This is an optimization exercise on Yosys and OpenROAD, whose aim is small area, not a production implementation.
At most, simulation tests tie the RTL to the original design; equivalence was not proved.
Not every run is shown, and edits may drop behaviour that the tests do not exercise.
Only the layout flow was run in runs 3 to 5, 12 and 13; the RTL was not checked for function there.

**flow/run.sh**
```bash
#!/bin/bash
# synth_recipe.tcl (not shown) runs the flow's synth.tcl, then flattens the netlist and writes it again
# the make line also repeats each setting of config.mk as NAME=value (left out here)
make -C /OpenROAD-flow-scripts/flow DESIGN_CONFIG=/design/flow/config.mk WORK_HOME=/design/flow/orfs CLKGATE_MAP_FILE= SYNTH_SCRIPT=/design/flow/synth_recipe.tcl finish
```
**flow/config.mk**
```make
export PLATFORM = sky130hd
export DESIGN_NAME = DigitalClock_12hrFormat
export DESIGN_NICKNAME = DigitalClock_12hrFormat
export VERILOG_FILES = /design/flow/design.v
export SDC_FILE = /design/flow/constraint.sdc
export NUM_CORES = 4
export LEC_CHECK = 0
export CAP_MARGIN = 20
export CORE_MARGIN = 2
export CORE_UTILIZATION = 40
export PLACE_DENSITY = 0.6
export SLEW_MARGIN = 20
```
**flow/constraint.sdc**
```tcl
create_clock -name core_clock -period 10.0 [get_ports {clk}]
set_input_delay 2.0000 -clock core_clock [delete_from_list [all_inputs] [get_ports {clk}]]
set_output_delay 2.0000 -clock core_clock [all_outputs]
set_load 0.01 [all_outputs]
```
**flow/design.v**
```verilog
module DigitalClock_12hrFormat(
    input clk,
    input rst,
    input center,
    input right,
    input left,
    input up,
    input down,
    input M_00,
    input M_01,
    input M_02,
    input M_03,
    input M_10,
    input M_11,
    input M_12,
    input H_00,
    input H_01,
    input H_02,
    input H_10,
    input H_11,
    output [6:0] seg,
    output [3:0] an,
    output AMPM_indicator_led,
    output clock_mode_indicator_led,
    output Alarm1,
    output Alarm2,
    output Alarm3,
    output Alarm4,
    output Alarm5,
    input stop
);
    reg [31:0] counter;
    parameter max_count = 99;
    parameter set_count = 49;
    reg [3:0] H_in1;
    reg [3:0] H_in0;
    reg [3:0] M_in1;
    reg [3:0] M_in0;
    always @(*)begin
    H_in1=H_10+H_11*2;
        H_in0=H_00+H_01*2+H_02*4;
        M_in1=M_10+M_11*2+M_12*4;
        M_in0=M_00+M_01*2+M_02*4+M_03*8;
    end
    reg [5:0] hrs,min,sec;
    reg [3:0] min_ones, min_tens, hrs_ones, hrs_tens;
    reg toggle;   
    reg x;
assign Alarm1 = x;
assign Alarm2 = x;
assign Alarm3 = x;
assign Alarm4 = x;
assign Alarm5 = x;
always @(posedge clk)
begin
if(rst)
x<=0;
else begin
if(stop)
x<=0;
if({H_in1,H_in0,M_in1,M_in0}=={hrs_tens,hrs_ones,min_tens,min_ones})
begin
if(stop==0)
  x<=1;
  else
  x<=0;
end
end
end
    reg pm;
    assign AMPM_indicator_led = pm;
    reg clock_mode;
    assign clock_mode_indicator_led = clock_mode;
    seven_segment SSM(clk,rst,min_ones,min_tens,hrs_ones,hrs_tens,seg,an);
    parameter display_time = 1'b0;
    parameter set_time = 1'b1;
    reg current_mode;
    always @(posedge clk)
    begin
      if (rst) begin
        counter <= 0;
        hrs <= 0;
        min <= 0;
        sec <= 0;
        min_ones <= 0;
        min_tens <= 0;
        hrs_ones <= 0;
        hrs_tens <= 0;
        toggle <= 0;
        pm <= 0;
        clock_mode <= 0;
        current_mode <= set_time;
      end else begin
         case(current_mode)
         display_time:
       begin
          if (center)
          begin
            clock_mode <= 0;
            current_mode <= set_time;
            counter <= 0;
            toggle <= 0;
            sec <= 0;
          end
           if (counter < max_count)
           begin
             counter <= counter + 1;
           end
          else
           begin
               counter <= 0;
               sec <= sec + 1;
           end
        end
         set_time:
         begin
           if (center) begin
           clock_mode <= 1;
           current_mode <= display_time;
           end
           if (counter < (set_count)) begin
           counter <= counter + 1;
           end
           else begin
           counter <= 0;
           case (toggle)
           1'b0:
           begin
              if(up) begin
              min <= min + 1;
           end
    if (down) begin
      if (min > 0) begin
    min <= min - 1;
    end
    else if (hrs > 1) begin
    hrs <= hrs - 1;
    min <= 59;
    end else if (hrs == 1) begin
    hrs <=  12;
    min <= 59;
    end
    end
    if (left || right ) begin
     toggle <= 1;
     end
     end
     1'b1 : begin
     if (up) begin
     hrs <= hrs + 1;
     end
     if (down) begin
     if(hrs > 1) begin
     hrs <= hrs - 1;
     end else if (hrs == 1) begin
     hrs <=  12;
     end
     end
     if (right || left ) begin
     toggle <= 0;
     end
     end
     endcase
     end
     end
     endcase
      if (sec >= 60) begin
      sec <= 0;
      min <= min + 1;
      end
      if (min >= 60) begin
      min <= 0;
      hrs <= hrs + 1;
      end
      if (hrs >=  24) begin
      hrs <= 0;
      end
      else begin
      min_ones <= min % 10;
      min_tens <= min / 10;
      if (hrs < 12) begin
      if (hrs == 0) begin
      hrs_ones <= 2;
      hrs_tens <= 1;
      end else begin
      hrs_ones <= hrs % 10;
      hrs_tens <= hrs / 10;
      end
      pm <= 0;
      end else begin
      if (hrs == 12) begin
      hrs_ones <= 2;
      hrs_tens <= 1;
      end else begin
      hrs_ones <= (hrs - 12) % 10;
      hrs_tens <= (hrs - 12) / 10;
      end
      pm <= 1;
      end
      end
      end
      end
      endmodule
module seven_segment(input clk,
input rst,
input [3:0] min_ones, 
input [3:0] min_tens, 
input [3:0] hrs_ones, 
input [3:0] hrs_tens, 
output reg [6:0] seg,
output reg [3:0] an 
); 
reg [1:0] digit_display; 
reg [6:0] display[3:0];
reg [18:0] counter;
parameter max_count=3;
wire [3:0] four_bit [3:0];
assign four_bit[0]= min_ones;
assign four_bit[1]= min_tens;
assign four_bit[2]= hrs_ones;
assign four_bit[3]= {2'b00, hrs_tens[1:0]};
always @(posedge clk)begin
  if (rst) begin
    counter <= 0;
    digit_display <= 0;
    display[0] <= 7'b1111111;
    display[1] <= 7'b1111111;
    display[2] <= 7'b1111111;
    display[3] <= 7'b1111111;
    seg <= 7'b1111111;
    an <= 4'b1111;
  end else begin
    if(counter < max_count)begin
        counter <= counter+1;
    end else begin
        digit_display <= digit_display +1;
        counter<=0;
    end
    case(four_bit[digit_display])
    4'b0000: display[digit_display]<=7'b1000000;
    4'b0001: display[digit_display]<=7'b1111001;
    4'b0010: display[digit_display]<=7'b0100100;
    4'b0011: display[digit_display]<=7'b0110000;
    4'b0100: display[digit_display]<=7'b0011001;
    4'b0101: display[digit_display]<=7'b0010010;
    4'b0110: display[digit_display]<=7'b0000010;
    4'b0111: display[digit_display]<=7'b1111000;
    4'b1000: display[digit_display]<=7'b0000000;
    4'b1001: display[digit_display]<=7'b0011000;
    4'b1010: display[digit_display]<=7'b0001000;
    4'b1011: display[digit_display]<=7'b0000011;
    4'b1100: display[digit_display]<=7'b1000110;
    4'b1101: display[digit_display]<=7'b0100001;
    4'b1110: display[digit_display]<=7'b0000110;
    default: display[digit_display]<=7'b0001110;
    endcase
    case(digit_display)
    0: begin
        an<=4'b1110;
        seg<=display[0];
    end
    1: begin
        an<=4'b1101;
        seg<=display[1];
    end
    2: begin
        an<=4'b1011;
        seg<=display[2];
    end
    3: begin
        an<=4'b0111;
        seg<=display[3];
    end
    endcase
  end
end
endmodule
```
==> reports/qor.txt, run 1 <==
Via-to-Cell Ratio = 5.40
mean area per synthesized cell = 8.66 um2
Setup crit end kind = register
result of the run = timing/DRC/antenna clean
required time worst endpoint = 10.35 ns
XOR/XNOR share of the synthesized area = 4.05%
Fill cells = 1531
Routed met2 length = 7250 um
non-clock inverter count in the final layout = 28
measured slew at the worst slew-check pin = 1.05 ns
main combinational cell family by area after synthesis = simple AND/OR/NAND/NOR gates
initial antenna violation count = 0
length of routed met3 wiring = 748 um
Clock-cell share = 7.16%
most common library cell in the layout ignoring fill and taps = sky130_fd_sc_hd__dfxtp_1
top fanout value on the critical path = 29
Boundary Pins = 38
Ys Warns = 2
category of the worst setup path launch point = input port
Synth Flop Type = sky130_fd_sc_hd__dfxtp_1
net count reported at finish = 876
core area = 16500 um2
endpoints failing setup = 0
Vias = 5722
FF-to-FF End = hrs_tens[0]
maximum number of pins on one net before global-route repair = 30
std cell rows = 47
comb_multi_in = 610
critical path data arrival time = 4.73 ns
met1 wire length = 7500 um
gr busiest metal = met2
accumulated negative setup slack = 0 ns
placement-stage cell area = 7310 um2
share of async-settable or async-resettable flops after synthesis = 0%
Detailed Route Iter0 Violations = 667
Clock buffer cells = 19
latest clock arrival within the worst-skew pair = 0.42 ns
fraction of standard cell area in multi-input logic = 46.4%
Fmax = 0.228 GHz
final cycle utilization of the critical path = 43.9%
Worst Hold Class = register to register
Clock Tree Buf Depth = 2
r2r setup slk = 5.89 ns
Hold Startpoint = SSM.counter[0]
Worst Path Class, Setup = input port to register
relative area of non-clock buffer cells in the final design = 4.99%
Detailed Routing Iterations Pass 1 = 5
aggregate global-route resource usage = 18.5%
number of unique standard cell types used by synthesis = 69
synthesized-area fraction occupied by ao, oa, aoi and oai cells = 20.8%
run 1: metrics by stage:
step	hold slack [ns]	setup WS [ns]	instances	util [%]
3_3_place_gp	0.433	5.39	1028	44.4
4_1_cts	0.453	5.65	1060	47.8
3_5_place_dp	0.440	5.23	1028	44.4
5_1_grt	0.483	5.26	1060	47.8
2_1_floorplan	0.415	6.69	814	-
6_report	0.450	5.61	1060	47.8
run 1: worst max-delay path: stages:
cell and delay (ns):
sky130_fd_sc_hd__clkdlybuf4s50_1 0.40, sky130_fd_sc_hd__buf_4 0.22, sky130_fd_sc_hd__inv_1 0.70, sky130_fd_sc_hd__nand2_1 0.43
sky130_fd_sc_hd__a2111oi_0 0.57, sky130_fd_sc_hd__a21o_1 0.21, sky130_fd_sc_hd__a21oi_1 0.04, sky130_fd_sc_hd__o21ai_0 0.14
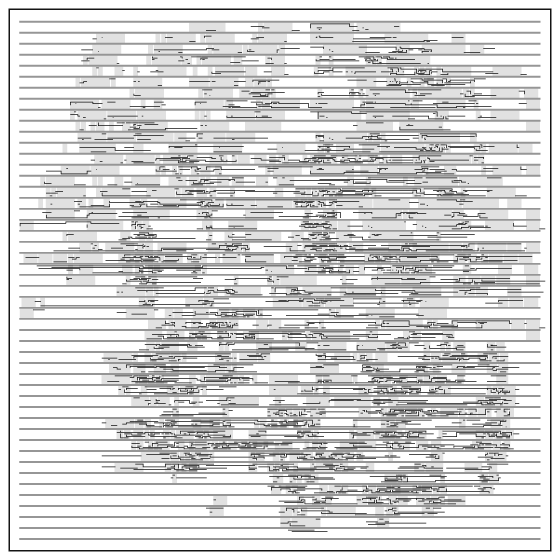
*Met1 routing, run 1*
Supply wires on this layer in gray.
The longest straight run is 36.8 um. 795 nets have wire on it.

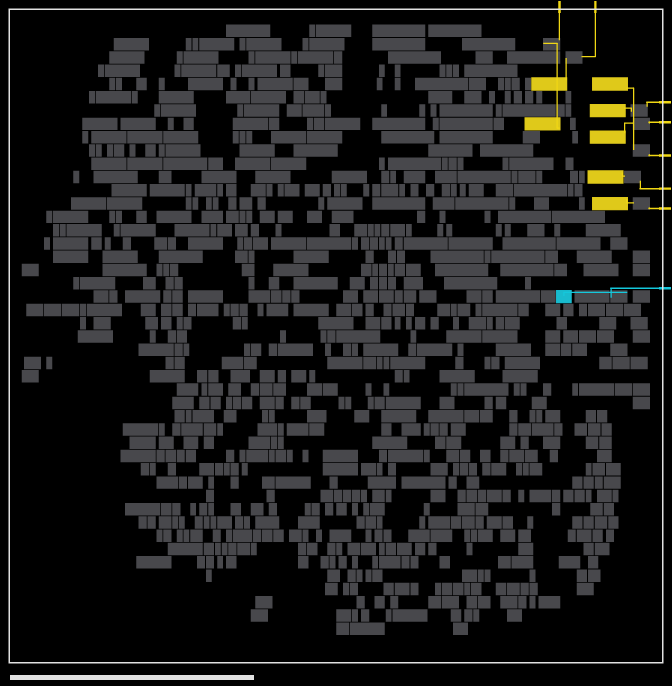
*I/O nets highlighted, run 1*
The bar under the picture is 50 um long.
Cyan is M_10, direction input, end cells 1, buffers 1, wire 25.3 um. Yellow is seg, direction output, end cells 7, buffers 7, wire 81.6 um.

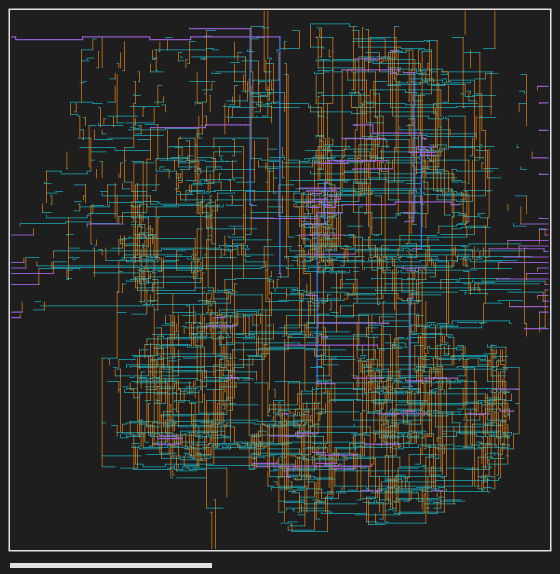
*Routed metal, one color a layer, run 1*
The bar under the picture is 50 um long.
Purple is met3, wire length 748 um. Orange is met2, wire length 7250 um. Cyan is met1, wire length 7500 um. Blue is met4, wire length 239 um.

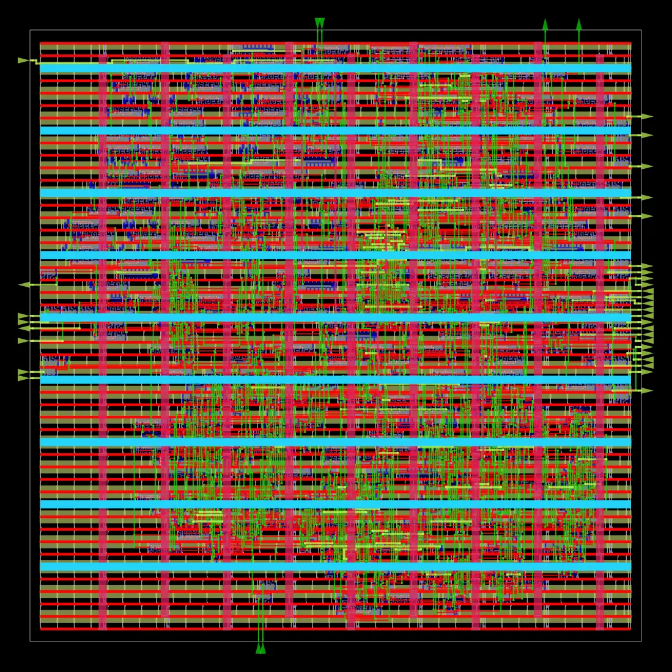
*Final layout, run 1*
Die H: 133 um
end-of-flow core utilization: 47.8%
Post-Route WL: 15700 um

### Clock tree after CTS, run 1

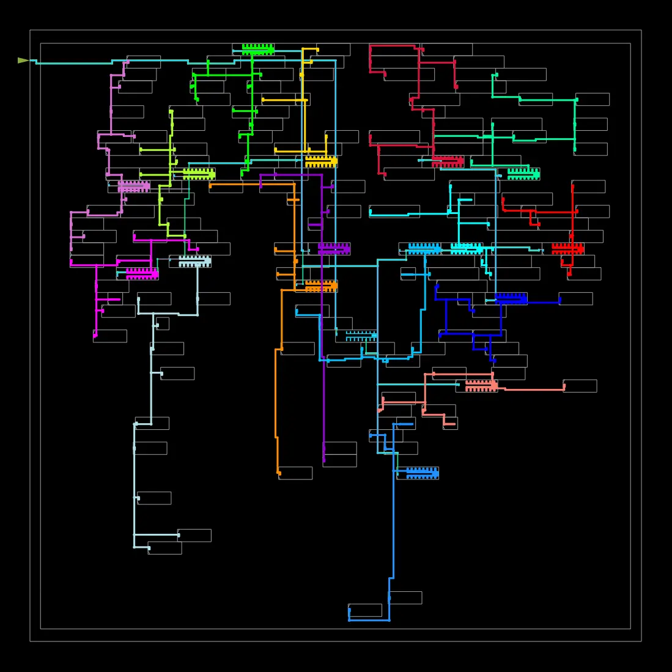

==> run 2: a larger rewrite; changed files in full <==
==> flow/design.v <==
module DigitalClock_12hrFormat(
    input clk,
    input rst,
    input center,
    input right,
    input left,
    input up,
    input down,
    input M_00,
    input M_01,
    input M_02,
    input M_03,
    input M_10,
    input M_11,
    input M_12,
    input H_00,
    input H_01,
    input H_02,
    input H_10,
    input H_11,
    output [6:0] seg,
    output [3:0] an,
    output AMPM_indicator_led,
    output clock_mode_indicator_led,
    output Alarm1,
    output Alarm2,
    output Alarm3,
    output Alarm4,
    output Alarm5,
    input stop
);
    localparam [5:0] L49 = 6'b001001;    
    localparam [5:0] S60 = 6'b101000;    
    reg       hi;
    reg [5:0] lo;
    reg [5:0] sec;
    reg       cm;       
    reg       tgl;      
    reg       x;        
    reg [2:0] mt;       
    reg [3:0] mo;       
    reg       pm;       
    reg [3:0] h12;      
    reg       f24;      
    reg [2:0] dmt;      
    reg [3:0] dmo;      
    reg       dpm;      
    reg [3:0] dh12;     
    wire set_mode = ~cm;
    wire wrap_lo  = (lo == L49);
    wire act      = set_mode & (hi | wrap_lo);       
    wire sec_tick = cm & hi & wrap_lo;               
    wire s60      = (sec == S60);
    wire m60      = mt[2] & mt[1];
    wire mo9      = mo[3] & mo[0];
    wire mo0      = ~(mo[3] | mo[2] | mo[1] | mo[0]);
    wire m_nz     = ~mo0 | mt[0] | mt[1] | mt[2];
    wire h_nz     = pm | ~(h12[3] & h12[2]);         
    wire h11      = h12[3] & h12[1] & h12[0];
    wire h12is12  = h12[3] & h12[2];
    wire h12is1   = ~h12[3] & ~h12[2] & ~h12[1] & h12[0];
    wire [5:0] lo_step  = {lo[4:0], ~(lo[5] ^ lo[4])};
    wire [5:0] sec_step = {sec[4:0], ~(sec[5] ^ sec[4])};
    wire mmode   = act & ~tgl;
    wire hmode   = act & tgl;
    wire dec_m   = mmode & down & m_nz;
    wire wrap_dn = mmode & down & ~m_nz & h_nz;
    wire inc_m   = s60 | (mmode & up & ~(down & (m_nz | h_nz)));
    wire inc_h   = m60 | (hmode & up & ~(down & h_nz));
    wire dec_h   = wrap_dn | (hmode & down & h_nz);
    wire [3:0] mo_inc = {mo[3] ^ (mo[2] & mo[1] & mo[0]), mo[2] ^ (mo[1] & mo[0]), mo[1] ^ mo[0], ~mo[0]};
    wire [3:0] mo_dec = {mo[3] ^ ~(mo[2] | mo[1] | mo[0]), mo[2] ^ ~(mo[1] | mo[0]), mo[1] ^ ~mo[0], ~mo[0]};
    wire [2:0] mt_inc = {mt[2] ^ (mt[1] & mt[0]), mt[1] ^ mt[0], ~mt[0]};
    wire [2:0] mt_dec = {mt[2] ^ ~(mt[1] | mt[0]), mt[1] ^ ~mt[0], ~mt[0]};
    wire [3:0] h_inc  = {h12[3] ^ (h12[2] & h12[1] & h12[0]), h12[2] ^ (h12[1] & h12[0]), h12[1] ^ h12[0], ~h12[0]};
    wire [3:0] h_dec  = {h12[3] ^ ~(h12[2] | h12[1] | h12[0]), h12[2] ^ ~(h12[1] | h12[0]), h12[1] ^ ~h12[0], ~h12[0]};
    reg [2:0] mt_n;
    reg [3:0] mo_n;
    reg       pm_n;
    reg [3:0] h12_n;
    reg       f24_n;
    always @(*) begin
        mt_n = mt; mo_n = mo;
        if (m60) begin mt_n = 3'd0; mo_n = 4'd0; end
        else if (inc_m) begin
            if (mo9) begin mo_n = 4'd0; mt_n = mt_inc; end
            else mo_n = mo_inc;
        end else if (dec_m) begin
            if (mo0) begin mo_n = 4'd9; mt_n = mt_dec; end
            else mo_n = mo_dec;
        end else if (wrap_dn) begin mt_n = 3'd5; mo_n = 4'd9; end
        pm_n = pm; h12_n = h12; f24_n = 1'b0;
        if (f24) begin pm_n = 1'b0; h12_n = 4'd12; end
        else if (inc_h) begin
            if (h11) begin
                if (pm) f24_n = 1'b1;
                else begin pm_n = 1'b1; h12_n = 4'd12; end
            end else if (h12is12) h12_n = 4'd1;
            else h12_n = h_inc;
        end else if (dec_h) begin
            if (h12is1) begin pm_n = 1'b1; h12_n = 4'd12; end
            else if (h12is12) begin pm_n = 1'b0; h12_n = 4'd11; end
            else h12_n = h_dec;
        end
    end
    always @(posedge clk) begin
        if (rst) begin
            hi <= 1'b0; lo <= 6'd0; sec <= 6'd0;
            cm <= 1'b0; tgl <= 1'b0; x <= 1'b0;
            mt <= 3'd0; mo <= 4'd0; pm <= 1'b0; h12 <= 4'd12; f24 <= 1'b0;
            dmt <= 3'd0; dmo <= 4'd0; dpm <= 1'b0; dh12 <= 4'd0;
        end else begin
            cm <= cm ^ center;
            hi <= cm & (hi ^ wrap_lo);
            lo <= (wrap_lo | (set_mode & hi)) ? 6'd0 : lo_step;
            if (s60 | (cm & center & ~sec_tick)) sec <= 6'd0;
            else if (sec_tick) sec <= sec_step;
            if (cm & center) tgl <= 1'b0;
            else if (act & (left | right)) tgl <= ~tgl;
            x <= ~stop & (x | match);
            mt <= mt_n; mo <= mo_n; pm <= pm_n; h12 <= h12_n; f24 <= f24_n;
            dmo <= mo;
            dmt <= mt | (f24 ? dmt : 3'd0);
            dpm <= pm;
            dh12 <= h12;
        end
    end
    wire ht = dh12[3] & (dh12[2] | dh12[1]);
    wire [3:0] ho = {~ht & dh12[3], ~ht & dh12[2], ht ? dh12[2] : dh12[1], dh12[0]};
    wire match = ~H_11 & (H_10 == ht) & ({1'b0, H_02, H_01, H_00} == ho) &
                 ({M_12, M_11, M_10} == dmt) & ({M_03, M_02, M_01, M_00} == dmo);
    assign AMPM_indicator_led = dpm;
    assign clock_mode_indicator_led = cm;
    assign Alarm1 = x;
    assign Alarm2 = x;
    assign Alarm3 = x;
    assign Alarm4 = x;
    assign Alarm5 = x;
    reg [1:0] cnt, dd;
    reg       fr;              
    reg [3:0] mem0, mem2;
    reg [2:0] mem1;
    reg       mem3;
    reg [3:0] segc;            
    always @(posedge clk) begin
        case (dd)
        2'd0: mem0 <= dmo;
        2'd1: mem1 <= dmt;
        2'd2: mem2 <= ho;
        2'd3: mem3 <= ht;
        endcase
        if (rst) begin
            cnt <= 2'd0; dd <= 2'd0; fr <= 1'b1; segc <= 4'd15;
        end else begin
            cnt <= cnt + 2'd1;
            if (cnt == 2'd3) dd <= dd + 2'd1;
            if ((cnt == 2'd3) & (dd == 2'd3)) fr <= 1'b0;
            if (fr & (cnt == 2'd0)) segc <= 4'd15;
            else case (dd)
            2'd0: segc <= mem0;
            2'd1: segc <= {1'b0, mem1};
            2'd2: segc <= mem2;
            2'd3: segc <= {3'b000, mem3};
            endcase
        end
    end
    wire [6:0] segp;
    assign segp[0] = (segc[1] & segc[3]) | (~segc[0] & ~segc[1] & segc[2]) | (segc[0] & ~segc[1] & ~segc[2] & ~segc[3]);
    assign segp[1] = ~((~segc[2]) | (~segc[0] & ~segc[1]) | (segc[0] & segc[1] & ~segc[3]));
    assign segp[2] = (segc[1] & segc[3]) | (~segc[0] & segc[1] & ~segc[2]);
    assign segp[3] = ~((~segc[0] & ~segc[2]) | (segc[1] & ~segc[2]) | (~segc[0] & segc[1]) | (segc[0] & ~segc[1] & segc[2]));
    assign segp[4] = (segc[0]) | (~segc[1] & segc[2]);
    assign segp[5] = (segc[0] & segc[1]) | (segc[1] & ~segc[2]) | (segc[0] & ~segc[2] & ~segc[3]);
    assign segp[6] = (segc[0] & segc[1] & segc[2]) | (~segc[1] & ~segc[2] & ~segc[3]);
    assign seg = segp;
    wire       rst_state = (segc == 4'd15) & (cnt == 2'd0) & (dd == 2'd0);
    wire [1:0] dprev = (cnt == 2'd0) ? dd - 2'd1 : dd;
    assign an = rst_state ? 4'b1111 : ~(4'b0001 << dprev);
endmodule
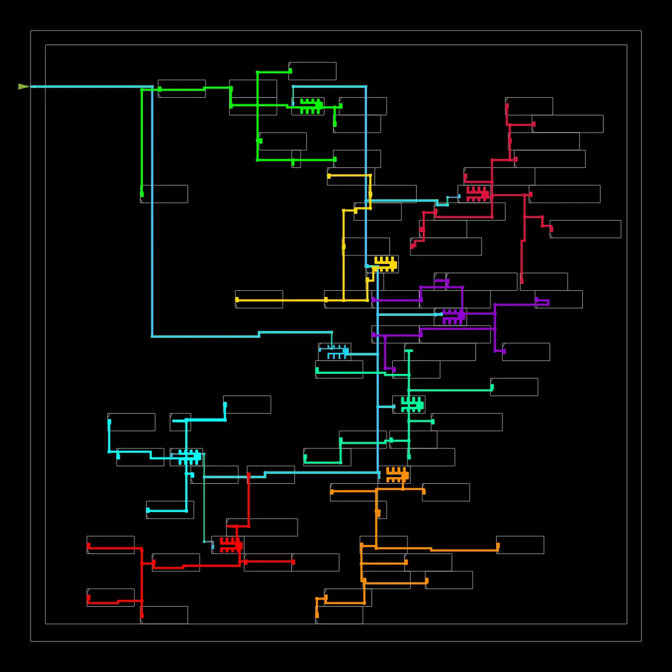
*Clock tree after CTS, run 2*
sink count of the clock tree: 62
number of H-tree levels: 3
Seq Cell Count: 62

==> reports/qor.txt, run 2 <==
measured slew at the worst slew-check pin = 0.961 ns (-0.0899 ns)
main combinational cell family by area after synthesis = simple AND/OR/NAND/NOR gates
CP delay by family, top = buffers and inverters
final setup margin = 5.74 ns (+0.129 ns)
Clock Tree Buf Depth = 2 (unchanged)
Detailed Routing Iterations Pass 1 = 4 (-1)
share of async-settable or async-resettable flops after synthesis = 0% (unchanged)
aggregate global-route resource usage = 16.6% (-1.9 points)
Fmax = 0.235 GHz (+3.0%)
hold_ws = 0.436 ns (-0.0147 ns)
Die H = 94.7 um (-29%)
filler-free cell count of the finished design = 506 (-52%)
accumulated negative setup slack = 0 ns (unchanged)
Setup crit end kind = output pin
Synth Flop Type = sky130_fd_sc_hd__dfxtp_1
Vias = 2694 (-53%)
final cycle utilization of the critical path = 42.6% (-1.3 points)
synthesized-area fraction occupied by ao, oa, aoi and oai cells = 17.9% (-2.9 points)
required time worst endpoint = 8.00 ns (-2.35 ns)
Setup Slack @ Placement = 5.91 ns (+0.684 ns)
number of buffers and inverters on the critical path = 2 (-1)
Worst Reg-to-Reg Cells = 10
top fanout value on the critical path = 12 (-59%)
Detailed Route Iter0 Violations = 114 (-83%)
Cells after DPL = 490 (-52%)
ordered cell list for the critical path = inv_1, ha_1, nand4_1, o21ai_0, clkdlybuf4s50_1
result of the run = timing/DRC/antenna clean
Ys Warns = 1 (-1)
Via-to-Cell Ratio = 5.32 (-1.4%)
Worst Hold Class = register to register
critical path data arrival time = 2.26 ns (-2.47 ns)
Worst Path Class, Setup = register to output pin
std cell rows = 33 (-30%)
stages on the worst setup path = 5 (-3)
endpoints failing setup = 0 (unchanged)
Fill cells = 782 (-49%)
initial antenna violation count = 0 (unchanged)
mean area per synthesized cell = 9.04 um2 (+4.4%)
Hold Startpoint = cnt[0]
number of flops mapped to enable cells by yosys = 12
maximum number of pins on one net before global-route repair = 35 (+17%)
core area = 8090 um2 (-51%)
placement-stage cell area = 3720 um2 (-49%)
FF-to-FF End = mt[1]
CP max-delay cell = sky130_fd_sc_hd__clkdlybuf4s50_1
category of the worst setup path launch point = register
highest cell delay on the worst timing path = 0.55 ns (-0.15 ns)
r2r setup slk = 7.37 ns (+1.48 ns)
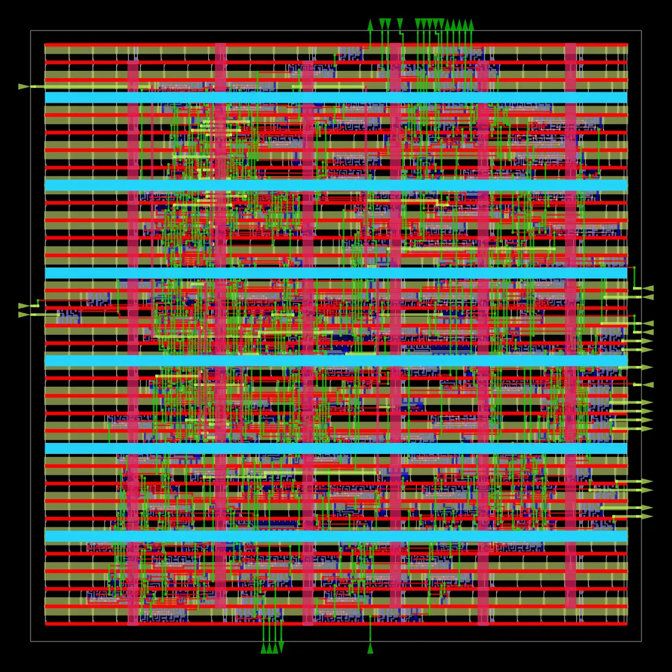
*Final layout, run 2*
Post-Route WL: 6870 um
final std cell area, no fill: 3930 um2
end-of-flow core utilization: 48.6%

[run 2: area by class of cell]
class | instances | share of cell area, %
sequential | 62 | 34.6
clock inverter | 7 | 2.26
tap | 105 | 3.34
inverter | 23 | 2.20
timing repair buffer | 38 | 9.61
clock buffer | 9 | 3.15
multi-input combinational | 262 | 44.8
[run 2: cells by family (layout without fill, tap and decap cells)]
family / Yosys count / after routing
flip-flops: 62 / 62
XOR/XNOR: 15 / 15
multiplexers: 10 / 10
AO/OA/AOI/OAI: 83 / 83
AND/OR/NAND/NOR: 138 / 138
adder cells (fa/ha/maj): 16 / 16
buffers and inverters: 40 / 77
[run 2: per-layer routing]
metal	track usage [%]	up-vias	routed length [um]
met3	4.31	18	303
met2	25.1	74	3070
met4	8.09	0	182
met5	0	-	0
li1	-	1368	-
met1	22.0	1234	3310
### Met1 routing, run 2

Supply wires on this layer in gray.
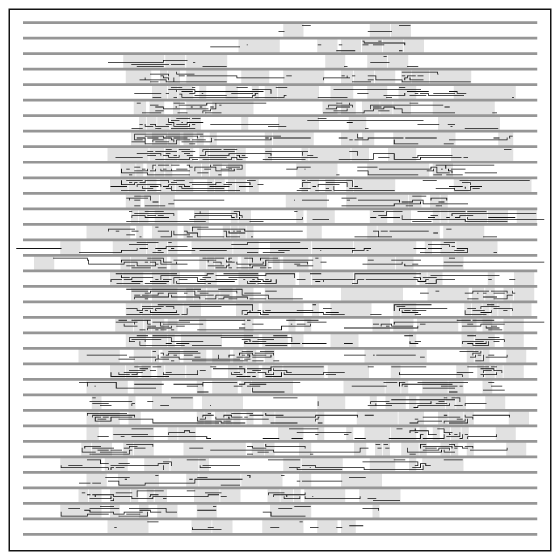

## Run 3: files that changed since run 2, shown whole
==> flow/design.v <==
module DigitalClock_12hrFormat(
    input clk,
    input rst,
    input center,
    input right,
    input left,
    input up,
    input down,
    input M_00,
    input M_01,
    input M_02,
    input M_03,
    input M_10,
    input M_11,
    input M_12,
    input H_00,
    input H_01,
    input H_02,
    input H_10,
    input H_11,
    output [6:0] seg,
    output [3:0] an,
    output AMPM_indicator_led,
    output clock_mode_indicator_led,
    output Alarm1,
    output Alarm2,
    output Alarm3,
    output Alarm4,
    output Alarm5,
    input stop
);
    wire act, tgl, s60;
    wire [2:0] mt, dmt;
    wire [3:0] mo, h12, dmo, ho;
    wire pm, ht, dpm, h24;
    reg  x;
    ticks      TK (.clk(clk), .rst(rst), .center(center), .left(left), .right(right),
                   .cm(clock_mode_indicator_led), .act(act), .tgl(tgl), .s60(s60));
    timeofday  TD (.clk(clk), .rst(rst), .act(act), .tgl(tgl), .up(up), .down(down), .s60(s60),
                   .mt(mt), .mo(mo), .pm(pm), .h12(h12), .h24(h24));
    shown      SH (.clk(clk), .rst(rst), .mt(mt), .mo(mo), .pm(pm), .h12(h12), .h24(h24),
                   .dmt(dmt), .dmo(dmo), .dpm(dpm), .ht(ht), .ho(ho));
    scan       SC (.clk(clk), .rst(rst), .dmo(dmo), .dmt(dmt), .ho(ho), .ht(ht), .seg(seg), .an(an));
    wire match = ~H_11 & (H_10 == ht) & ({1'b0, H_02, H_01, H_00} == ho) &
                 ({M_12, M_11, M_10} == dmt) & ({M_03, M_02, M_01, M_00} == dmo);
    always @(posedge clk)
        if (rst) x <= 1'b0;
        else x <= ~stop & (x | match);
    assign AMPM_indicator_led = dpm;
    assign Alarm1 = x;
    assign Alarm2 = x;
    assign Alarm3 = x;
    assign Alarm4 = x;
    assign Alarm5 = x;
endmodule
module ticks(input clk, input rst, input center, input left, input right,
             output reg cm, output act, output reg tgl, output s60);
    localparam [5:0] L49 = 6'b001001;    
    localparam [5:0] S60 = 6'b101000;    
    reg       hi;
    reg [5:0] lo;
    reg [5:0] sec;
    wire wrap_lo  = (lo == L49);
    assign act    = ~cm & (hi | wrap_lo);            
    wire sec_tick = cm & hi & wrap_lo;               
    assign s60    = (sec == S60);
    always @(posedge clk) begin
        if (rst) begin
            cm <= 1'b0; hi <= 1'b0; lo <= 6'd0; sec <= 6'd0; tgl <= 1'b0;
        end else begin
            cm <= cm ^ center;
            hi <= cm & (hi ^ wrap_lo);
            lo <= (wrap_lo | (~cm & hi)) ? 6'd0 : {lo[4:0], ~(lo[5] ^ lo[4])};
            if (s60 | (cm & center & ~sec_tick)) sec <= 6'd0;
            else if (sec_tick) sec <= {sec[4:0], ~(sec[5] ^ sec[4])};
            if (cm & center) tgl <= 1'b0;
            else if (act & (left | right)) tgl <= ~tgl;
        end
    end
endmodule
module timeofday(input clk, input rst, input act, input tgl, input up, input down, input s60,
                 output reg [2:0] mt, output reg [3:0] mo, output reg pm, output reg [3:0] h12,
                 output h24);
    wire m60      = mt[2] & mt[1];
    wire mo9      = mo[3] & mo[0];
    wire mo0      = ~(mo[3] | mo[2] | mo[1] | mo[0]);
    wire mt0      = ~(mt[2] | mt[1] | mt[0]);
    assign h24    = h12[3] & h12[2] & h12[0];
    wire h12is12  = h12[3] & h12[2];
    wire h11      = h12[3] & h12[1] & h12[0];
    wire h1       = ~h12[3] & ~h12[2] & ~h12[1] & h12[0];
    wire h_nz     = pm | ~h12is12;                   
    wire t_nz     = h_nz | ~mo0 | ~mt0;              
    wire mmode = act & ~tgl;
    wire hmode = act & tgl;
    wire m_up  = s60 | (mmode & up & ~(down & t_nz));
    wire m_dn  = mmode & down & t_nz;
    wire h_up  = m60 | (hmode & up & ~(down & h_nz));
    wire h_dn  = (m_dn & mo0 & mt0) | (hmode & down & h_nz);
    wire [3:0] a = mo ^ {4{m_dn}};
    wire cu = m_up & mo9;
    wire cd = m_dn & mo0;
    wire wr = cu | cd;
    wire t0 = m_up | m_dn;
    wire t1 = t0 & a[0];
    wire t2 = t1 & a[1];
    wire t3 = t2 & a[2];
    wire [3:0] tmo = {t3 | wr, t2 & ~wr, t1 & ~wr, t0};
    wire [2:0] b = mt ^ {3{m_dn}};
    wire u1 = wr & b[0];
    wire u2 = u1 & b[1];
    wire [2:0] tmt = {u2, u1 & ~(cd & mt0), wr};
    wire [3:0] c = h12 ^ {4{h_dn}};
    wire sp = (h_up & h12is12) | (h_dn & h1);
    wire v0 = h_up | h_dn;
    wire v1 = v0 & c[0];
    wire v2 = v1 & c[1];
    wire v3 = v2 & c[2];
    wire [3:0] th = {v3 | sp, v2 | sp, v1, v0 & ~(h_up & h11 & pm)};
    wire pm_t = (h_up & h11 & ~pm) | (h_dn & h1 & ~pm) | (h_dn & h12is12 & pm);
    always @(posedge clk) begin
        if (rst | h24) begin pm <= 1'b0; h12 <= 4'd12; end
        else begin pm <= pm ^ pm_t; h12 <= h12 ^ th; end
        if (rst | m60) begin mt <= 3'd0; mo <= 4'd0; end
        else begin mt <= mt ^ tmt; mo <= mo ^ tmo; end
    end
endmodule
module shown(input clk, input rst, input [2:0] mt, input [3:0] mo, input pm, input [3:0] h12,
             input h24, output reg [2:0] dmt, output reg [3:0] dmo, output reg dpm,
             output ht, output [3:0] ho);
    reg [3:0] dh12;     
    always @(posedge clk)
        if (rst) begin dmt <= 3'd0; dmo <= 4'd0; dpm <= 1'b0; dh12 <= 4'd0; end
        else begin
            dmo <= mo;
            dmt <= mt | (h24 ? dmt : 3'd0);
            dpm <= pm;
            dh12 <= h12;
        end
    assign ht = dh12[3] & (dh12[2] | dh12[1]);
    assign ho = {~ht & dh12[3], ~ht & dh12[2], ht ? dh12[2] & ~dh12[0] : dh12[1], dh12[0]};
endmodule
module scan(input clk, input rst, input [3:0] dmo, input [2:0] dmt, input [3:0] ho, input ht,
            output [6:0] seg, output [3:0] an);
    reg [1:0] cnt, dd;
    reg       fr;              
    reg [3:0] mem0, mem2;
    reg [2:0] mem1;
    reg       mem3;
    reg [3:0] segc;            
    always @(posedge clk) begin
        case (dd)
        2'd0: mem0 <= dmo;
        2'd1: mem1 <= dmt;
        2'd2: mem2 <= ho;
        2'd3: mem3 <= ht;
        endcase
        if (rst) begin
            cnt <= 2'd0; dd <= 2'd0; fr <= 1'b1; segc <= 4'd15;
        end else begin
            cnt <= cnt + 2'd1;
            if (cnt == 2'd3) dd <= dd + 2'd1;
            if ((cnt == 2'd3) & (dd == 2'd3)) fr <= 1'b0;
            if (fr & (cnt == 2'd0)) segc <= 4'd15;
            else case (dd)
            2'd0: segc <= mem0;
            2'd1: segc <= {1'b0, mem1};
            2'd2: segc <= mem2;
            2'd3: segc <= {3'b000, mem3};
            endcase
        end
    end
    assign seg[0] = (segc[1] & segc[3]) | (~segc[0] & ~segc[1] & segc[2]) | (segc[0] & ~segc[1] & ~segc[2] & ~segc[3]);
    assign seg[1] = ~((~segc[2]) | (~segc[0] & ~segc[1]) | (segc[0] & segc[1] & ~segc[3]));
    assign seg[2] = (segc[1] & segc[3]) | (~segc[0] & segc[1] & ~segc[2]);
    assign seg[3] = ~((~segc[0] & ~segc[2]) | (segc[1] & ~segc[2]) | (~segc[0] & segc[1]) | (segc[0] & ~segc[1] & segc[2]));
    assign seg[4] = (segc[0]) | (~segc[1] & segc[2]);
    assign seg[5] = (segc[0] & segc[1]) | (segc[1] & ~segc[2]) | (segc[0] & ~segc[2] & ~segc[3]);
    assign seg[6] = (segc[0] & segc[1] & segc[2]) | (~segc[1] & ~segc[2] & ~segc[3]);
    wire       rst_state = (segc == 4'd15) & (cnt == 2'd0) & (dd == 2'd0);
    wire [1:0] dprev = (cnt == 2'd0) ? dd - 2'd1 : dd;
    assign an = rst_state ? 4'b1111 : ~(4'b0001 << dprev);
endmodule
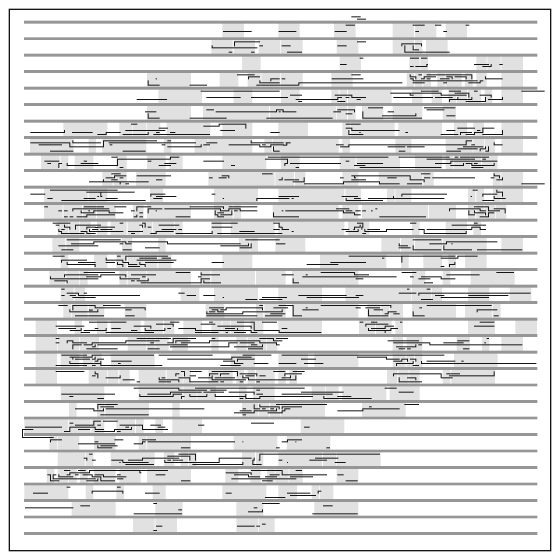
*Met1 routing, run 3*
Supply wires on this layer in gray.
The longest straight run is 26.7 um. The layer holds 48% of the routed length. 337 nets have wire on it.

==> reports/qor.txt, run 3 <==
main combinational cell family by area after synthesis = simple AND/OR/NAND/NOR gates
initial antenna violation count = 0 (unchanged)
Tap Cells = 99 (-5.7%)
Fill cells = 702 (-10%)
mean area per synthesized cell = 9.10 um2 (+0.63%)
Clock Tree Buf Depth = 2 (unchanged)
top fanout value on the critical path = 12 (unchanged)
accumulated negative setup slack = 0 ns (unchanged)
aggregate global-route resource usage = 15.3% (-1.3 points)
measured slew at the worst slew-check pin = 0.762 ns (-0.200 ns)
Seq Cell Count = 61 (-1.6%)
biggest area consumer among cell classes = multi-input gates
Ys Warns = 5 (+4)
proportion of cell area occupied by registers = 38.5% (+3.9 points)
std cell rows = 31 (-6.1%)
Detailed Routing Iterations Pass 1 = 4 (unchanged)
CP delay by family, top = buffers and inverters
critical path data arrival time = 2.28 ns (+0.02 ns)
Worst Reg-to-Reg Cells = 11 (+1)
final setup margin = 5.72 ns (-0.0265 ns)
non-clock inverter count in the final layout = 14 (-39%)
result of the run = timing/DRC/antenna clean
number of H-tree levels = 3 (unchanged)
Fmax = 0.233 GHz (-0.62%)
Die H = 89.0 um (-6.0%)
stages on the worst setup path = 5 (unchanged)
Post-Route WL = 5510 um (-20%)
core area = 7140 um2 (-12%)
category of the worst setup path launch point = register
fraction of standard cell area in multi-input logic = 40.6% (-4.3 points)
relative area of non-clock buffer cells in the final design = 10.9% (+1.2 points)
Clock-cell share = 4.96% (-0.45 points)
Via-to-Cell Ratio = 5.10 (-4.3%)
Synth Flop Type = sky130_fd_sc_hd__dfxtp_1
Worst Path Class, Setup = register to output pin
share of async-settable or async-resettable flops after synthesis = 0% (unchanged)
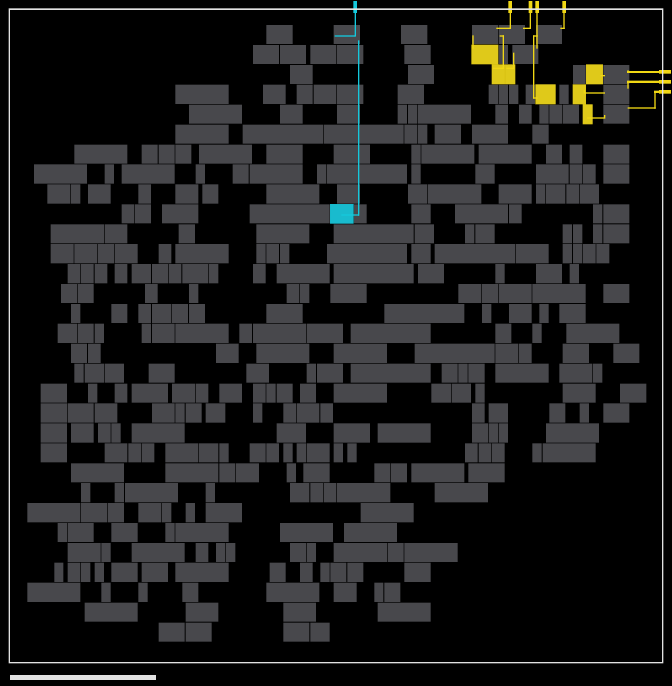
*I/O nets highlighted, run 3*
The bar under the picture is 20 um long.
Cyan is M_10, direction input, end cells 1, buffers 1, wire 32.1 um. Yellow is seg, direction output, end cells 7, buffers 7, wire 57.7 um.

## run 3: metrics by stage
step	cells	area, um2	hold WS [ns]	utilization, %
2_1_floorplan	318	2890	0.417	-
3_3_place_gp	436	3310	0.432	46.3
3_5_place_dp	436	3310	0.436	46.3
4_1_cts	452	3480	0.455	48.8
5_1_grt	452	3480	0.475	48.8
6_report	452	3480	0.449	48.8
## run 3: metal layers
layer	global-route usage, %	vias to the layer above	part of all wire, %
met5	0	-	0
met3	4.52	9	3.9
li1	-	1193	-
met2	24.1	36	46
met4	7.73	0	1.9
met1	19.0	1066	48
## run 3: worst paths after layout
kind                   from  slack (ns)   endpoint
setup / recovery   SC.dd[0]        5.72      an[2]
hold / removal    SC.cnt[0]        0.45  SC.cnt[0]
setup reg to reg   TK.lo[4]        7.11   TD.mo[2]
hold reg to reg   SC.cnt[0]        0.45  SC.cnt[0]
### Routed metal, one color a layer, run 3

The bar under the picture is 20 um long.
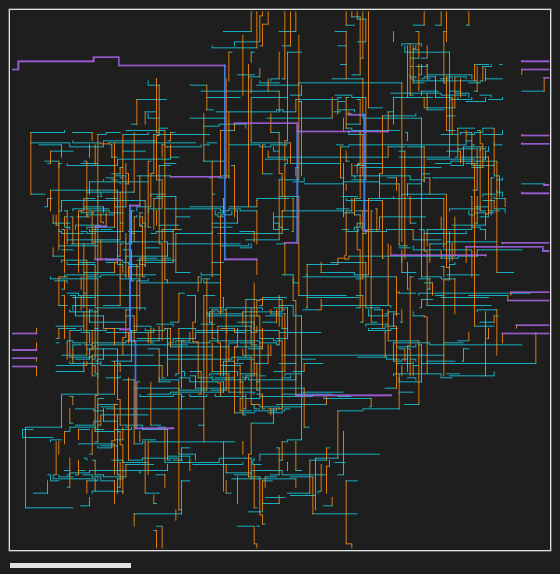

==> run 3 -> run 4 <==
--- a/flow/config.mk
+++ b/flow/config.mk
@@ -10,2 +10,5 @@
 export CORE_UTILIZATION = 40
+export CTS_BUF_LIST = sky130_fd_sc_hd__clkbuf_4
+export CTS_CLUSTER_DIAMETER = 200
+export CTS_CLUSTER_SIZE = 40
 export PLACE_DENSITY = 0.6
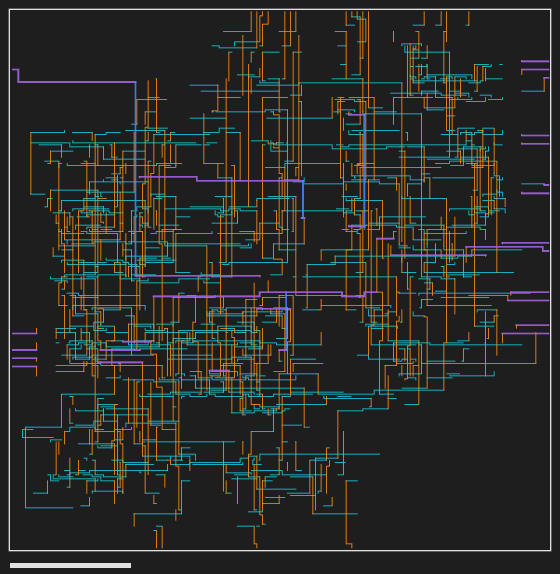
*Routed metal, one color a layer, run 4*
The bar under the picture is 20 um long.
Blue is met4, wire length 66.0 um. Cyan is met1, wire length 2590 um. Orange is met2, wire length 2640 um. Purple is met3, wire length 248 um.

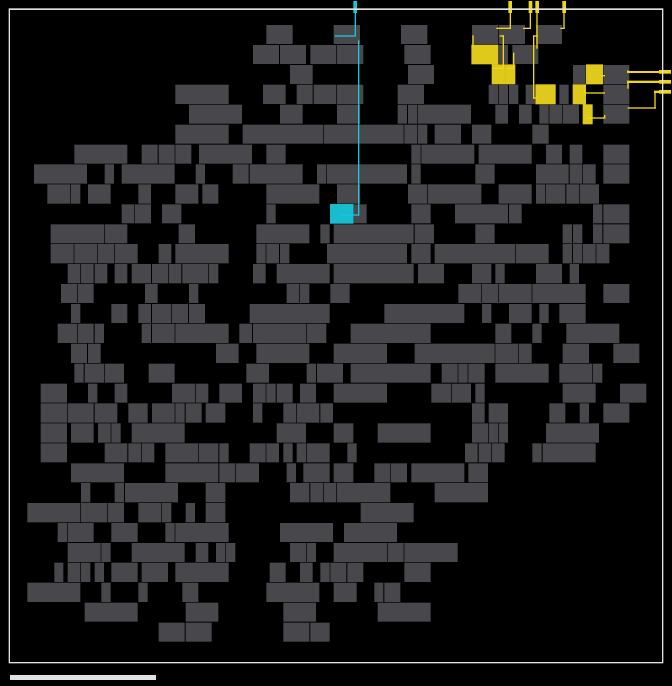
*I/O nets highlighted, run 4*
The bar under the picture is 20 um long.
Yellow is seg, direction output, end cells 7, buffers 7, wire 57.7 um. Cyan is M_10, direction input, end cells 1, buffers 1, wire 32.1 um.

==> reports/qor.txt, run 4 <==
result of the run = timing/DRC/antenna clean
main combinational cell family by area after synthesis = simple AND/OR/NAND/NOR gates
Ys Warns = 5 (unchanged)
global placement routability congestion = 0.785
post-synthesis instance total = 318
FF-to-FF End = TD.mo[2]
category of the worst setup path launch point = register
std cell rows = 31 (unchanged)
measured slew at the worst slew-check pin = 0.773 ns (+0.0113 ns)
crit path from = SC.dd[0]
initial antenna violation count = 0 (unchanged)
CP delay by family, top = buffers and inverters
starting density of the core = 40.5%
accumulated negative setup slack = 0 ns (unchanged)
Ant. Diodes = 0
worst setup path end = an[2]
Via-to-Cell Ratio = 5.10 (+0.13%)
number of H-tree levels = 3 (unchanged)
Fmax = 0.228 GHz (-2.1%)
hold worst-path end = SC.segc[0]
top fanout value on the critical path = 12 (unchanged)
critical path data arrival time = 2.38 ns (+0.10 ns)
number of hold buffers added after cts = 0
source of the worst register-to-register timing path = TK.lo[4]
stages on the worst setup path = 5 (unchanged)
Cells after DPL = 436 (unchanged)
Detailed Routing Iterations Pass 1 = 5 (+1)
mean area per synthesized cell = 9.10 um2 (unchanged)
Die H = 89.0 um (unchanged)
ranking of synthesized cells by instance count = sky130_fd_sc_hd__dfxtp_1 (49), sky130_fd_sc_hd__nor2_1 (35), sky130_fd_sc_hd__nand2_1 (25), sky130_fd_sc_hd__o21ai_0 (17)
r2r setup slk = 7.11 ns (about the same)
Worst Reg-to-Reg Cells = 11 (unchanged)
Synth Flop Type = sky130_fd_sc_hd__dfxtp_1
Setup crit end kind = output pin
Post-Route WL = 5540 um (+0.62%)
filler-free cell count of the finished design = 452 (unchanged)
count of input and output buffers = 37
aggregate global-route resource usage = 15.3% (+0.022 points)
core area = 7140 um2 (unchanged)
Hold Startpoint = SC.mem0[0]
Clock Tree Buf Depth = 2 (unchanged)
highest cell delay on the worst timing path = 0.55 ns
share of async-settable or async-resettable flops after synthesis = 0% (unchanged)
run 4: metal layers:
layer | up-vias | share of wire (%) | global-route usage (%)
met5 | - | 0 | 0
met1 | 1061 | 47 | 19.1
met4 | 0 | 1.2 | 5.70
met2 | 41 | 48 | 24.4
met3 | 8 | 4.5 | 5.36
li1 | 1197 | - | -
run 4: per-stage QoR:
| step | hold slack (ns) | cell area [um2] | util (%) | worst slack [ns] |
|---|---|---|---|---|
| final | 0.455 | 3410 | 47.8 | 5.62 |
| after global routing | 0.483 | 3410 | 47.8 | 5.32 |
| after CTS | 0.456 | 3410 | 47.8 | 5.56 |
| after detailed placement | 0.436 | 3310 | 46.3 | 5.77 |
| after global placement | 0.432 | 3310 | 46.3 | 5.77 |
| after floorplan | 0.417 | 2890 | - | 6.35 |
run 4: layout make-up:
| class | instances | area [um2] |
|---|---|---|
| Inverter | 14 | 52.6 |
| Clock inverter | 4 | 17.5 |
| Fill cell | 715 | 3720 |
| Multi-Input combinational cell | 224 | 1410 |
| Sequential cell | 61 | 1340 |
| Timing Repair Buffer | 38 | 378 |
| Clock buffer | 12 | 90.1 |
| Tap cell | 99 | 124 |
### Clock tree after CTS, run 4

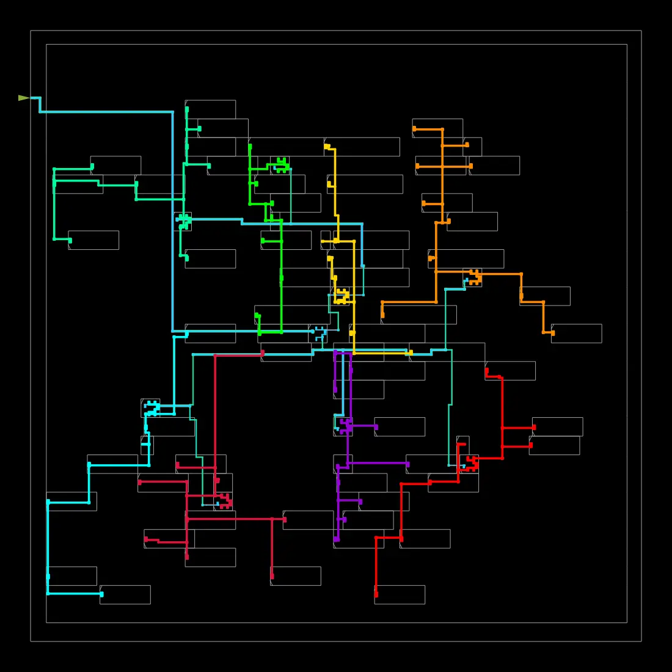

==> run 4 -> run 5 <==
--- a/flow/config.mk
+++ b/flow/config.mk
@@ -10,5 +10,5 @@
 export CORE_UTILIZATION = 40
-export CTS_BUF_LIST = sky130_fd_sc_hd__clkbuf_4
-export CTS_CLUSTER_DIAMETER = 200
-export CTS_CLUSTER_SIZE = 40
+export CTS_BUF_LIST = sky130_fd_sc_hd__clkbuf_16
+export CTS_CLUSTER_DIAMETER = 500
+export CTS_CLUSTER_SIZE = 64
 export PLACE_DENSITY = 0.6
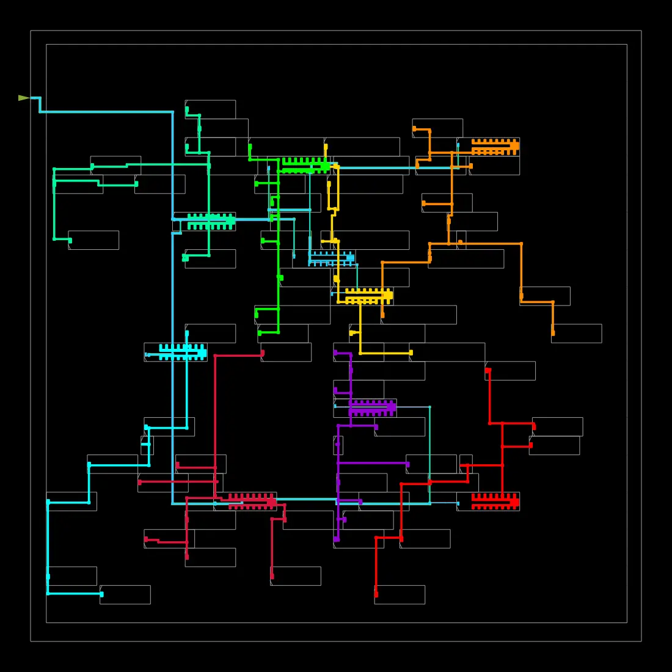
*Clock tree after CTS, run 5*
Seq Cell Count: 61
sink count of the clock tree: 61
total clock buffers created by CTS: 9

==> reports/qor.txt, run 5 <==
result of the run = timing/DRC/antenna clean
mean area per synthesized cell = 9.10 um2 (unchanged)
starting density of the core = 40.5% (unchanged)
top fanout value on the critical path = 12 (unchanged)
placement-stage cell area = 3310 um2 (unchanged)
Synth Flop Type = sky130_fd_sc_hd__dfxtp_1
GRT met2 Usage = 24.8% (+0.41 points)
Clock Tree Buf Depth = 2 (unchanged)
highest cell delay on the worst timing path = 0.55 ns (about the same)
number of H-tree levels = 3 (unchanged)
Max Used Layer = met4
accumulated negative setup slack = 0 ns (unchanged)
gr busiest metal = met2
critical path data arrival time = 2.29 ns (-0.09 ns)
r2r setup slk = 7.11 ns (about the same)
ranking of synthesized cells by instance count = sky130_fd_sc_hd__dfxtp_1 (49), sky130_fd_sc_hd__nor2_1 (35), sky130_fd_sc_hd__nand2_1 (25), sky130_fd_sc_hd__o21ai_0 (17)
global placement routability congestion = 0.785 (unchanged)
crit path from = SC.dd[0]
measured slew at the worst slew-check pin = 0.762 ns (-0.0115 ns)
source of the worst register-to-register timing path = TK.lo[4]
Worst Reg-to-Reg Cells = 11 (unchanged)
Cells after DPL = 436 (unchanged)
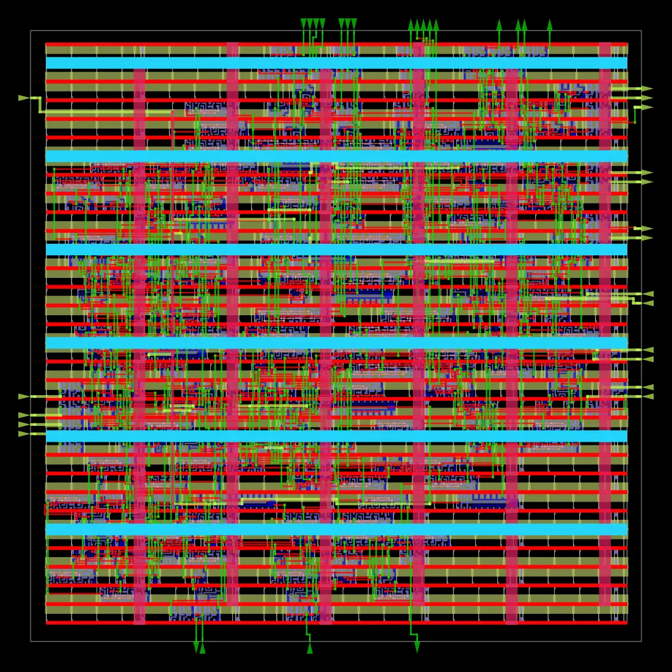
*Final layout, run 5*
die area: 7930 um2
final std cell area, no fill: 3560 um2
Post-Route WL: 5610 um
die extent in x: 89.0 um

[run 5: final timing paths]
check                                 to
worst max register to register  TD.mo[2]
worst min-delay path            TK.lo[1]
worst min register to register  TK.lo[1]
worst max-delay path               an[2]
[run 5: per-stage QoR]
stage | hold WS (ns) | util, % | worst slack, ns
floorplan | 0.417 | - | 6.35
global placement | 0.432 | 46.3 | 5.77
detailed placement | 0.436 | 46.3 | 5.77
CTS | 0.450 | 49.9 | 5.68
global route | 0.472 | 49.9 | 5.44
finish | 0.446 | 49.9 | 5.71
[run 5: cell type report]
type | instances | area, um2 | area share (%)
inverter | 14 | 52.6 | 1.48
sequential | 61 | 1340 | 37.7
multi-input combinational | 224 | 1410 | 39.6
clock inverter | 7 | 28.8 | 0.808
clock buffer | 9 | 225 | 6.32
timing repair buffer | 38 | 378 | 10.6
tap | 99 | 124 | 3.48
### I/O nets highlighted, run 5

The bar under the picture is 20 um long.
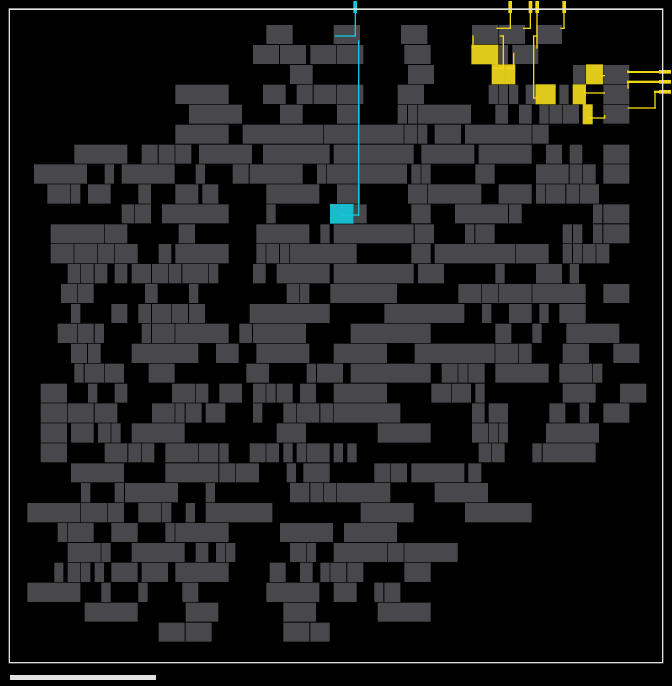

## Run 6: files that changed since run 5, shown whole
removed: flow/run.sh
==> flow/design.v <==
module DigitalClock_12hrFormat(
    input clk,
    input rst,
    input center,
    input right,
    input left,
    input up,
    input down,
    input M_00,
    input M_01,
    input M_02,
    input M_03,
    input M_10,
    input M_11,
    input M_12,
    input H_00,
    input H_01,
    input H_02,
    input H_10,
    input H_11,
    output [6:0] seg,
    output [3:0] an,
    output AMPM_indicator_led,
    output clock_mode_indicator_led,
    output Alarm1,
    output Alarm2,
    output Alarm3,
    output Alarm4,
    output Alarm5,
    input stop
);
    wire act, tgl, s60;
    wire [2:0] dmt;
    wire [3:0] dmo, ho;
    wire ht, dpm;
    reg  x;
    ticks      TK (.clk(clk), .rst(rst), .center(center), .left(left), .right(right),
                   .cm(clock_mode_indicator_led), .act(act), .tgl(tgl), .s60(s60));
    timeofday  TD (.clk(clk), .rst(rst), .act(act), .tgl(tgl), .up(up), .down(down), .s60(s60),
                   .dmt(dmt), .dmo(dmo), .dpm(dpm), .ht(ht), .ho(ho));
    scan       SC (.clk(clk), .rst(rst), .dmo(dmo), .dmt(dmt), .ho(ho), .ht(ht), .seg(seg), .an(an));
    wire match = ~H_11 & (H_10 == ht) & ({1'b0, H_02, H_01, H_00} == ho) &
                 ({M_12, M_11, M_10} == dmt) & ({M_03, M_02, M_01, M_00} == dmo);
    always @(posedge clk)
        if (rst) x <= 1'b0;
        else x <= ~stop & (x | match);
    assign AMPM_indicator_led = dpm;
    assign Alarm1 = x;
    assign Alarm2 = x;
    assign Alarm3 = x;
    assign Alarm4 = x;
    assign Alarm5 = x;
endmodule
module ticks(input clk, input rst, input center, input left, input right,
             output reg cm, output act, output reg tgl, output s60);
    localparam [5:0] L49 = 6'b001001;    
    localparam [5:0] S60 = 6'b101000;    
    reg       hi;
    reg [5:0] lo;
    reg [5:0] sec;
    wire wrap_lo  = (lo == L49);
    assign act    = ~cm & (hi | wrap_lo);            
    wire sec_tick = cm & hi & wrap_lo;               
    assign s60    = (sec == S60);
    always @(posedge clk) begin
        if (rst) begin
            cm <= 1'b0; hi <= 1'b0; lo <= 6'd0; sec <= 6'd0; tgl <= 1'b0;
        end else begin
            cm <= cm ^ center;
            hi <= cm & (hi ^ wrap_lo);
            lo <= (wrap_lo | (~cm & hi)) ? 6'd0 : {lo[4:0], ~(lo[5] ^ lo[4])};
            if (s60 | (cm & center & ~sec_tick)) sec <= 6'd0;
            else if (sec_tick) sec <= {sec[4:0], ~(sec[5] ^ sec[4])};
            if (cm & center) tgl <= 1'b0;
            else if (act & (left | right)) tgl <= ~tgl;
        end
    end
endmodule
module timeofday(input clk, input rst, input act, input tgl, input up, input down, input s60,
                 output [2:0] dmt, output reg [3:0] dmo, output reg dpm,
                 output ht, output [3:0] ho);
    reg [2:0] rmt;
    reg [3:0] rh12;
    reg       f60;       
    reg       op_u, op_d, op_h;    
    wire d_m60  = rmt[2] & rmt[1];
    wire d_mo0  = ~(dmo[3] | dmo[2] | dmo[1] | dmo[0]);
    wire d_mt0  = ~(rmt[2] | rmt[1] | rmt[0]);
    wire d_mo9  = dmo[3] & dmo[0];
    wire d_hclr = rh12[3] & rh12[2] & rh12[0] | ~(rh12[3] | rh12[2] | rh12[1] | rh12[0]);
    wire d_h12  = rh12[3] & rh12[2];
    wire d_h11  = rh12[3] & rh12[1] & rh12[0];
    wire d_h1   = ~rh12[3] & ~rh12[2] & ~rh12[1] & rh12[0];
    wire m_up = op_u & ~op_h;
    wire m_dn = op_d & ~op_h;
    wire h_up = d_m60 | (op_u & op_h);
    wire h_dn = (op_d & op_h) | (m_dn & d_mo0 & d_mt0);
    wire [3:0] a = dmo ^ {4{m_dn}};
    wire cu = m_up & d_mo9;
    wire cd = m_dn & d_mo0;
    wire wr = cu | cd;
    wire t0 = m_up | m_dn;
    wire t1 = t0 & a[0];
    wire t2 = t1 & a[1];
    wire t3 = t2 & a[2];
    wire [3:0] mo = d_m60 ? 4'd0 : dmo ^ {t3 | wr, t2 & ~wr, t1 & ~wr, t0};
    wire [2:0] b = rmt ^ {3{m_dn}};
    wire u1 = wr & b[0];
    wire u2 = u1 & b[1];
    wire [2:0] mt = d_m60 ? 3'd0 : rmt ^ {u2, u1 & ~(cd & d_mt0), wr};
    wire [3:0] c = rh12 ^ {4{h_dn}};
    wire sp = (h_up & d_h12) | (h_dn & d_h1);
    wire v0 = h_up | h_dn;
    wire v1 = v0 & c[0];
    wire v2 = v1 & c[1];
    wire v3 = v2 & c[2];
    wire [3:0] h12 = d_hclr ? 4'd12 : rh12 ^ {v3 | sp, v2 | sp, v1, v0 & ~(h_up & d_h11 & dpm)};
    wire pm = ~d_hclr & (dpm ^ ((h_up & d_h11 & ~dpm) | (h_dn & d_h1 & ~dpm) | (h_dn & d_h12 & dpm)));
    wire m60   = mt[2] & mt[1];
    wire mo0   = ~(mo[3] | mo[2] | mo[1] | mo[0]);
    wire mt0   = ~(mt[2] | mt[1] | mt[0]);
    wire h24   = h12[3] & h12[2] & h12[0];
    wire h_nz  = pm | ~(h12[3] & h12[2]);            
    wire t_nz  = h_nz | ~mo0 | ~mt0;                  
    wire mmode = act & ~tgl;
    wire hmode = act & tgl;
    wire n_mu  = ~m60 & (s60 | (mmode & up & ~(down & t_nz)));
    wire n_md  = ~m60 & mmode & down & t_nz;
    wire n_hu  = ~m60 & ~h24 & hmode & up & ~(down & h_nz);
    wire n_hd  = ~m60 & ~h24 & hmode & down & h_nz;
    always @(posedge clk)
        if (rst) begin
            dmo <= 4'd0; rmt <= 3'd0; dpm <= 1'b0; rh12 <= 4'd0; f60 <= 1'b0;
            op_u <= 1'b0; op_d <= 1'b0; op_h <= 1'b0;
        end else begin
            dmo <= mo; rmt <= mt; dpm <= pm; rh12 <= h12;
            f60 <= h24 & d_m60;
            op_u <= n_mu | n_hu;
            op_d <= n_md | n_hd;
            op_h <= n_hu | n_hd;
        end
    assign dmt = rmt | {f60, f60, 1'b0};
    assign ht = rh12[3] & (rh12[2] | rh12[1]);
    assign ho = {~ht & rh12[3], ~ht & rh12[2], ht ? rh12[2] & ~rh12[0] : rh12[1], rh12[0]};
endmodule
module scan(input clk, input rst, input [3:0] dmo, input [2:0] dmt, input [3:0] ho, input ht,
            output [6:0] seg, output [3:0] an);
    reg [1:0] cnt, dd;
    reg       fr;              
    reg [3:0] mem0, mem2;
    reg [2:0] mem1;
    reg       mem3;
    reg [3:0] segc;            
    always @(posedge clk) begin
        case (dd)
        2'd0: mem0 <= dmo;
        2'd1: mem1 <= dmt;
        2'd2: mem2 <= ho;
        2'd3: mem3 <= ht;
        endcase
        if (rst) begin
            cnt <= 2'd0; dd <= 2'd0; fr <= 1'b1; segc <= 4'd15;
        end else begin
            cnt <= cnt + 2'd1;
            if (cnt == 2'd3) dd <= dd + 2'd1;
            if ((cnt == 2'd3) & (dd == 2'd3)) fr <= 1'b0;
            if (fr & (cnt == 2'd0)) segc <= 4'd15;
            else case (dd)
            2'd0: segc <= mem0;
            2'd1: segc <= {1'b0, mem1};
            2'd2: segc <= mem2;
            2'd3: segc <= {3'b000, mem3};
            endcase
        end
    end
    assign seg[0] = (segc[1] & segc[3]) | (~segc[0] & ~segc[1] & segc[2]) | (segc[0] & ~segc[1] & ~segc[2] & ~segc[3]);
    assign seg[1] = ~((~segc[2]) | (~segc[0] & ~segc[1]) | (segc[0] & segc[1] & ~segc[3]));
    assign seg[2] = (segc[1] & segc[3]) | (~segc[0] & segc[1] & ~segc[2]);
    assign seg[3] = ~((~segc[0] & ~segc[2]) | (segc[1] & ~segc[2]) | (~segc[0] & segc[1]) | (segc[0] & ~segc[1] & segc[2]));
    assign seg[4] = (segc[0]) | (~segc[1] & segc[2]);
    assign seg[5] = (segc[0] & segc[1]) | (segc[1] & ~segc[2]) | (segc[0] & ~segc[2] & ~segc[3]);
    assign seg[6] = (segc[0] & segc[1] & segc[2]) | (~segc[1] & ~segc[2] & ~segc[3]);
    wire       rst_state = (segc == 4'd15) & (cnt == 2'd0) & (dd == 2'd0);
    wire [1:0] dprev = (cnt == 2'd0) ? dd - 2'd1 : dd;
    assign an = rst_state ? 4'b1111 : ~(4'b0001 << dprev);
endmodule
==> flow/flow/run.sh <==
#!/bin/bash
set -euo pipefail
bash standard.sh "BUFFER_PORTS_ARGS=-buffer_cell sky130_fd_sc_hd__buf_1" \
  "CTS_ARGS=-sink_clustering_enable -repair_clock_nets -root_buf sky130_fd_sc_hd__clkbuf_8 -buf_list {sky130_fd_sc_hd__clkbuf_4 sky130_fd_sc_hd__clkbuf_8} -sink_clustering_size 40 -sink_clustering_max_diameter 300 -dont_use_dummy_load" \
  finish > standard.log 2>&1
==> flow/standard.sh <==
#!/bin/bash
# synth_recipe.tcl (not shown) runs the flow's synth.tcl, then flattens the netlist and writes it again
# the make line also repeats each setting of config.mk as NAME=value (left out here)
make -C /OpenROAD-flow-scripts/flow DESIGN_CONFIG=/design/flow/config.mk WORK_HOME=/design/flow/orfs CLKGATE_MAP_FILE= SYNTH_SCRIPT=/design/flow/synth_recipe.tcl "${@:-finish}"
==> flow/config.mk <==
export PLATFORM = sky130hd
export DESIGN_NAME = DigitalClock_12hrFormat
export DESIGN_NICKNAME = DigitalClock_12hrFormat
export VERILOG_FILES = /design/flow/design.v
export SDC_FILE = /design/flow/constraint.sdc
export NUM_CORES = 4
export LEC_CHECK = 0
export CAP_MARGIN = 20
export CORE_MARGIN = 2
export CORE_UTILIZATION = 40
export CTS_BUF_LIST = sky130_fd_sc_hd__clkbuf_4
export PLACE_DENSITY = 0.6
export SLEW_MARGIN = 20
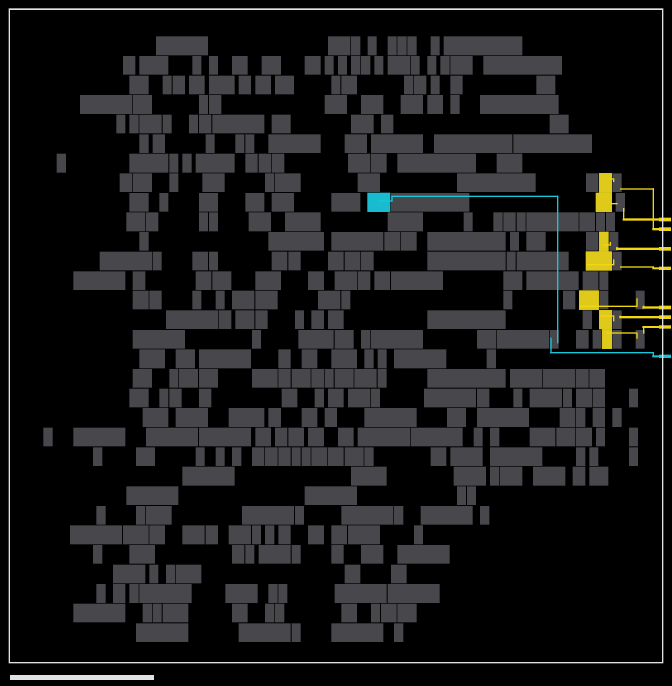
*I/O nets highlighted, run 6*
The bar under the picture is 20 um long.
Cyan is M_10, direction input, end cells 1, buffers 1, wire 63.5 um. Yellow is seg, direction output, end cells 7, buffers 7, wire 63.5 um.

==> reports/qor.txt, run 6 <==
final std cell area, no fill = 3210 um2 (-9.8%)
Worst Reg-to-Reg Cells = 6 (-5)
die extent in x = 90.7 um (+1.8%)
clock tree from TritonCTS = yes
sink count of the clock tree = 53 (-13%)
mean area per synthesized cell = 8.58 um2 (-5.6%)
global placement routability congestion = 0.786 (+0.14%)
hold worst-path end = SC.cnt[0]
crit path from = SC.dd[0]
Post-Route WL = 6140 um (+9.4%)
Synth Flop Type = sky130_fd_sc_hd__dfxtp_1
Setup crit end kind = output pin
GRT met2 Usage = 26.0% (+1.2 points)
die area = 8220 um2 (+3.7%)
critical path data arrival time = 1.80 ns (-0.49 ns)
number of H-tree levels = 2 (-1)
result of the run = timing/DRC/antenna clean
Setup Slack @ Placement = 6.49 ns (+0.724 ns)
worst setup path end = an[1]
Max Used Layer = met4
top fanout value on the critical path = 12 (unchanged)
measured slew at the worst slew-check pin = 0.606 ns (-0.155 ns)
accumulated negative setup slack = 0 ns (unchanged)
FF-to-FF End = TD.op_d
ranking of synthesized cells by instance count = sky130_fd_sc_hd__dfxtp_1 (41), sky130_fd_sc_hd__nor2_1 (39), sky130_fd_sc_hd__nand2_1 (33), sky130_fd_sc_hd__nor3_1 (18), sky130_fd_sc_hd__inv_1 (17)
Cells after DPL = 461 (+5.7%)
hold_ws = 0.448 ns (+0.00226 ns)
highest cell delay on the worst timing path = 0.43 ns (-0.12 ns)
placement-stage cell area = 3140 um2 (-4.9%)
category of the worst setup path launch point = register
gr busiest metal = met2
source of the worst register-to-register timing path = TD.op_h
Largest regs = TK.lo x6, TK.sec x6
end-of-flow core utilization = 44.3% (-5.6 points)
Fmax = 0.263 GHz
final setup margin = 6.20 ns (+0.490 ns)
starting density of the core = 41.4% (+0.89 points)
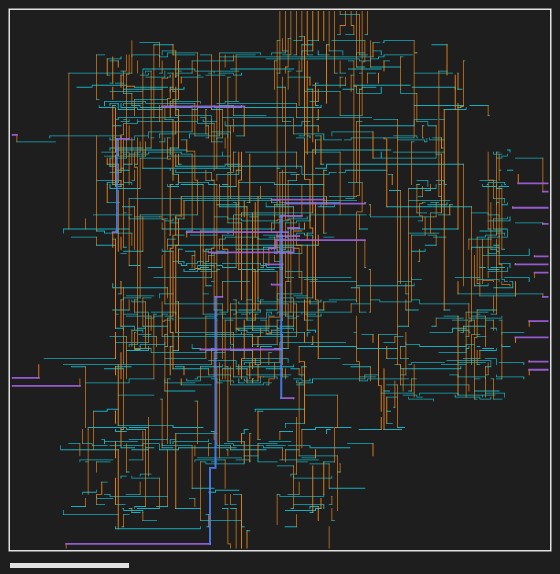
*Routed metal, one color a layer, run 6*
The bar under the picture is 20 um long.
Cyan is met1, wire length 2900 um. Blue is met4, wire length 88.6 um. Purple is met3, wire length 196 um. Orange is met2, wire length 2950 um.

[run 6: changes by cell type after synthesis, sizes merged, moves of 4 or more]
cell    previous run  this run
buf                6        13
nand2             25        33
xnor2             13         6
a21oi             10        15
dfxtp             49        41
o21a               1         5
a211oi             0         7
nor4               5        10
xor2               2         9
nor2              35        39
o21ai             17         9
nor3              14        18
[run 6: layout make-up]
class                   instances  area [um2]  area share [%]
well taps                      99         124            3.86
clock buffers                   5        68.8            2.14
repair buffers                 39         154            4.79
multi-input cells             253        1620            50.5
inverters                      17        63.8            1.99
flip-flops and latches         53        1180            36.8
[run 6: logic make-up (layout without fill, tap and decap cells)]
| group | Yosys count | in the layout | share of synthesized area [%] |
|---|---|---|---|
| AO/OA/AOI/OAI | 70 | 70 | 17.1 |
| multiplexers | 7 | 7 | 2.33 |
| adder cells (fa/ha/maj) | 11 | 11 | 4.54 |
| buffers and inverters | 44 | 61 | 6.71 |
| flip-flops | 53 | 53 | 39.3 |
| XOR/XNOR | 15 | 15 | 4.37 |
| AND/OR/NAND/NOR | 150 | 150 | 25.7 |
==> run 6 -> run 7 <==
==> flow/flow/run.sh (replaced) <==
#!/bin/bash
set -euo pipefail
bash standard.sh "BUFFER_PORTS_ARGS=-buffer_cell sky130_fd_sc_hd__buf_1" \
  "CTS_ARGS=-sink_clustering_enable -repair_clock_nets -root_buf sky130_fd_sc_hd__clkbuf_8 -buf_list sky130_fd_sc_hd__clkbuf_8 -sink_clustering_size 40 -sink_clustering_max_diameter 300 -dont_use_dummy_load" \
  finish > standard.log 2>&1
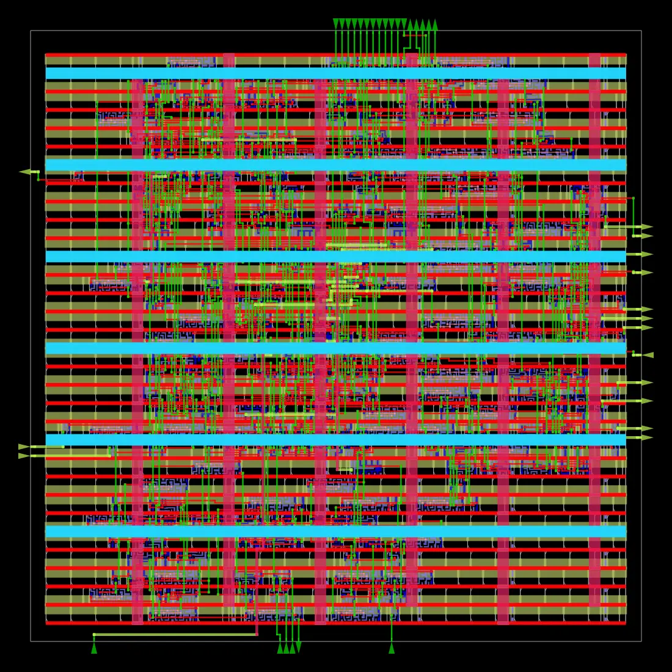
*Final layout, run 7*
Boundary Pins: 38
die area: 8220 um2
die extent in x: 90.7 um
Die H: 90.7 um
filler-free cell count of the finished design: 466

==> reports/qor.txt, run 7 <==
Largest regs = TK.lo x6, TK.sec x6
clock tree from TritonCTS = yes
category of the worst setup path launch point = register
top fanout value on the critical path = 12 (unchanged)
setup skew after layout = 0.0117 ns
Synth Flop Type = sky130_fd_sc_hd__dfxtp_1
DRC errors left = 0
mean area per synthesized cell = 8.58 um2 (unchanged)
critical path data arrival time = 1.80 ns (about the same)
accumulated negative setup slack = 0 ns (unchanged)
Hold Path Cell Cnt = 1
end-of-flow core utilization = 44.3% (unchanged)
synthesized-area fraction occupied by ao, oa, aoi and oai cells = 17.1% (unchanged)
Worst Reg-to-Reg Cells = 6 (unchanged)
ranking of synthesized cells by instance count = sky130_fd_sc_hd__dfxtp_1 (41), sky130_fd_sc_hd__nor2_1 (39), sky130_fd_sc_hd__nand2_1 (33), sky130_fd_sc_hd__nor3_1 (18), sky130_fd_sc_hd__inv_1 (17)
initial antenna violation count = 0
Max Used Layer = met4
number of H-tree levels = 2 (unchanged)
global placement routability congestion = 0.786 (unchanged)
final std cell area, no fill = 3210 um2 (unchanged)
CP delay by family, top = adder cells
highest cell delay on the worst timing path = 0.43 ns (about the same)
top cell type's share of synthesized area = 27.3%
aggregate global-route resource usage = 15.3%
number of buffers inserted by post-CTS setup repair = 0
stages on the worst setup path = 5
starting density of the core = 41.4% (unchanged)
number of buffers and inverters on the critical path = 2
share of synthesized cell area in and, or, nand and nor gates = 25.7% (unchanged)
Min Clock Period, post-route = 3.80 ns
endpoints failing setup = 0
layout-stage area growth over the synthesis result = 6.96%
Routed met2 length = 2950 um
Cells after DPL = 461 (unchanged)
gr busiest metal = met2
mux contribution to synthesized area = 2.33% (unchanged)
post-synthesis share of cell area spent on full adders, half adders and majority gates = 4.54% (unchanged)
Fmax = 0.263 GHz (unchanged)
setup repair after global routing missed its margin = no
measured slew at the worst slew-check pin = 0.606 ns (unchanged)
GRT met2 Usage = 26.0% (unchanged)
Setup Slack @ Placement = 6.49 ns (unchanged)
Post-Route WL = 6140 um (unchanged)
XOR/XNOR share of the synthesized area = 4.37% (unchanged)
Setup crit end kind = output pin
placement-stage cell area = 3140 um2 (unchanged)
hold_ws = 0.448 ns (unchanged)
final setup margin = 6.20 ns (unchanged)
main combinational cell family by area after synthesis = simple AND/OR/NAND/NOR gates
result of the run = timing/DRC/antenna clean
met1 wire length = 2900 um
Ys Warns = 4
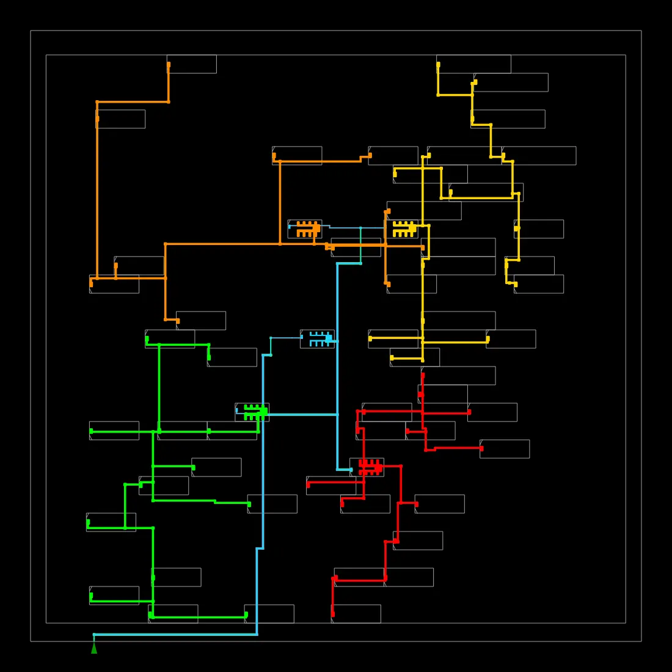
*Clock tree after CTS, run 7*
Seq Cell Count: 53
total clock buffers created by CTS: 5
sink count of the clock tree: 53
root cell of the clock tree: sky130_fd_sc_hd__clkbuf_8

## run 7: cell counts in the layout (fill, tap and decap cells not counted)
Identical to the previous run, type by type.
## run 7: final cells by class
cell class / instances / area (um2)
clock buffer: 5 / 68.8
fill: 771 / 4040
inverter: 17 / 63.8
multi-input combinational: 253 / 1620
sequential: 53 / 1180
tap: 99 / 124
timing repair buffer: 39 / 154
## run 7: cells by family after synthesis
group / Yosys count
xor gates and xnor gates: 15
adders and majority gates: 11
DFF: 53
AOI/OAI and AO/OA: 70
and+or+nand+nor: 150
buffers and inverters: 44
muxes: 7
## run 7: final timing paths
check / to / slack, ns / startpoint
setup reg to reg: TD.op_d / 7.47 / TD.op_h
setup / recovery: an[1] / 6.20 / SC.dd[0]
hold reg to reg: SC.cnt[0] / 0.45 / SC.cnt[0]
hold / removal: SC.cnt[0] / 0.45 / SC.cnt[0]
### Hierarchy map of the flops, run 7

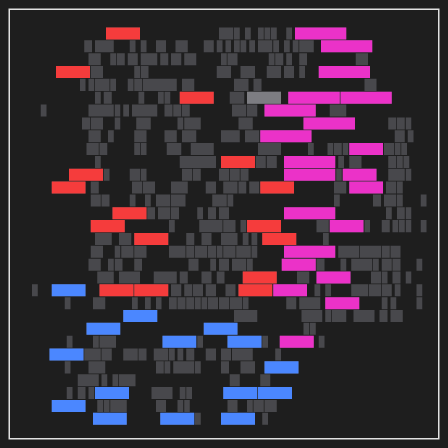

==> run 7 -> run 8 <==
==> flow/flow/run.sh (replaced) <==
#!/bin/bash
# The standard layout (standard.sh) with three changes:
#  - synthesis maps the logic for area (flow/synth.tcl, flow/area.abc);
#  - the ports get the smallest buffer cell;
#  - the clock tree uses clkbuf_8 buffers and no dummy loads.
# make's full output goes to standard.log; ORFS keeps each step's log in orfs/logs.
set -euo pipefail
here=$(pwd)
export FLOW_SYNTH_TCL="$here/synth_recipe.tcl"
export AREA_ABC_SCRIPT="$here/flow/area.abc"
bash standard.sh \
  "SYNTH_SCRIPT=$here/flow/synth.tcl" \
  "BUFFER_PORTS_ARGS=-buffer_cell sky130_fd_sc_hd__buf_1" \
  "CTS_ARGS=-sink_clustering_enable -repair_clock_nets -root_buf sky130_fd_sc_hd__clkbuf_8 -buf_list sky130_fd_sc_hd__clkbuf_8 -sink_clustering_size 40 -sink_clustering_max_diameter 300 -dont_use_dummy_load" \
  finish > standard.log 2>&1
==> flow/flow/area.abc (new file) <==
strash
&get -n
&deepsyn -T 20
&put
dch -f
amap
topo
==> flow/flow/synth.tcl (new file) <==
# The standard synthesis (synth_recipe.tcl), with two changes to the
# combinational mapping only: yosys does not pull half/full adders out of the
# logic before ABC, and ABC maps for area (flow/area.abc) instead of speed.
# Registers are mapped exactly as in the standard synthesis.
proc extract_fa {args} {}
proc abc {args} {
  set i [lsearch $args -script]
  if {$i >= 0} {
    lset args [expr {$i + 1}] $::env(AREA_ABC_SCRIPT)
  }
  yosys abc {*}$args
}
source $::env(FLOW_SYNTH_TCL)
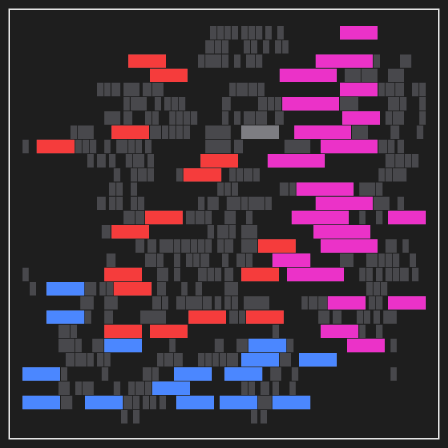
*Hierarchy map of the flops, run 8*
Magenta is SC, sequential cells 21. Red is TD, sequential cells 16. Blue is TK, sequential cells 15.

==> reports/qor.txt, run 8 <==
result of the run = timing/DRC/antenna clean
Setup Slack @ Placement = 6.18 ns (-0.309 ns)
starting density of the core = 41.2% (-0.22 points)
critical path data arrival time = 1.86 ns (+0.06 ns)
Cells after DPL = 419 (-9.1%)
clock tree from TritonCTS = yes
synthesized-area fraction occupied by ao, oa, aoi and oai cells = 19.2% (+2.1 points)
Routed met2 length = 2460 um (-17%)
number of H-tree levels = 2 (unchanged)
aggregate global-route resource usage = 16.4% (+1.1 points)
multi-input combinational cell area = 1020 um2 (-37%)
Die H = 81.9 um (-9.7%)
Fmax = 0.259 GHz (-1.6%)
Largest regs = TK.lo x6, TK.sec x6
FF-to-FF End = TD.rh12[3]
Ys Warns = 4 (unchanged)
highest cell delay on the worst timing path = 0.55 ns (+0.12 ns)
top cell type's share of synthesized area = 33.8% (+6.5 points)
post-synthesis share of cell area spent on full adders, half adders and majority gates = 0% (-4.5 points)
gr busiest metal = met2
Post-Route WL = 5240 um (-15%)
die extent in x = 81.9 um (-9.7%)
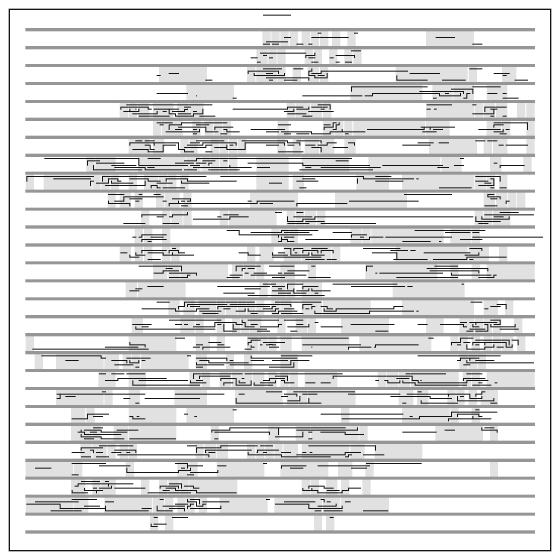
*Met1 routing, run 8*
Supply wires on this layer in gray.
The layer holds 48% of the routed length. The layer carries 2520 um of wire. The wires run mostly horizontal.

[run 8: changes by cell type after synthesis, moves of 5 or more]
cell / previous run / this run
sky130_fd_sc_hd__o22ai_1: 2 / 9
sky130_fd_sc_hd__mux2i_1: 7 / 0
sky130_fd_sc_hd__clkbuf_1: 14 / 0
sky130_fd_sc_hd__ha_1: 10 / 0
sky130_fd_sc_hd__clkinv_1: 0 / 51
sky130_fd_sc_hd__o21ai_0: 9 / 20
sky130_fd_sc_hd__buf_2: 5 / 0
sky130_fd_sc_hd__nor2_1: 39 / 62
sky130_fd_sc_hd__inv_1: 17 / 0
sky130_fd_sc_hd__xor2_1: 9 / 0
sky130_fd_sc_hd__nand2b_1: 7 / 1
sky130_fd_sc_hd__xnor2_1: 6 / 0
sky130_fd_sc_hd__nor3_1: 18 / 11
[run 8: area by class of cell]
| cell class | instances | area share (%) |
|---|---|---|
| Sequential cell | 53 | 43.8 |
| Multi-Input combinational cell | 203 | 37.9 |
| Inverter | 51 | 7.10 |
| Timing Repair Buffer | 37 | 5.15 |
| Tap cell | 75 | 3.48 |
| Clock buffer | 5 | 2.55 |
### Clock tree after CTS, run 8

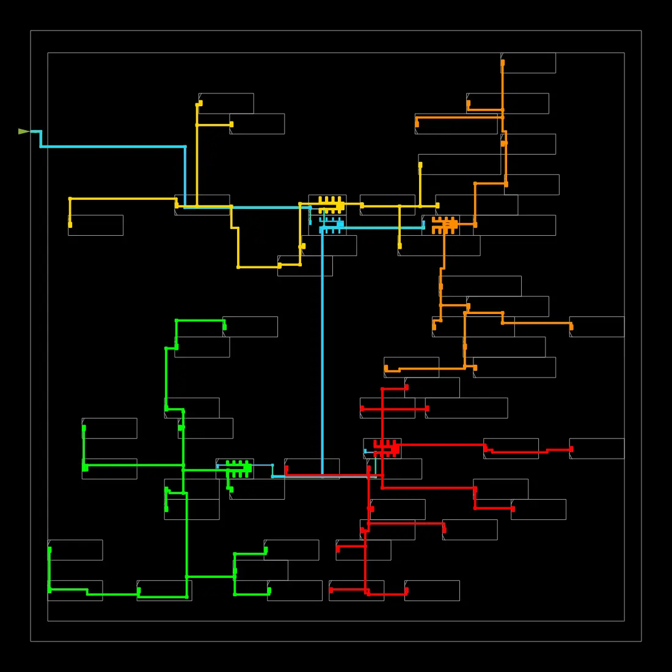

==> run 8 -> run 9 <==
--- a/flow/design.v
+++ b/flow/design.v
@@ -55,4 +55,2 @@
              output reg cm, output act, output reg tgl, output s60);
-    localparam [5:0] L49 = 6'b001001;    
-    localparam [5:0] S60 = 6'b101000;    
     reg       hi;
@@ -60,6 +58,6 @@
     reg [5:0] sec;
-    wire wrap_lo  = (lo == L49);
+    wire wrap_lo  = lo[5] & lo[4] & lo[1] & lo[0];        
     assign act    = ~cm & (hi | wrap_lo);            
     wire sec_tick = cm & hi & wrap_lo;               
-    assign s60    = (sec == S60);
+    assign s60    = sec[5] & sec[4] & ~sec[2] & ~sec[1] & ~sec[0];   
     always @(posedge clk) begin
@@ -70,5 +68,5 @@
             hi <= cm & (hi ^ wrap_lo);
-            lo <= (wrap_lo | (~cm & hi)) ? 6'd0 : {lo[4:0], ~(lo[5] ^ lo[4])};
+            lo <= (wrap_lo | (~cm & hi)) ? 6'd0 : {lo[4:0], ~(lo[5] ^ lo[0])};
             if (s60 | (cm & center & ~sec_tick)) sec <= 6'd0;
-            else if (sec_tick) sec <= {sec[4:0], ~(sec[5] ^ sec[4])};
+            else if (sec_tick) sec <= {sec[4:0], ~(sec[5] ^ sec[0])};
             if (cm & center) tgl <= 1'b0;
@@ -105,3 +103,3 @@
     wire t3 = t2 & a[2];
-    wire [3:0] mo = d_m60 ? 4'd0 : dmo ^ {t3 | wr, t2 & ~wr, t1 & ~wr, t0};
+    wire [3:0] mo = dmo ^ {t3 | wr, t2 & ~wr, t1 & ~wr, t0};
     wire [2:0] b = rmt ^ {3{m_dn}};
@@ -109,3 +107,3 @@
     wire u2 = u1 & b[1];
-    wire [2:0] mt = d_m60 ? 3'd0 : rmt ^ {u2, u1 & ~(cd & d_mt0), wr};
+    wire [2:0] mt = {rmt[2] & ~rmt[1], rmt[1] & ~rmt[2], rmt[0]} ^ {u2, u1 & ~(cd & d_mt0), wr};
     wire [3:0] c = rh12 ^ {4{h_dn}};
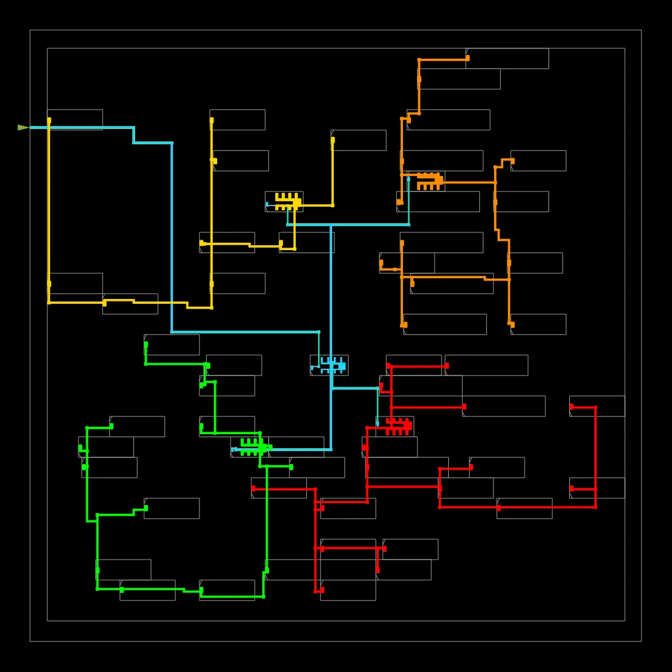
*Clock tree after CTS, run 9*
number of H-tree levels: 2

==> reports/qor.txt, run 9 <==
sink count of the clock tree = 53
Setup crit end kind = output pin
Hold Startpoint = TK.lo[4]
r2r setup slk = 6.74 ns
Setup Slack @ Placement = 6.27 ns (+0.0882 ns)
Fmax = 0.259 GHz (+0.21%)
gr busiest metal = met2
Die H = 81.3 um (-0.67%)
final setup margin = 6.15 ns
synthesis-stage register bit count = 53
starting density of the core = 40.9% (-0.33 points)
count of input and output buffers = 37
Largest regs = TK.lo x6, TK.sec x6
Post-Route WL = 5160 um (-1.4%)
result of the run = timing/DRC/antenna clean
top cell type's share of synthesized area = 34.3% (+0.48 points)
post-synthesis share of cell area spent on full adders, half adders and majority gates = 0% (unchanged)
highest cell delay on the worst timing path = 0.56 ns (about the same)
Cells after DPL = 409 (-2.4%)
die extent in x = 81.3 um (-0.67%)
Ys Warns = 4 (unchanged)
FF-to-FF End = TD.op_h
critical path data arrival time = 1.85 ns (about the same)
aggregate global-route resource usage = 16.9% (+0.49 points)
synthesized-area fraction occupied by ao, oa, aoi and oai cells = 19.3% (+0.11 points)
clock tree from TritonCTS = yes
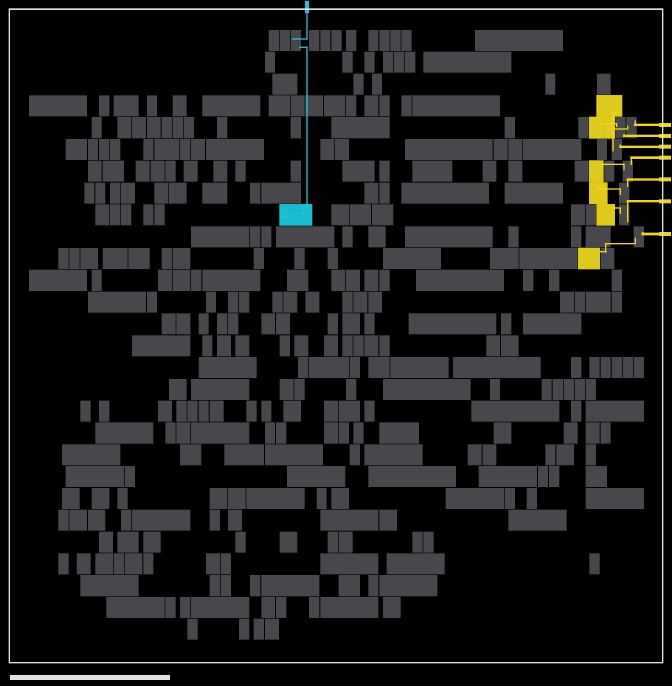
*I/O nets highlighted, run 9*
The bar under the picture is 20 um long.
Cyan is M_10, direction input, end cells 2, buffers 1, wire 30.8 um. Yellow is seg, direction output, end cells 7, buffers 7, wire 55.6 um.

==> run 9: cell types whose count changed after synthesis, moves of 3 or more <==
cell	before	now
sky130_fd_sc_hd__a211oi_1	2	8
sky130_fd_sc_hd__a21oi_1	15	19
sky130_fd_sc_hd__clkinv_1	51	44
sky130_fd_sc_hd__nor4_1	5	2
sky130_fd_sc_hd__o21a_1	1	4
sky130_fd_sc_hd__nand3_1	6	9
sky130_fd_sc_hd__nand2_1	33	22
sky130_fd_sc_hd__or2_0	4	0
sky130_fd_sc_hd__o21ai_0	20	17
sky130_fd_sc_hd__nor3_1	11	19
sky130_fd_sc_hd__o22ai_1	9	12
==> run 9: cells by family (layout without fill, tap and decap cells) <==
family,after synthesis,after routing
AO/OA/AOI/OAI,74,74
flip-flops,53,53
buffers and inverters,48,86
AND/OR/NAND/NOR,126,126
==> run 9: layout make-up <==
class                      count  area [um2]
tap                           75        93.8
multi-input combinational    200        1010
clock buffer                   5        68.8
timing repair buffer          37         139
sequential                    53        1180
fill                         596        3190
inverter                      44         165
==> run 9: routing by layer <==
layer,up-vias,part of all wire [%]
li1,1123,-
met1,964,46
met2,53,48
met3,5,4.7
met4,0,1.1
met5,-,0
### Met1 routing, run 9

Supply wires on this layer in gray.
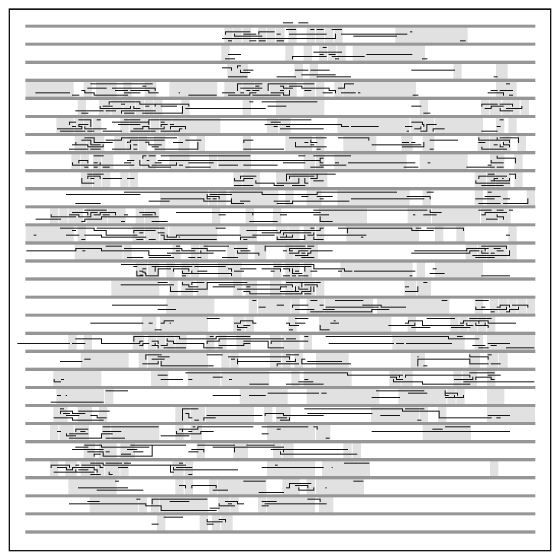

==> run 9 -> run 10 <==
--- a/flow/flow/run.sh
+++ b/flow/flow/run.sh
@@ -13,3 +13,3 @@
   "BUFFER_PORTS_ARGS=-buffer_cell sky130_fd_sc_hd__buf_1" \
-  "CTS_ARGS=-sink_clustering_enable -repair_clock_nets -root_buf sky130_fd_sc_hd__clkbuf_8 -buf_list sky130_fd_sc_hd__clkbuf_8 -sink_clustering_size 40 -sink_clustering_max_diameter 300 -dont_use_dummy_load" \
+  "CTS_ARGS=-repair_clock_nets -root_buf sky130_fd_sc_hd__clkbuf_16 -buf_list sky130_fd_sc_hd__clkbuf_16 -dont_use_dummy_load" \
   finish > standard.log 2>&1
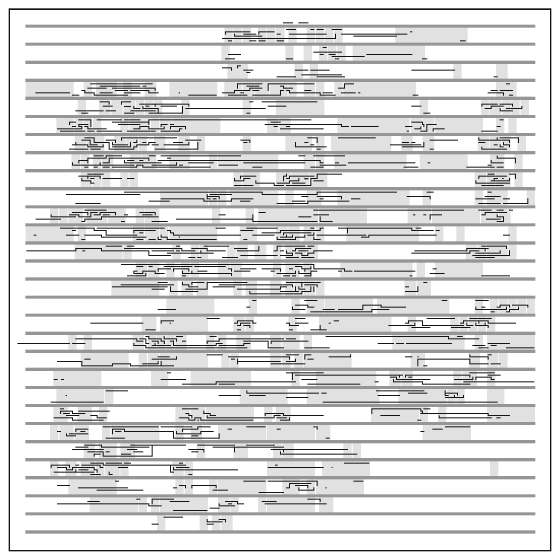
*Met1 routing, run 10*
Supply wires on this layer in gray.
The wires run mostly horizontal. 333 nets have wire on it. The longest straight run is 29.0 um.

==> reports/qor.txt, run 10 <==
Fmax = 0.262 GHz (+0.94%)
net count reported at finish = 361
Die H = 81.3 um (unchanged)
synthesized-area fraction occupied by ao, oa, aoi and oai cells = 19.3% (unchanged)
Setup crit end kind = output pin
Worst Hold Class = register to register
aggregate global-route resource usage = 16.8% (-0.035 points)
Detailed Routing Iterations Pass 1 = 4
number of H-tree levels = 2 (unchanged)
library cell with the highest instance count after synthesis = sky130_fd_sc_hd__nor2_1
setup skew after layout = 0.0164 ns
core area = 5850 um2
required time worst endpoint = 8.00 ns
r2r setup slk = 6.75 ns (about the same)
area of all sequential standard cells = 1180 um2 (unchanged)
starting density of the core = 40.9% (unchanged)
multi-input combinational cell area = 1010 um2 (unchanged)
XOR/XNOR share of the synthesized area = 0%
Hold Startpoint = TK.lo[4]
synthesis-stage register bit count = 53 (unchanged)
critical path data arrival time = 1.82 ns (-0.03 ns)
die extent in x = 81.3 um (unchanged)
endpoints failing setup = 0
post-synthesis share of cell area spent on full adders, half adders and majority gates = 0% (unchanged)
gr busiest metal = met2
clock tree from TritonCTS = yes
Largest regs = TK.lo x6, TK.sec x6
count of input and output buffers = 37 (unchanged)
mux contribution to synthesized area = 0%
Ys Warns = 4 (unchanged)
final cycle utilization of the critical path = 38.2%
result of the run = timing/DRC/antenna clean
Worst Path Class, Setup = register to output pin
Post-Route WL = 5170 um (+0.16%)
Seq/Total Area, Yosys = 49.4%
Max-cap violations = 0
sink count of the clock tree = 53 (unchanged)
length of routed met3 wiring = 223 um (-7.5%)
accumulated negative setup slack = 0 ns
Routed met2 length = 2490 um (+0.24%)
worst slew margin relative to its limit = 46.4%
Fill cells = 592 (-0.67%)
Max Used Layer = met4
std cell rows = 28
top cell type's share of synthesized area = 34.3% (unchanged)
FF-to-FF End = TD.op_h
wire length of the first global-routing pass = 8600 um
met1 wire length = 2420 um (+1.5%)
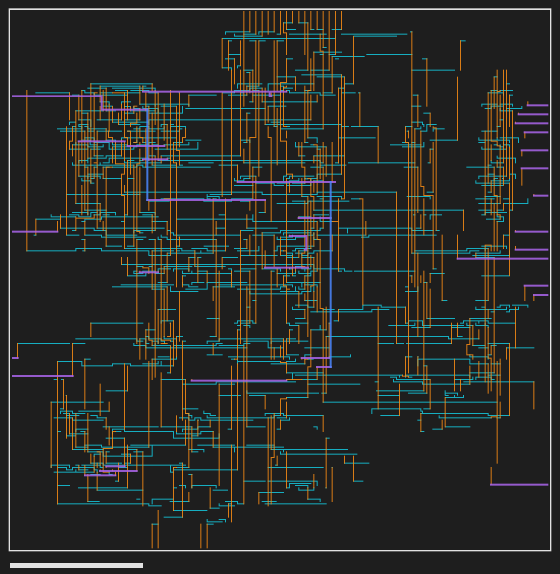
*Routed metal, one color a layer, run 10*
The bar under the picture is 20 um long.
Purple is met3, wire length 224 um. Orange is met2, wire length 2490 um. Cyan is met1, wire length 2420 um. Blue is met4, wire length 41.5 um.

run 10: cell counts after synthesis:
Identical to the previous run, type by type.
run 10: through the flow:
step	cells	util (%)	worst slack (ns)	cell area, um2
after CTS	414	46.5	6.15	2720
after global placement	409	44.3	6.32	2590
final	414	46.5	6.18	2720
after detailed placement	409	44.3	6.27	2590
after floorplan	301	-	6.84	2390
after global routing	414	46.5	6.00	2720
run 10: kinds of logic after synthesis:
group                  Yosys count
and+or+nand+nor                126
buffers and inverters           48
DFF                             53
AOI/OAI and AO/OA               74
run 10: final cells by class:
cell class	instances	share of cell area, %
clock buffers	5	4.60
multi-input cells	200	37.3
well taps	75	3.45
flip-flops and latches	53	43.4
repair buffers	37	5.11
inverters	44	6.07
run 10: critical path, stage by stage (launching register included):
cell                       delay (ns)
sky130_fd_sc_hd__dfxtp_1         0.41
sky130_fd_sc_hd__clkinv_1        0.18
sky130_fd_sc_hd__nor2_1          0.56
sky130_fd_sc_hd__nor2_1          0.08
sky130_fd_sc_hd__o311ai_0        0.11
sky130_fd_sc_hd__buf_1           0.19
### Final layout, run 10

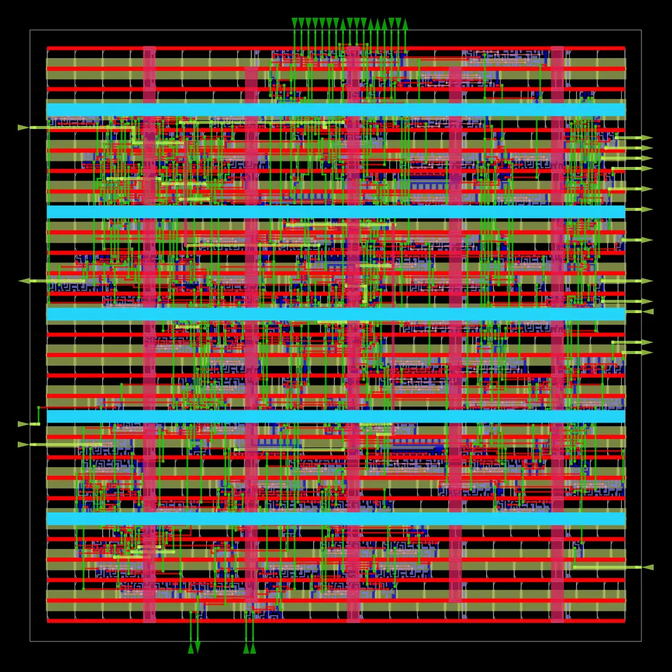

==> run 10 -> run 11 <==
--- a/flow/flow/run.sh
+++ b/flow/flow/run.sh
@@ -13,3 +13,3 @@
   "BUFFER_PORTS_ARGS=-buffer_cell sky130_fd_sc_hd__buf_1" \
-  "CTS_ARGS=-repair_clock_nets -root_buf sky130_fd_sc_hd__clkbuf_16 -buf_list sky130_fd_sc_hd__clkbuf_16 -dont_use_dummy_load" \
+  "CTS_ARGS=-sink_clustering_enable -repair_clock_nets -root_buf sky130_fd_sc_hd__clkbuf_8 -buf_list sky130_fd_sc_hd__clkbuf_4 -sink_clustering_size 40 -sink_clustering_max_diameter 300 -dont_use_dummy_load" \
   finish > standard.log 2>&1
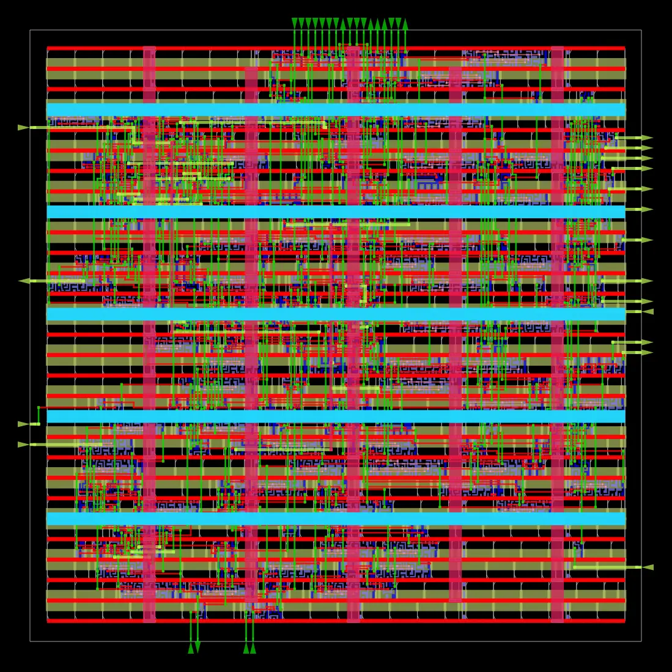
*Final layout, run 11*
Die H: 81.3 um
final std cell area, no fill: 2660 um2
filler-free cell count of the finished design: 414
end-of-flow core utilization: 45.5%

==> reports/qor.txt, run 11 <==
Worst Hold Class = register to register
net count reported at finish = 361 (unchanged)
Fmax = 0.259 GHz (-0.93%)
Setup Slack @ Placement = 6.27 ns (unchanged)
Largest regs = TK.lo x6, TK.sec x6
std cell rows = 28 (unchanged)
Tap Cells = 75 (unchanged)
relative area of non-clock buffer cells in the final design = 5.22% (+0.11 points)
accumulated negative setup slack = 0 ns (unchanged)
Cells after DPL = 409 (unchanged)
starting density of the core = 40.9% (unchanged)
multi-input combinational cell area = 1010 um2 (unchanged)
critical path data arrival time = 1.85 ns (+0.03 ns)
sink count of the clock tree = 53 (unchanged)
setup skew after layout = 0.0247 ns (+0.00833 ns)
synthesis-stage register bit count = 53 (unchanged)
Clock buffer cells = 5 (unchanged)
Worst Path Class, Setup = register to output pin
area of all sequential standard cells = 1180 um2 (unchanged)
number of H-tree levels = 2 (unchanged)
required time worst endpoint = 8.00 ns (about the same)
Max-cap violations = 0 (unchanged)
library cell with the highest instance count after synthesis = sky130_fd_sc_hd__nor2_1
die extent in x = 81.3 um (unchanged)
Setup crit end kind = output pin
final setup margin = 6.15 ns (-0.0358 ns)
clock tree from TritonCTS = yes
Clock-cell share = 2.58% (-2.0 points)
biggest area consumer among cell classes = sequential cells
result of the run = timing/DRC/antenna clean
core area = 5850 um2 (unchanged)
endpoints failing setup = 0 (unchanged)
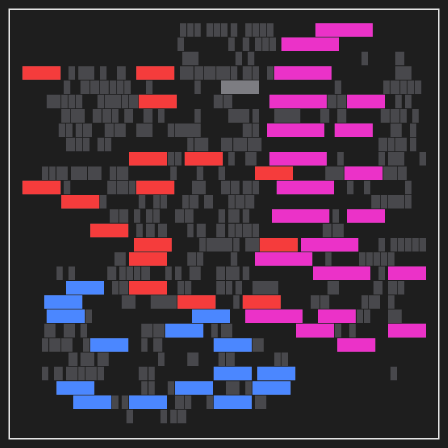
*Hierarchy map of the flops, run 11*
Blue is TK, sequential cells 15. Magenta is SC, sequential cells 21. Red is TD, sequential cells 16.
Another 1 sequential cells are not colored.

-- run 11: cell types whose count changed in the layout (fill, tap and decap cells not counted) --
cell and change:
sky130_fd_sc_hd__clkbuf_16 -5, sky130_fd_sc_hd__clkbuf_8 +5
-- run 11: cells by family (layout without fill, tap and decap cells) --
group | Yosys count | count (layout) | share of synthesized area, %
AOI/OAI and AO/OA | 74 | 74 | 19.3
buffers and inverters | 48 | 86 | 8.16
DFF | 53 | 53 | 49.4
and+or+nand+nor | 126 | 126 | 23.1
-- run 11: worst max-delay path: stages, from the launching register on --
cell                       delay, ns
sky130_fd_sc_hd__dfxtp_1        0.42
sky130_fd_sc_hd__clkinv_1       0.18
sky130_fd_sc_hd__nor2_1         0.56
sky130_fd_sc_hd__nor2_1         0.08
sky130_fd_sc_hd__o311ai_0       0.11
sky130_fd_sc_hd__buf_1          0.19
-- run 11: routing by layer --
layer / vias to the layer above / wire, um / global-route usage [%]
met5: - / 0 / 0
met1: 964 / 2380 / 21.7
li1: 1123 / - / -
met3: 5 / 241 / 4.33
met4: 0 / 55 / 5.25
met2: 53 / 2480 / 27.7
### Routed metal, one color a layer, run 11

The bar under the picture is 20 um long.
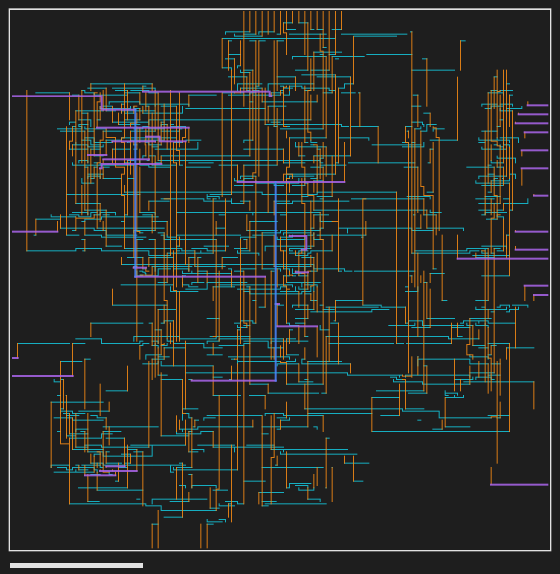

==> run 11 -> run 12 <==
--- a/flow/design.v
+++ b/flow/design.v
@@ -81,4 +81,4 @@
     reg [3:0] rh12;
-    reg       f60;       
-    reg       op_u, op_d, op_h;    
+    reg       op_u, op_d, op_h;
+    wire      f60 = op_u & op_d;
     wire d_m60  = rmt[2] & rmt[1];
@@ -91,6 +91,6 @@
     wire d_h1   = ~rh12[3] & ~rh12[2] & ~rh12[1] & rh12[0];
-    wire m_up = op_u & ~op_h;
-    wire m_dn = op_d & ~op_h;
-    wire h_up = d_m60 | (op_u & op_h);
-    wire h_dn = (op_d & op_h) | (m_dn & d_mo0 & d_mt0);
+    wire m_up = op_u & ~op_d & ~op_h;
+    wire m_dn = op_d & ~op_u & ~op_h;
+    wire h_up = d_m60 | (op_u & ~op_d & op_h);
+    wire h_dn = (op_d & ~op_u & op_h) | (m_dn & d_mo0 & d_mt0);
     wire [3:0] a = dmo ^ {4{m_dn}};
@@ -130,3 +130,3 @@
         if (rst) begin
-            dmo <= 4'd0; rmt <= 3'd0; dpm <= 1'b0; rh12 <= 4'd0; f60 <= 1'b0;
+            dmo <= 4'd0; rmt <= 3'd0; dpm <= 1'b0; rh12 <= 4'd0;
             op_u <= 1'b0; op_d <= 1'b0; op_h <= 1'b0;
@@ -134,5 +134,4 @@
             dmo <= mo; rmt <= mt; dpm <= pm; rh12 <= h12;
-            f60 <= h24 & d_m60;
-            op_u <= n_mu | n_hu;
-            op_d <= n_md | n_hd;
+            op_u <= n_mu | n_hu | (h24 & d_m60);
+            op_d <= n_md | n_hd | (h24 & d_m60);
             op_h <= n_hu | n_hd;
@@ -180,3 +179,3 @@
     assign seg[6] = (segc[0] & segc[1] & segc[2]) | (~segc[1] & ~segc[2] & ~segc[3]);
-    wire       rst_state = (segc == 4'd15) & (cnt == 2'd0) & (dd == 2'd0);
+    wire       rst_state = segc[3] & segc[2] & (cnt == 2'd0);
     wire [1:0] dprev = (cnt == 2'd0) ? dd - 2'd1 : dd;
--- a/flow/flow/run.sh
+++ b/flow/flow/run.sh
@@ -13,3 +13,3 @@
   "BUFFER_PORTS_ARGS=-buffer_cell sky130_fd_sc_hd__buf_1" \
-  "CTS_ARGS=-sink_clustering_enable -repair_clock_nets -root_buf sky130_fd_sc_hd__clkbuf_8 -buf_list sky130_fd_sc_hd__clkbuf_4 -sink_clustering_size 40 -sink_clustering_max_diameter 300 -dont_use_dummy_load" \
+  "CTS_ARGS=-sink_clustering_enable -repair_clock_nets -root_buf sky130_fd_sc_hd__clkbuf_8 -buf_list sky130_fd_sc_hd__clkbuf_8 -sink_clustering_size 64 -sink_clustering_max_diameter 500 -sink_buffer_max_cap_derate 1.0 -dont_use_dummy_load" \
   finish > standard.log 2>&1
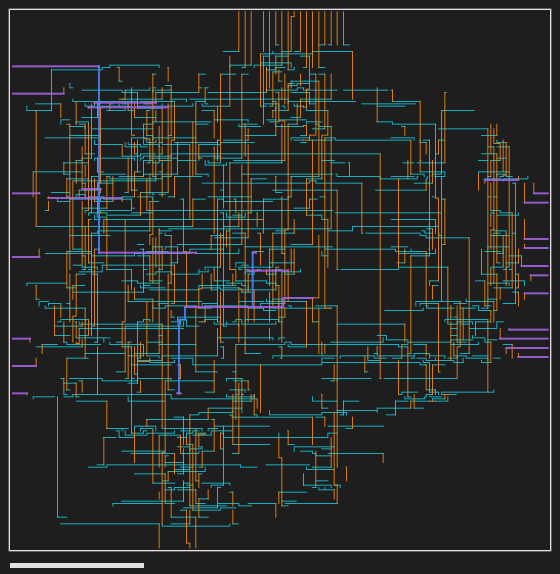
*Routed metal, one color a layer, run 12*
The bar under the picture is 20 um long.
Orange is met2, wire length 2290 um. Purple is met3, wire length 164 um. Blue is met4, wire length 49.9 um. Cyan is met1, wire length 2450 um.

==> reports/qor.txt, run 12 <==
post-synthesis share of cell area spent on full adders, half adders and majority gates = 0% (unchanged)
library cell with the highest instance count after synthesis = sky130_fd_sc_hd__nor2_1
highest cell delay on the worst timing path = 0.54 ns (-0.02 ns)
clock tree from TritonCTS = yes
std cell rows = 27 (-3.6%)
Cells after DPL = 402 (-1.7%)
synthesis-stage register bit count = 52 (-1.9%)
stages on the worst setup path = 4 (-1)
critical path data arrival time = 1.68 ns (-0.17 ns)
required time worst endpoint = 8.00 ns (about the same)
ordered cell list for the critical path = clkinv_1, nor2_1, o22ai_1, buf_1
multi-input combinational cell area = 1030 um2 (+1.7%)
Setup crit end kind = output pin
relative area of non-clock buffer cells in the final design = 5.55% (+0.33 points)
biggest area consumer among cell classes = sequential cells
net count reported at finish = 357 (-1.1%)
Clock-cell share = 2.61% (+0.025 points)
CP delay by family, top = simple AND/OR/NAND/NOR gates
final setup margin = 6.32 ns (+0.174 ns)
share of synthesized cell area in and, or, nand and nor gates = 24.3% (+1.1 points)
setup skew after layout = 0.0117 ns (-0.0130 ns)
met1 demand-to-capacity share in global routing = 22.0% (+0.24 points)
filler-free cell count of the finished design = 407 (-1.7%)
Worst Hold Class = register to register
length of routed met3 wiring = 163 um (-32%)
met1 wire length = 2450 um (+2.6%)
Clock buffer cells = 5 (unchanged)
Tap Cells = 72 (-4.0%)
Largest regs = TK.lo x6, TK.sec x6
result of the run = timing/DRC/antenna clean
end-of-flow core utilization = 47.0% (+1.5 points)
accumulated negative setup slack = 0 ns (unchanged)
gr busiest metal = met2
Routed met2 length = 2290 um (-7.9%)
Max Used Layer = met4
number of buffers and inverters on the critical path = 2 (unchanged)
endpoints failing setup = 0 (unchanged)
sink count of the clock tree = 52 (-1.9%)
die extent in x = 80.9 um (-0.57%)
Max-cap violations = 0 (unchanged)
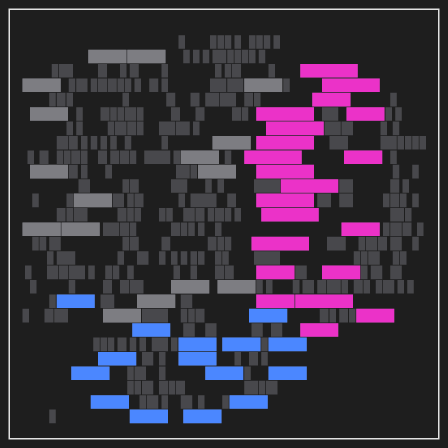
*Hierarchy map of the flops, run 12*
Magenta is SC, sequential cells 21. Blue is TK, sequential cells 15.
Another 16 sequential cells are not colored.

==> run 12: changes by cell type after synthesis, moves of 4 or more <==
cell,before,now
sky130_fd_sc_hd__nor2_1,60,68
sky130_fd_sc_hd__a21oi_1,19,13
sky130_fd_sc_hd__nand3_1,9,1
sky130_fd_sc_hd__clkinv_1,44,37
sky130_fd_sc_hd__o22ai_1,12,8
sky130_fd_sc_hd__or2_0,0,5
==> run 12: how the worst max path moves through the flow <==
stage                 end  slack, ns
floorplan           an[0]       6.87
finish              an[1]       6.32
global placement    an[1]       6.67
global route        an[1]       6.14
detailed placement  an[1]       6.62
CTS                 an[1]       6.28
==> run 12: kinds of logic (layout without fill, tap and decap cells) <==
| logic type | Yosys count | in the layout |
|---|---|---|
| flip-flops | 52 | 52 |
| AO/OA/AOI/OAI | 71 | 71 |
| buffers and inverters | 41 | 80 |
| AND/OR/NAND/NOR | 132 | 132 |
### I/O nets highlighted, run 12

The bar under the picture is 20 um long.
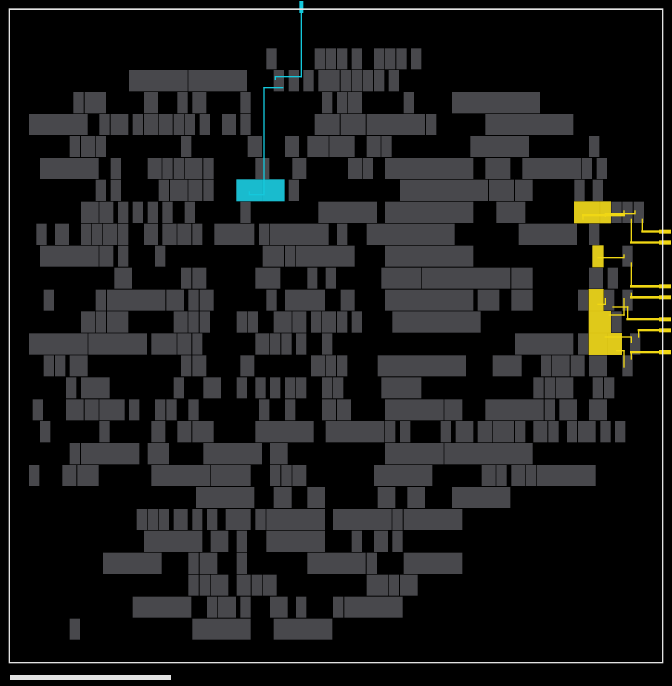

==> run 12 -> run 13 <==
--- a/flow/flow/run.sh
+++ b/flow/flow/run.sh
@@ -13,3 +13,3 @@
   "BUFFER_PORTS_ARGS=-buffer_cell sky130_fd_sc_hd__buf_1" \
-  "CTS_ARGS=-sink_clustering_enable -repair_clock_nets -root_buf sky130_fd_sc_hd__clkbuf_8 -buf_list sky130_fd_sc_hd__clkbuf_8 -sink_clustering_size 64 -sink_clustering_max_diameter 500 -sink_buffer_max_cap_derate 1.0 -dont_use_dummy_load" \
+  "CTS_ARGS=-sink_clustering_enable -repair_clock_nets -root_buf sky130_fd_sc_hd__clkbuf_16 -buf_list sky130_fd_sc_hd__clkbuf_16 -sink_clustering_size 64 -sink_clustering_max_diameter 500 -sink_clustering_levels 1 -dont_use_dummy_load" \
   finish > standard.log 2>&1
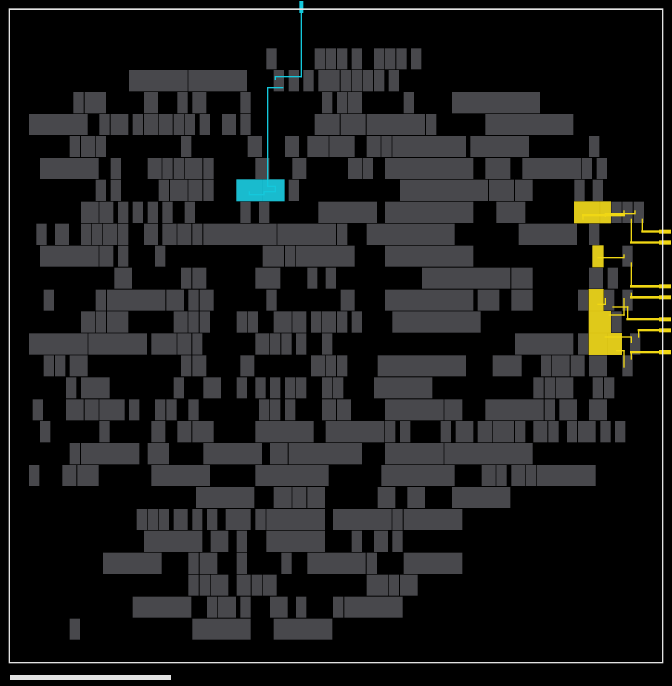
*I/O nets highlighted, run 13*
The bar under the picture is 20 um long.
Cyan is M_10, direction input, end cells 2, buffers 1, wire 31.1 um. Yellow is seg, direction output, end cells 7, buffers 7, wire 61.5 um.

==> reports/qor.txt, run 13 <==
vias in the first global route = 1873
synthesis-stage register bit count = 52 (unchanged)
r2r setup slk = 7.12 ns
DR WL/cell = 12.6 um
critical path data arrival time = 1.65 ns (-0.03 ns)
filler-free cell count of the finished design = 407 (unchanged)
Setup crit end kind = output pin
Synth Flop Type = sky130_fd_sc_hd__dfxtp_1
Worst Hold Class = register to register
final setup margin = 6.35 ns (+0.0275 ns)
Max-cap violations = 0 (unchanged)
stages on the worst setup path = 4 (unchanged)
ordered cell list for the critical path = clkinv_1, nor2_1, o22ai_1, buf_1
sink count of the clock tree = 52 (unchanged)
Routed met2 length = 2390 um (+4.7%)
required time worst endpoint = 8.00 ns (about the same)
share of synthesized cell area in and, or, nand and nor gates = 24.3% (unchanged)
worst setup path end = an[1]
number of buffers and inverters on the critical path = 2 (unchanged)
net count reported at finish = 357 (unchanged)
die area = 6540 um2
gr busiest metal = met2
Largest regs = TK.lo x6, TK.sec x6
library cell with the highest instance count after synthesis = sky130_fd_sc_hd__nor2_1
clock edge transition at the registers on the reported setup and hold paths = 0.06 ns
Cells after DPL = 402 (unchanged)
met3 Use GR = 3.44%
hold_ws = 0.427 ns
CP delay by family, top = simple AND/OR/NAND/NOR gates
die extent in x = 80.9 um (unchanged)
setup skew after layout = 0.00719 ns (-0.00450 ns)
accumulated negative setup slack = 0 ns (unchanged)
result of the run = timing/DRC/antenna clean
top fanout value on the critical path = 9
met1 demand-to-capacity share in global routing = 21.8% (-0.19 points)
worst slew margin relative to its limit = 55.2%
number of unique standard cell types used by synthesis = 33
length of routed met3 wiring = 178 um (+9.2%)
endpoints failing setup = 0 (unchanged)
met1 wire length = 2460 um (+0.57%)
clock tree from TritonCTS = yes
Die H = 80.9 um
highest cell delay on the worst timing path = 0.53 ns (about the same)
post-synthesis share of cell area spent on full adders, half adders and majority gates = 0% (unchanged)
Max Used Layer = met4
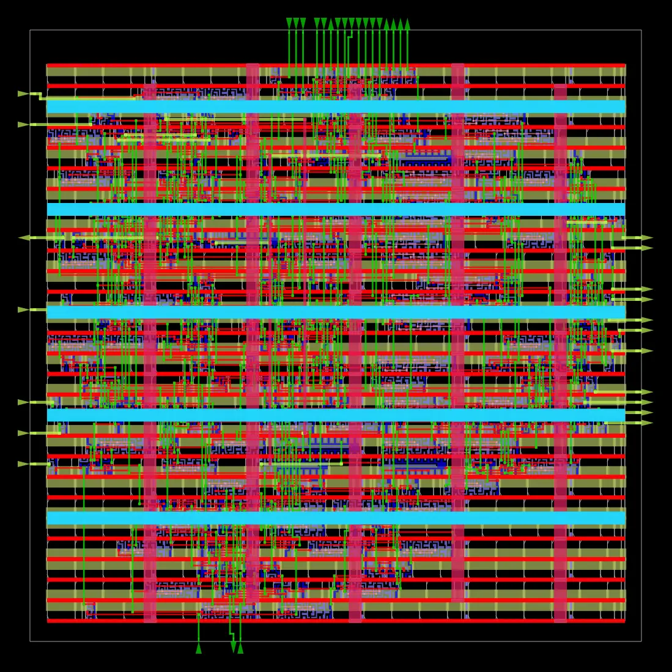
*Final layout, run 13*
std cell rows: 27
end-of-flow core utilization: 48.0%

==> run 13: cell types whose count changed in the layout (fill, tap and decap cells not counted) <==
| cell | before | now |
|---|---|---|
| sky130_fd_sc_hd__clkbuf_16 | 0 | 5 |
| sky130_fd_sc_hd__clkbuf_8 | 5 | 0 |
==> run 13: worst min path at each step <==
stage | start | end | slack, ns
3_3_place_gp | SC.cnt[0] | SC.cnt[0] | 0.42
4_1_cts | TK.lo[1] | TK.lo[2] | 0.43
3_5_place_dp | TK.lo[1] | TK.lo[2] | 0.41
6_report | TK.lo[1] | TK.lo[2] | 0.43
5_1_grt | TK.lo[1] | TK.lo[2] | 0.46
2_1_floorplan | SC.cnt[0] | SC.cnt[0] | 0.40
==> run 13: worst min-delay path, cell delays in order (launching register included) <==
cell and delay, ns:
sky130_fd_sc_hd__dfxtp_1 0.30, sky130_fd_sc_hd__clkinv_1 0.05, sky130_fd_sc_hd__nor2_1 0.04
==> run 13: layout make-up <==
cell class,count,area [um2]
Fill cell,597,2910
Tap cell,72,90.1
Clock buffer,5,125
Sequential cell,52,1160
Timing Repair Buffer,38,146
Multi-Input combinational cell,203,1030
Inverter,37,139

what the ideal ports hide:
The results above use ideal ports. As a check the final layouts listed here were re-extracted and re-timed, cells and wires unchanged.
Step 1: set_driving_cell puts a clkbuf_16 on clk and a buf_2 on each other input, an assumption about the parent block.
Step 2 moves the port delays by t, midway between the first and last clock arrival at a register: inputs arrive t later, outputs are due t later. That takes back most of the time a late clock gives input paths.
Three values: ideal ports, drivers, drivers and shift; two values: the first two.
run | shift t [ns] | slack for setup (ns) | clock arrival spread, ns
run 1 | 0.458 | 5.615 / 5.631 / 5.173 | 0.007 / 0.008
run 2 | 0.362 | 5.744 / 5.710 / 5.867 | 0.006 / 0.006
run 3 | 0.360 | 5.717 / 5.689 / 5.751 | 0.012 / 0.012
run 4 | 0.416 | 5.623 / 5.596 / 5.762 | 0.019 / 0.019
run 5 | 0.352 | 5.711 / 5.681 / 5.753 | 0.008 / 0.008
run 6 | 0.326 | 6.201 / 6.172 / 6.498 | 0.011 / 0.012
run 7 | 0.326 | 6.201 / 6.172 / 6.498 | 0.011 / 0.012
run 8 | 0.319 | 6.138 / 6.112 / 6.219 | 0.017 / 0.017
run 9 | 0.325 | 6.146 / 6.115 / 6.319 | 0.025 / 0.025
run 10 | 0.312 | 6.181 / 6.149 / 6.305 | 0.017 / 0.017
run 11 | 0.325 | 6.146 / 6.115 / 6.319 | 0.025 / 0.025
run 12 | 0.319 | 6.320 / 6.292 / 6.611 | 0.012 / 0.013
run 13 | 0.317 | 6.348 / 6.312 / 6.628 | 0.007 / 0.007
After both steps every run listed still meets setup and hold. For run 1, which loses most, drivers alone change the setup slack by +0.016 ns; drivers and shift together by -0.442 ns.
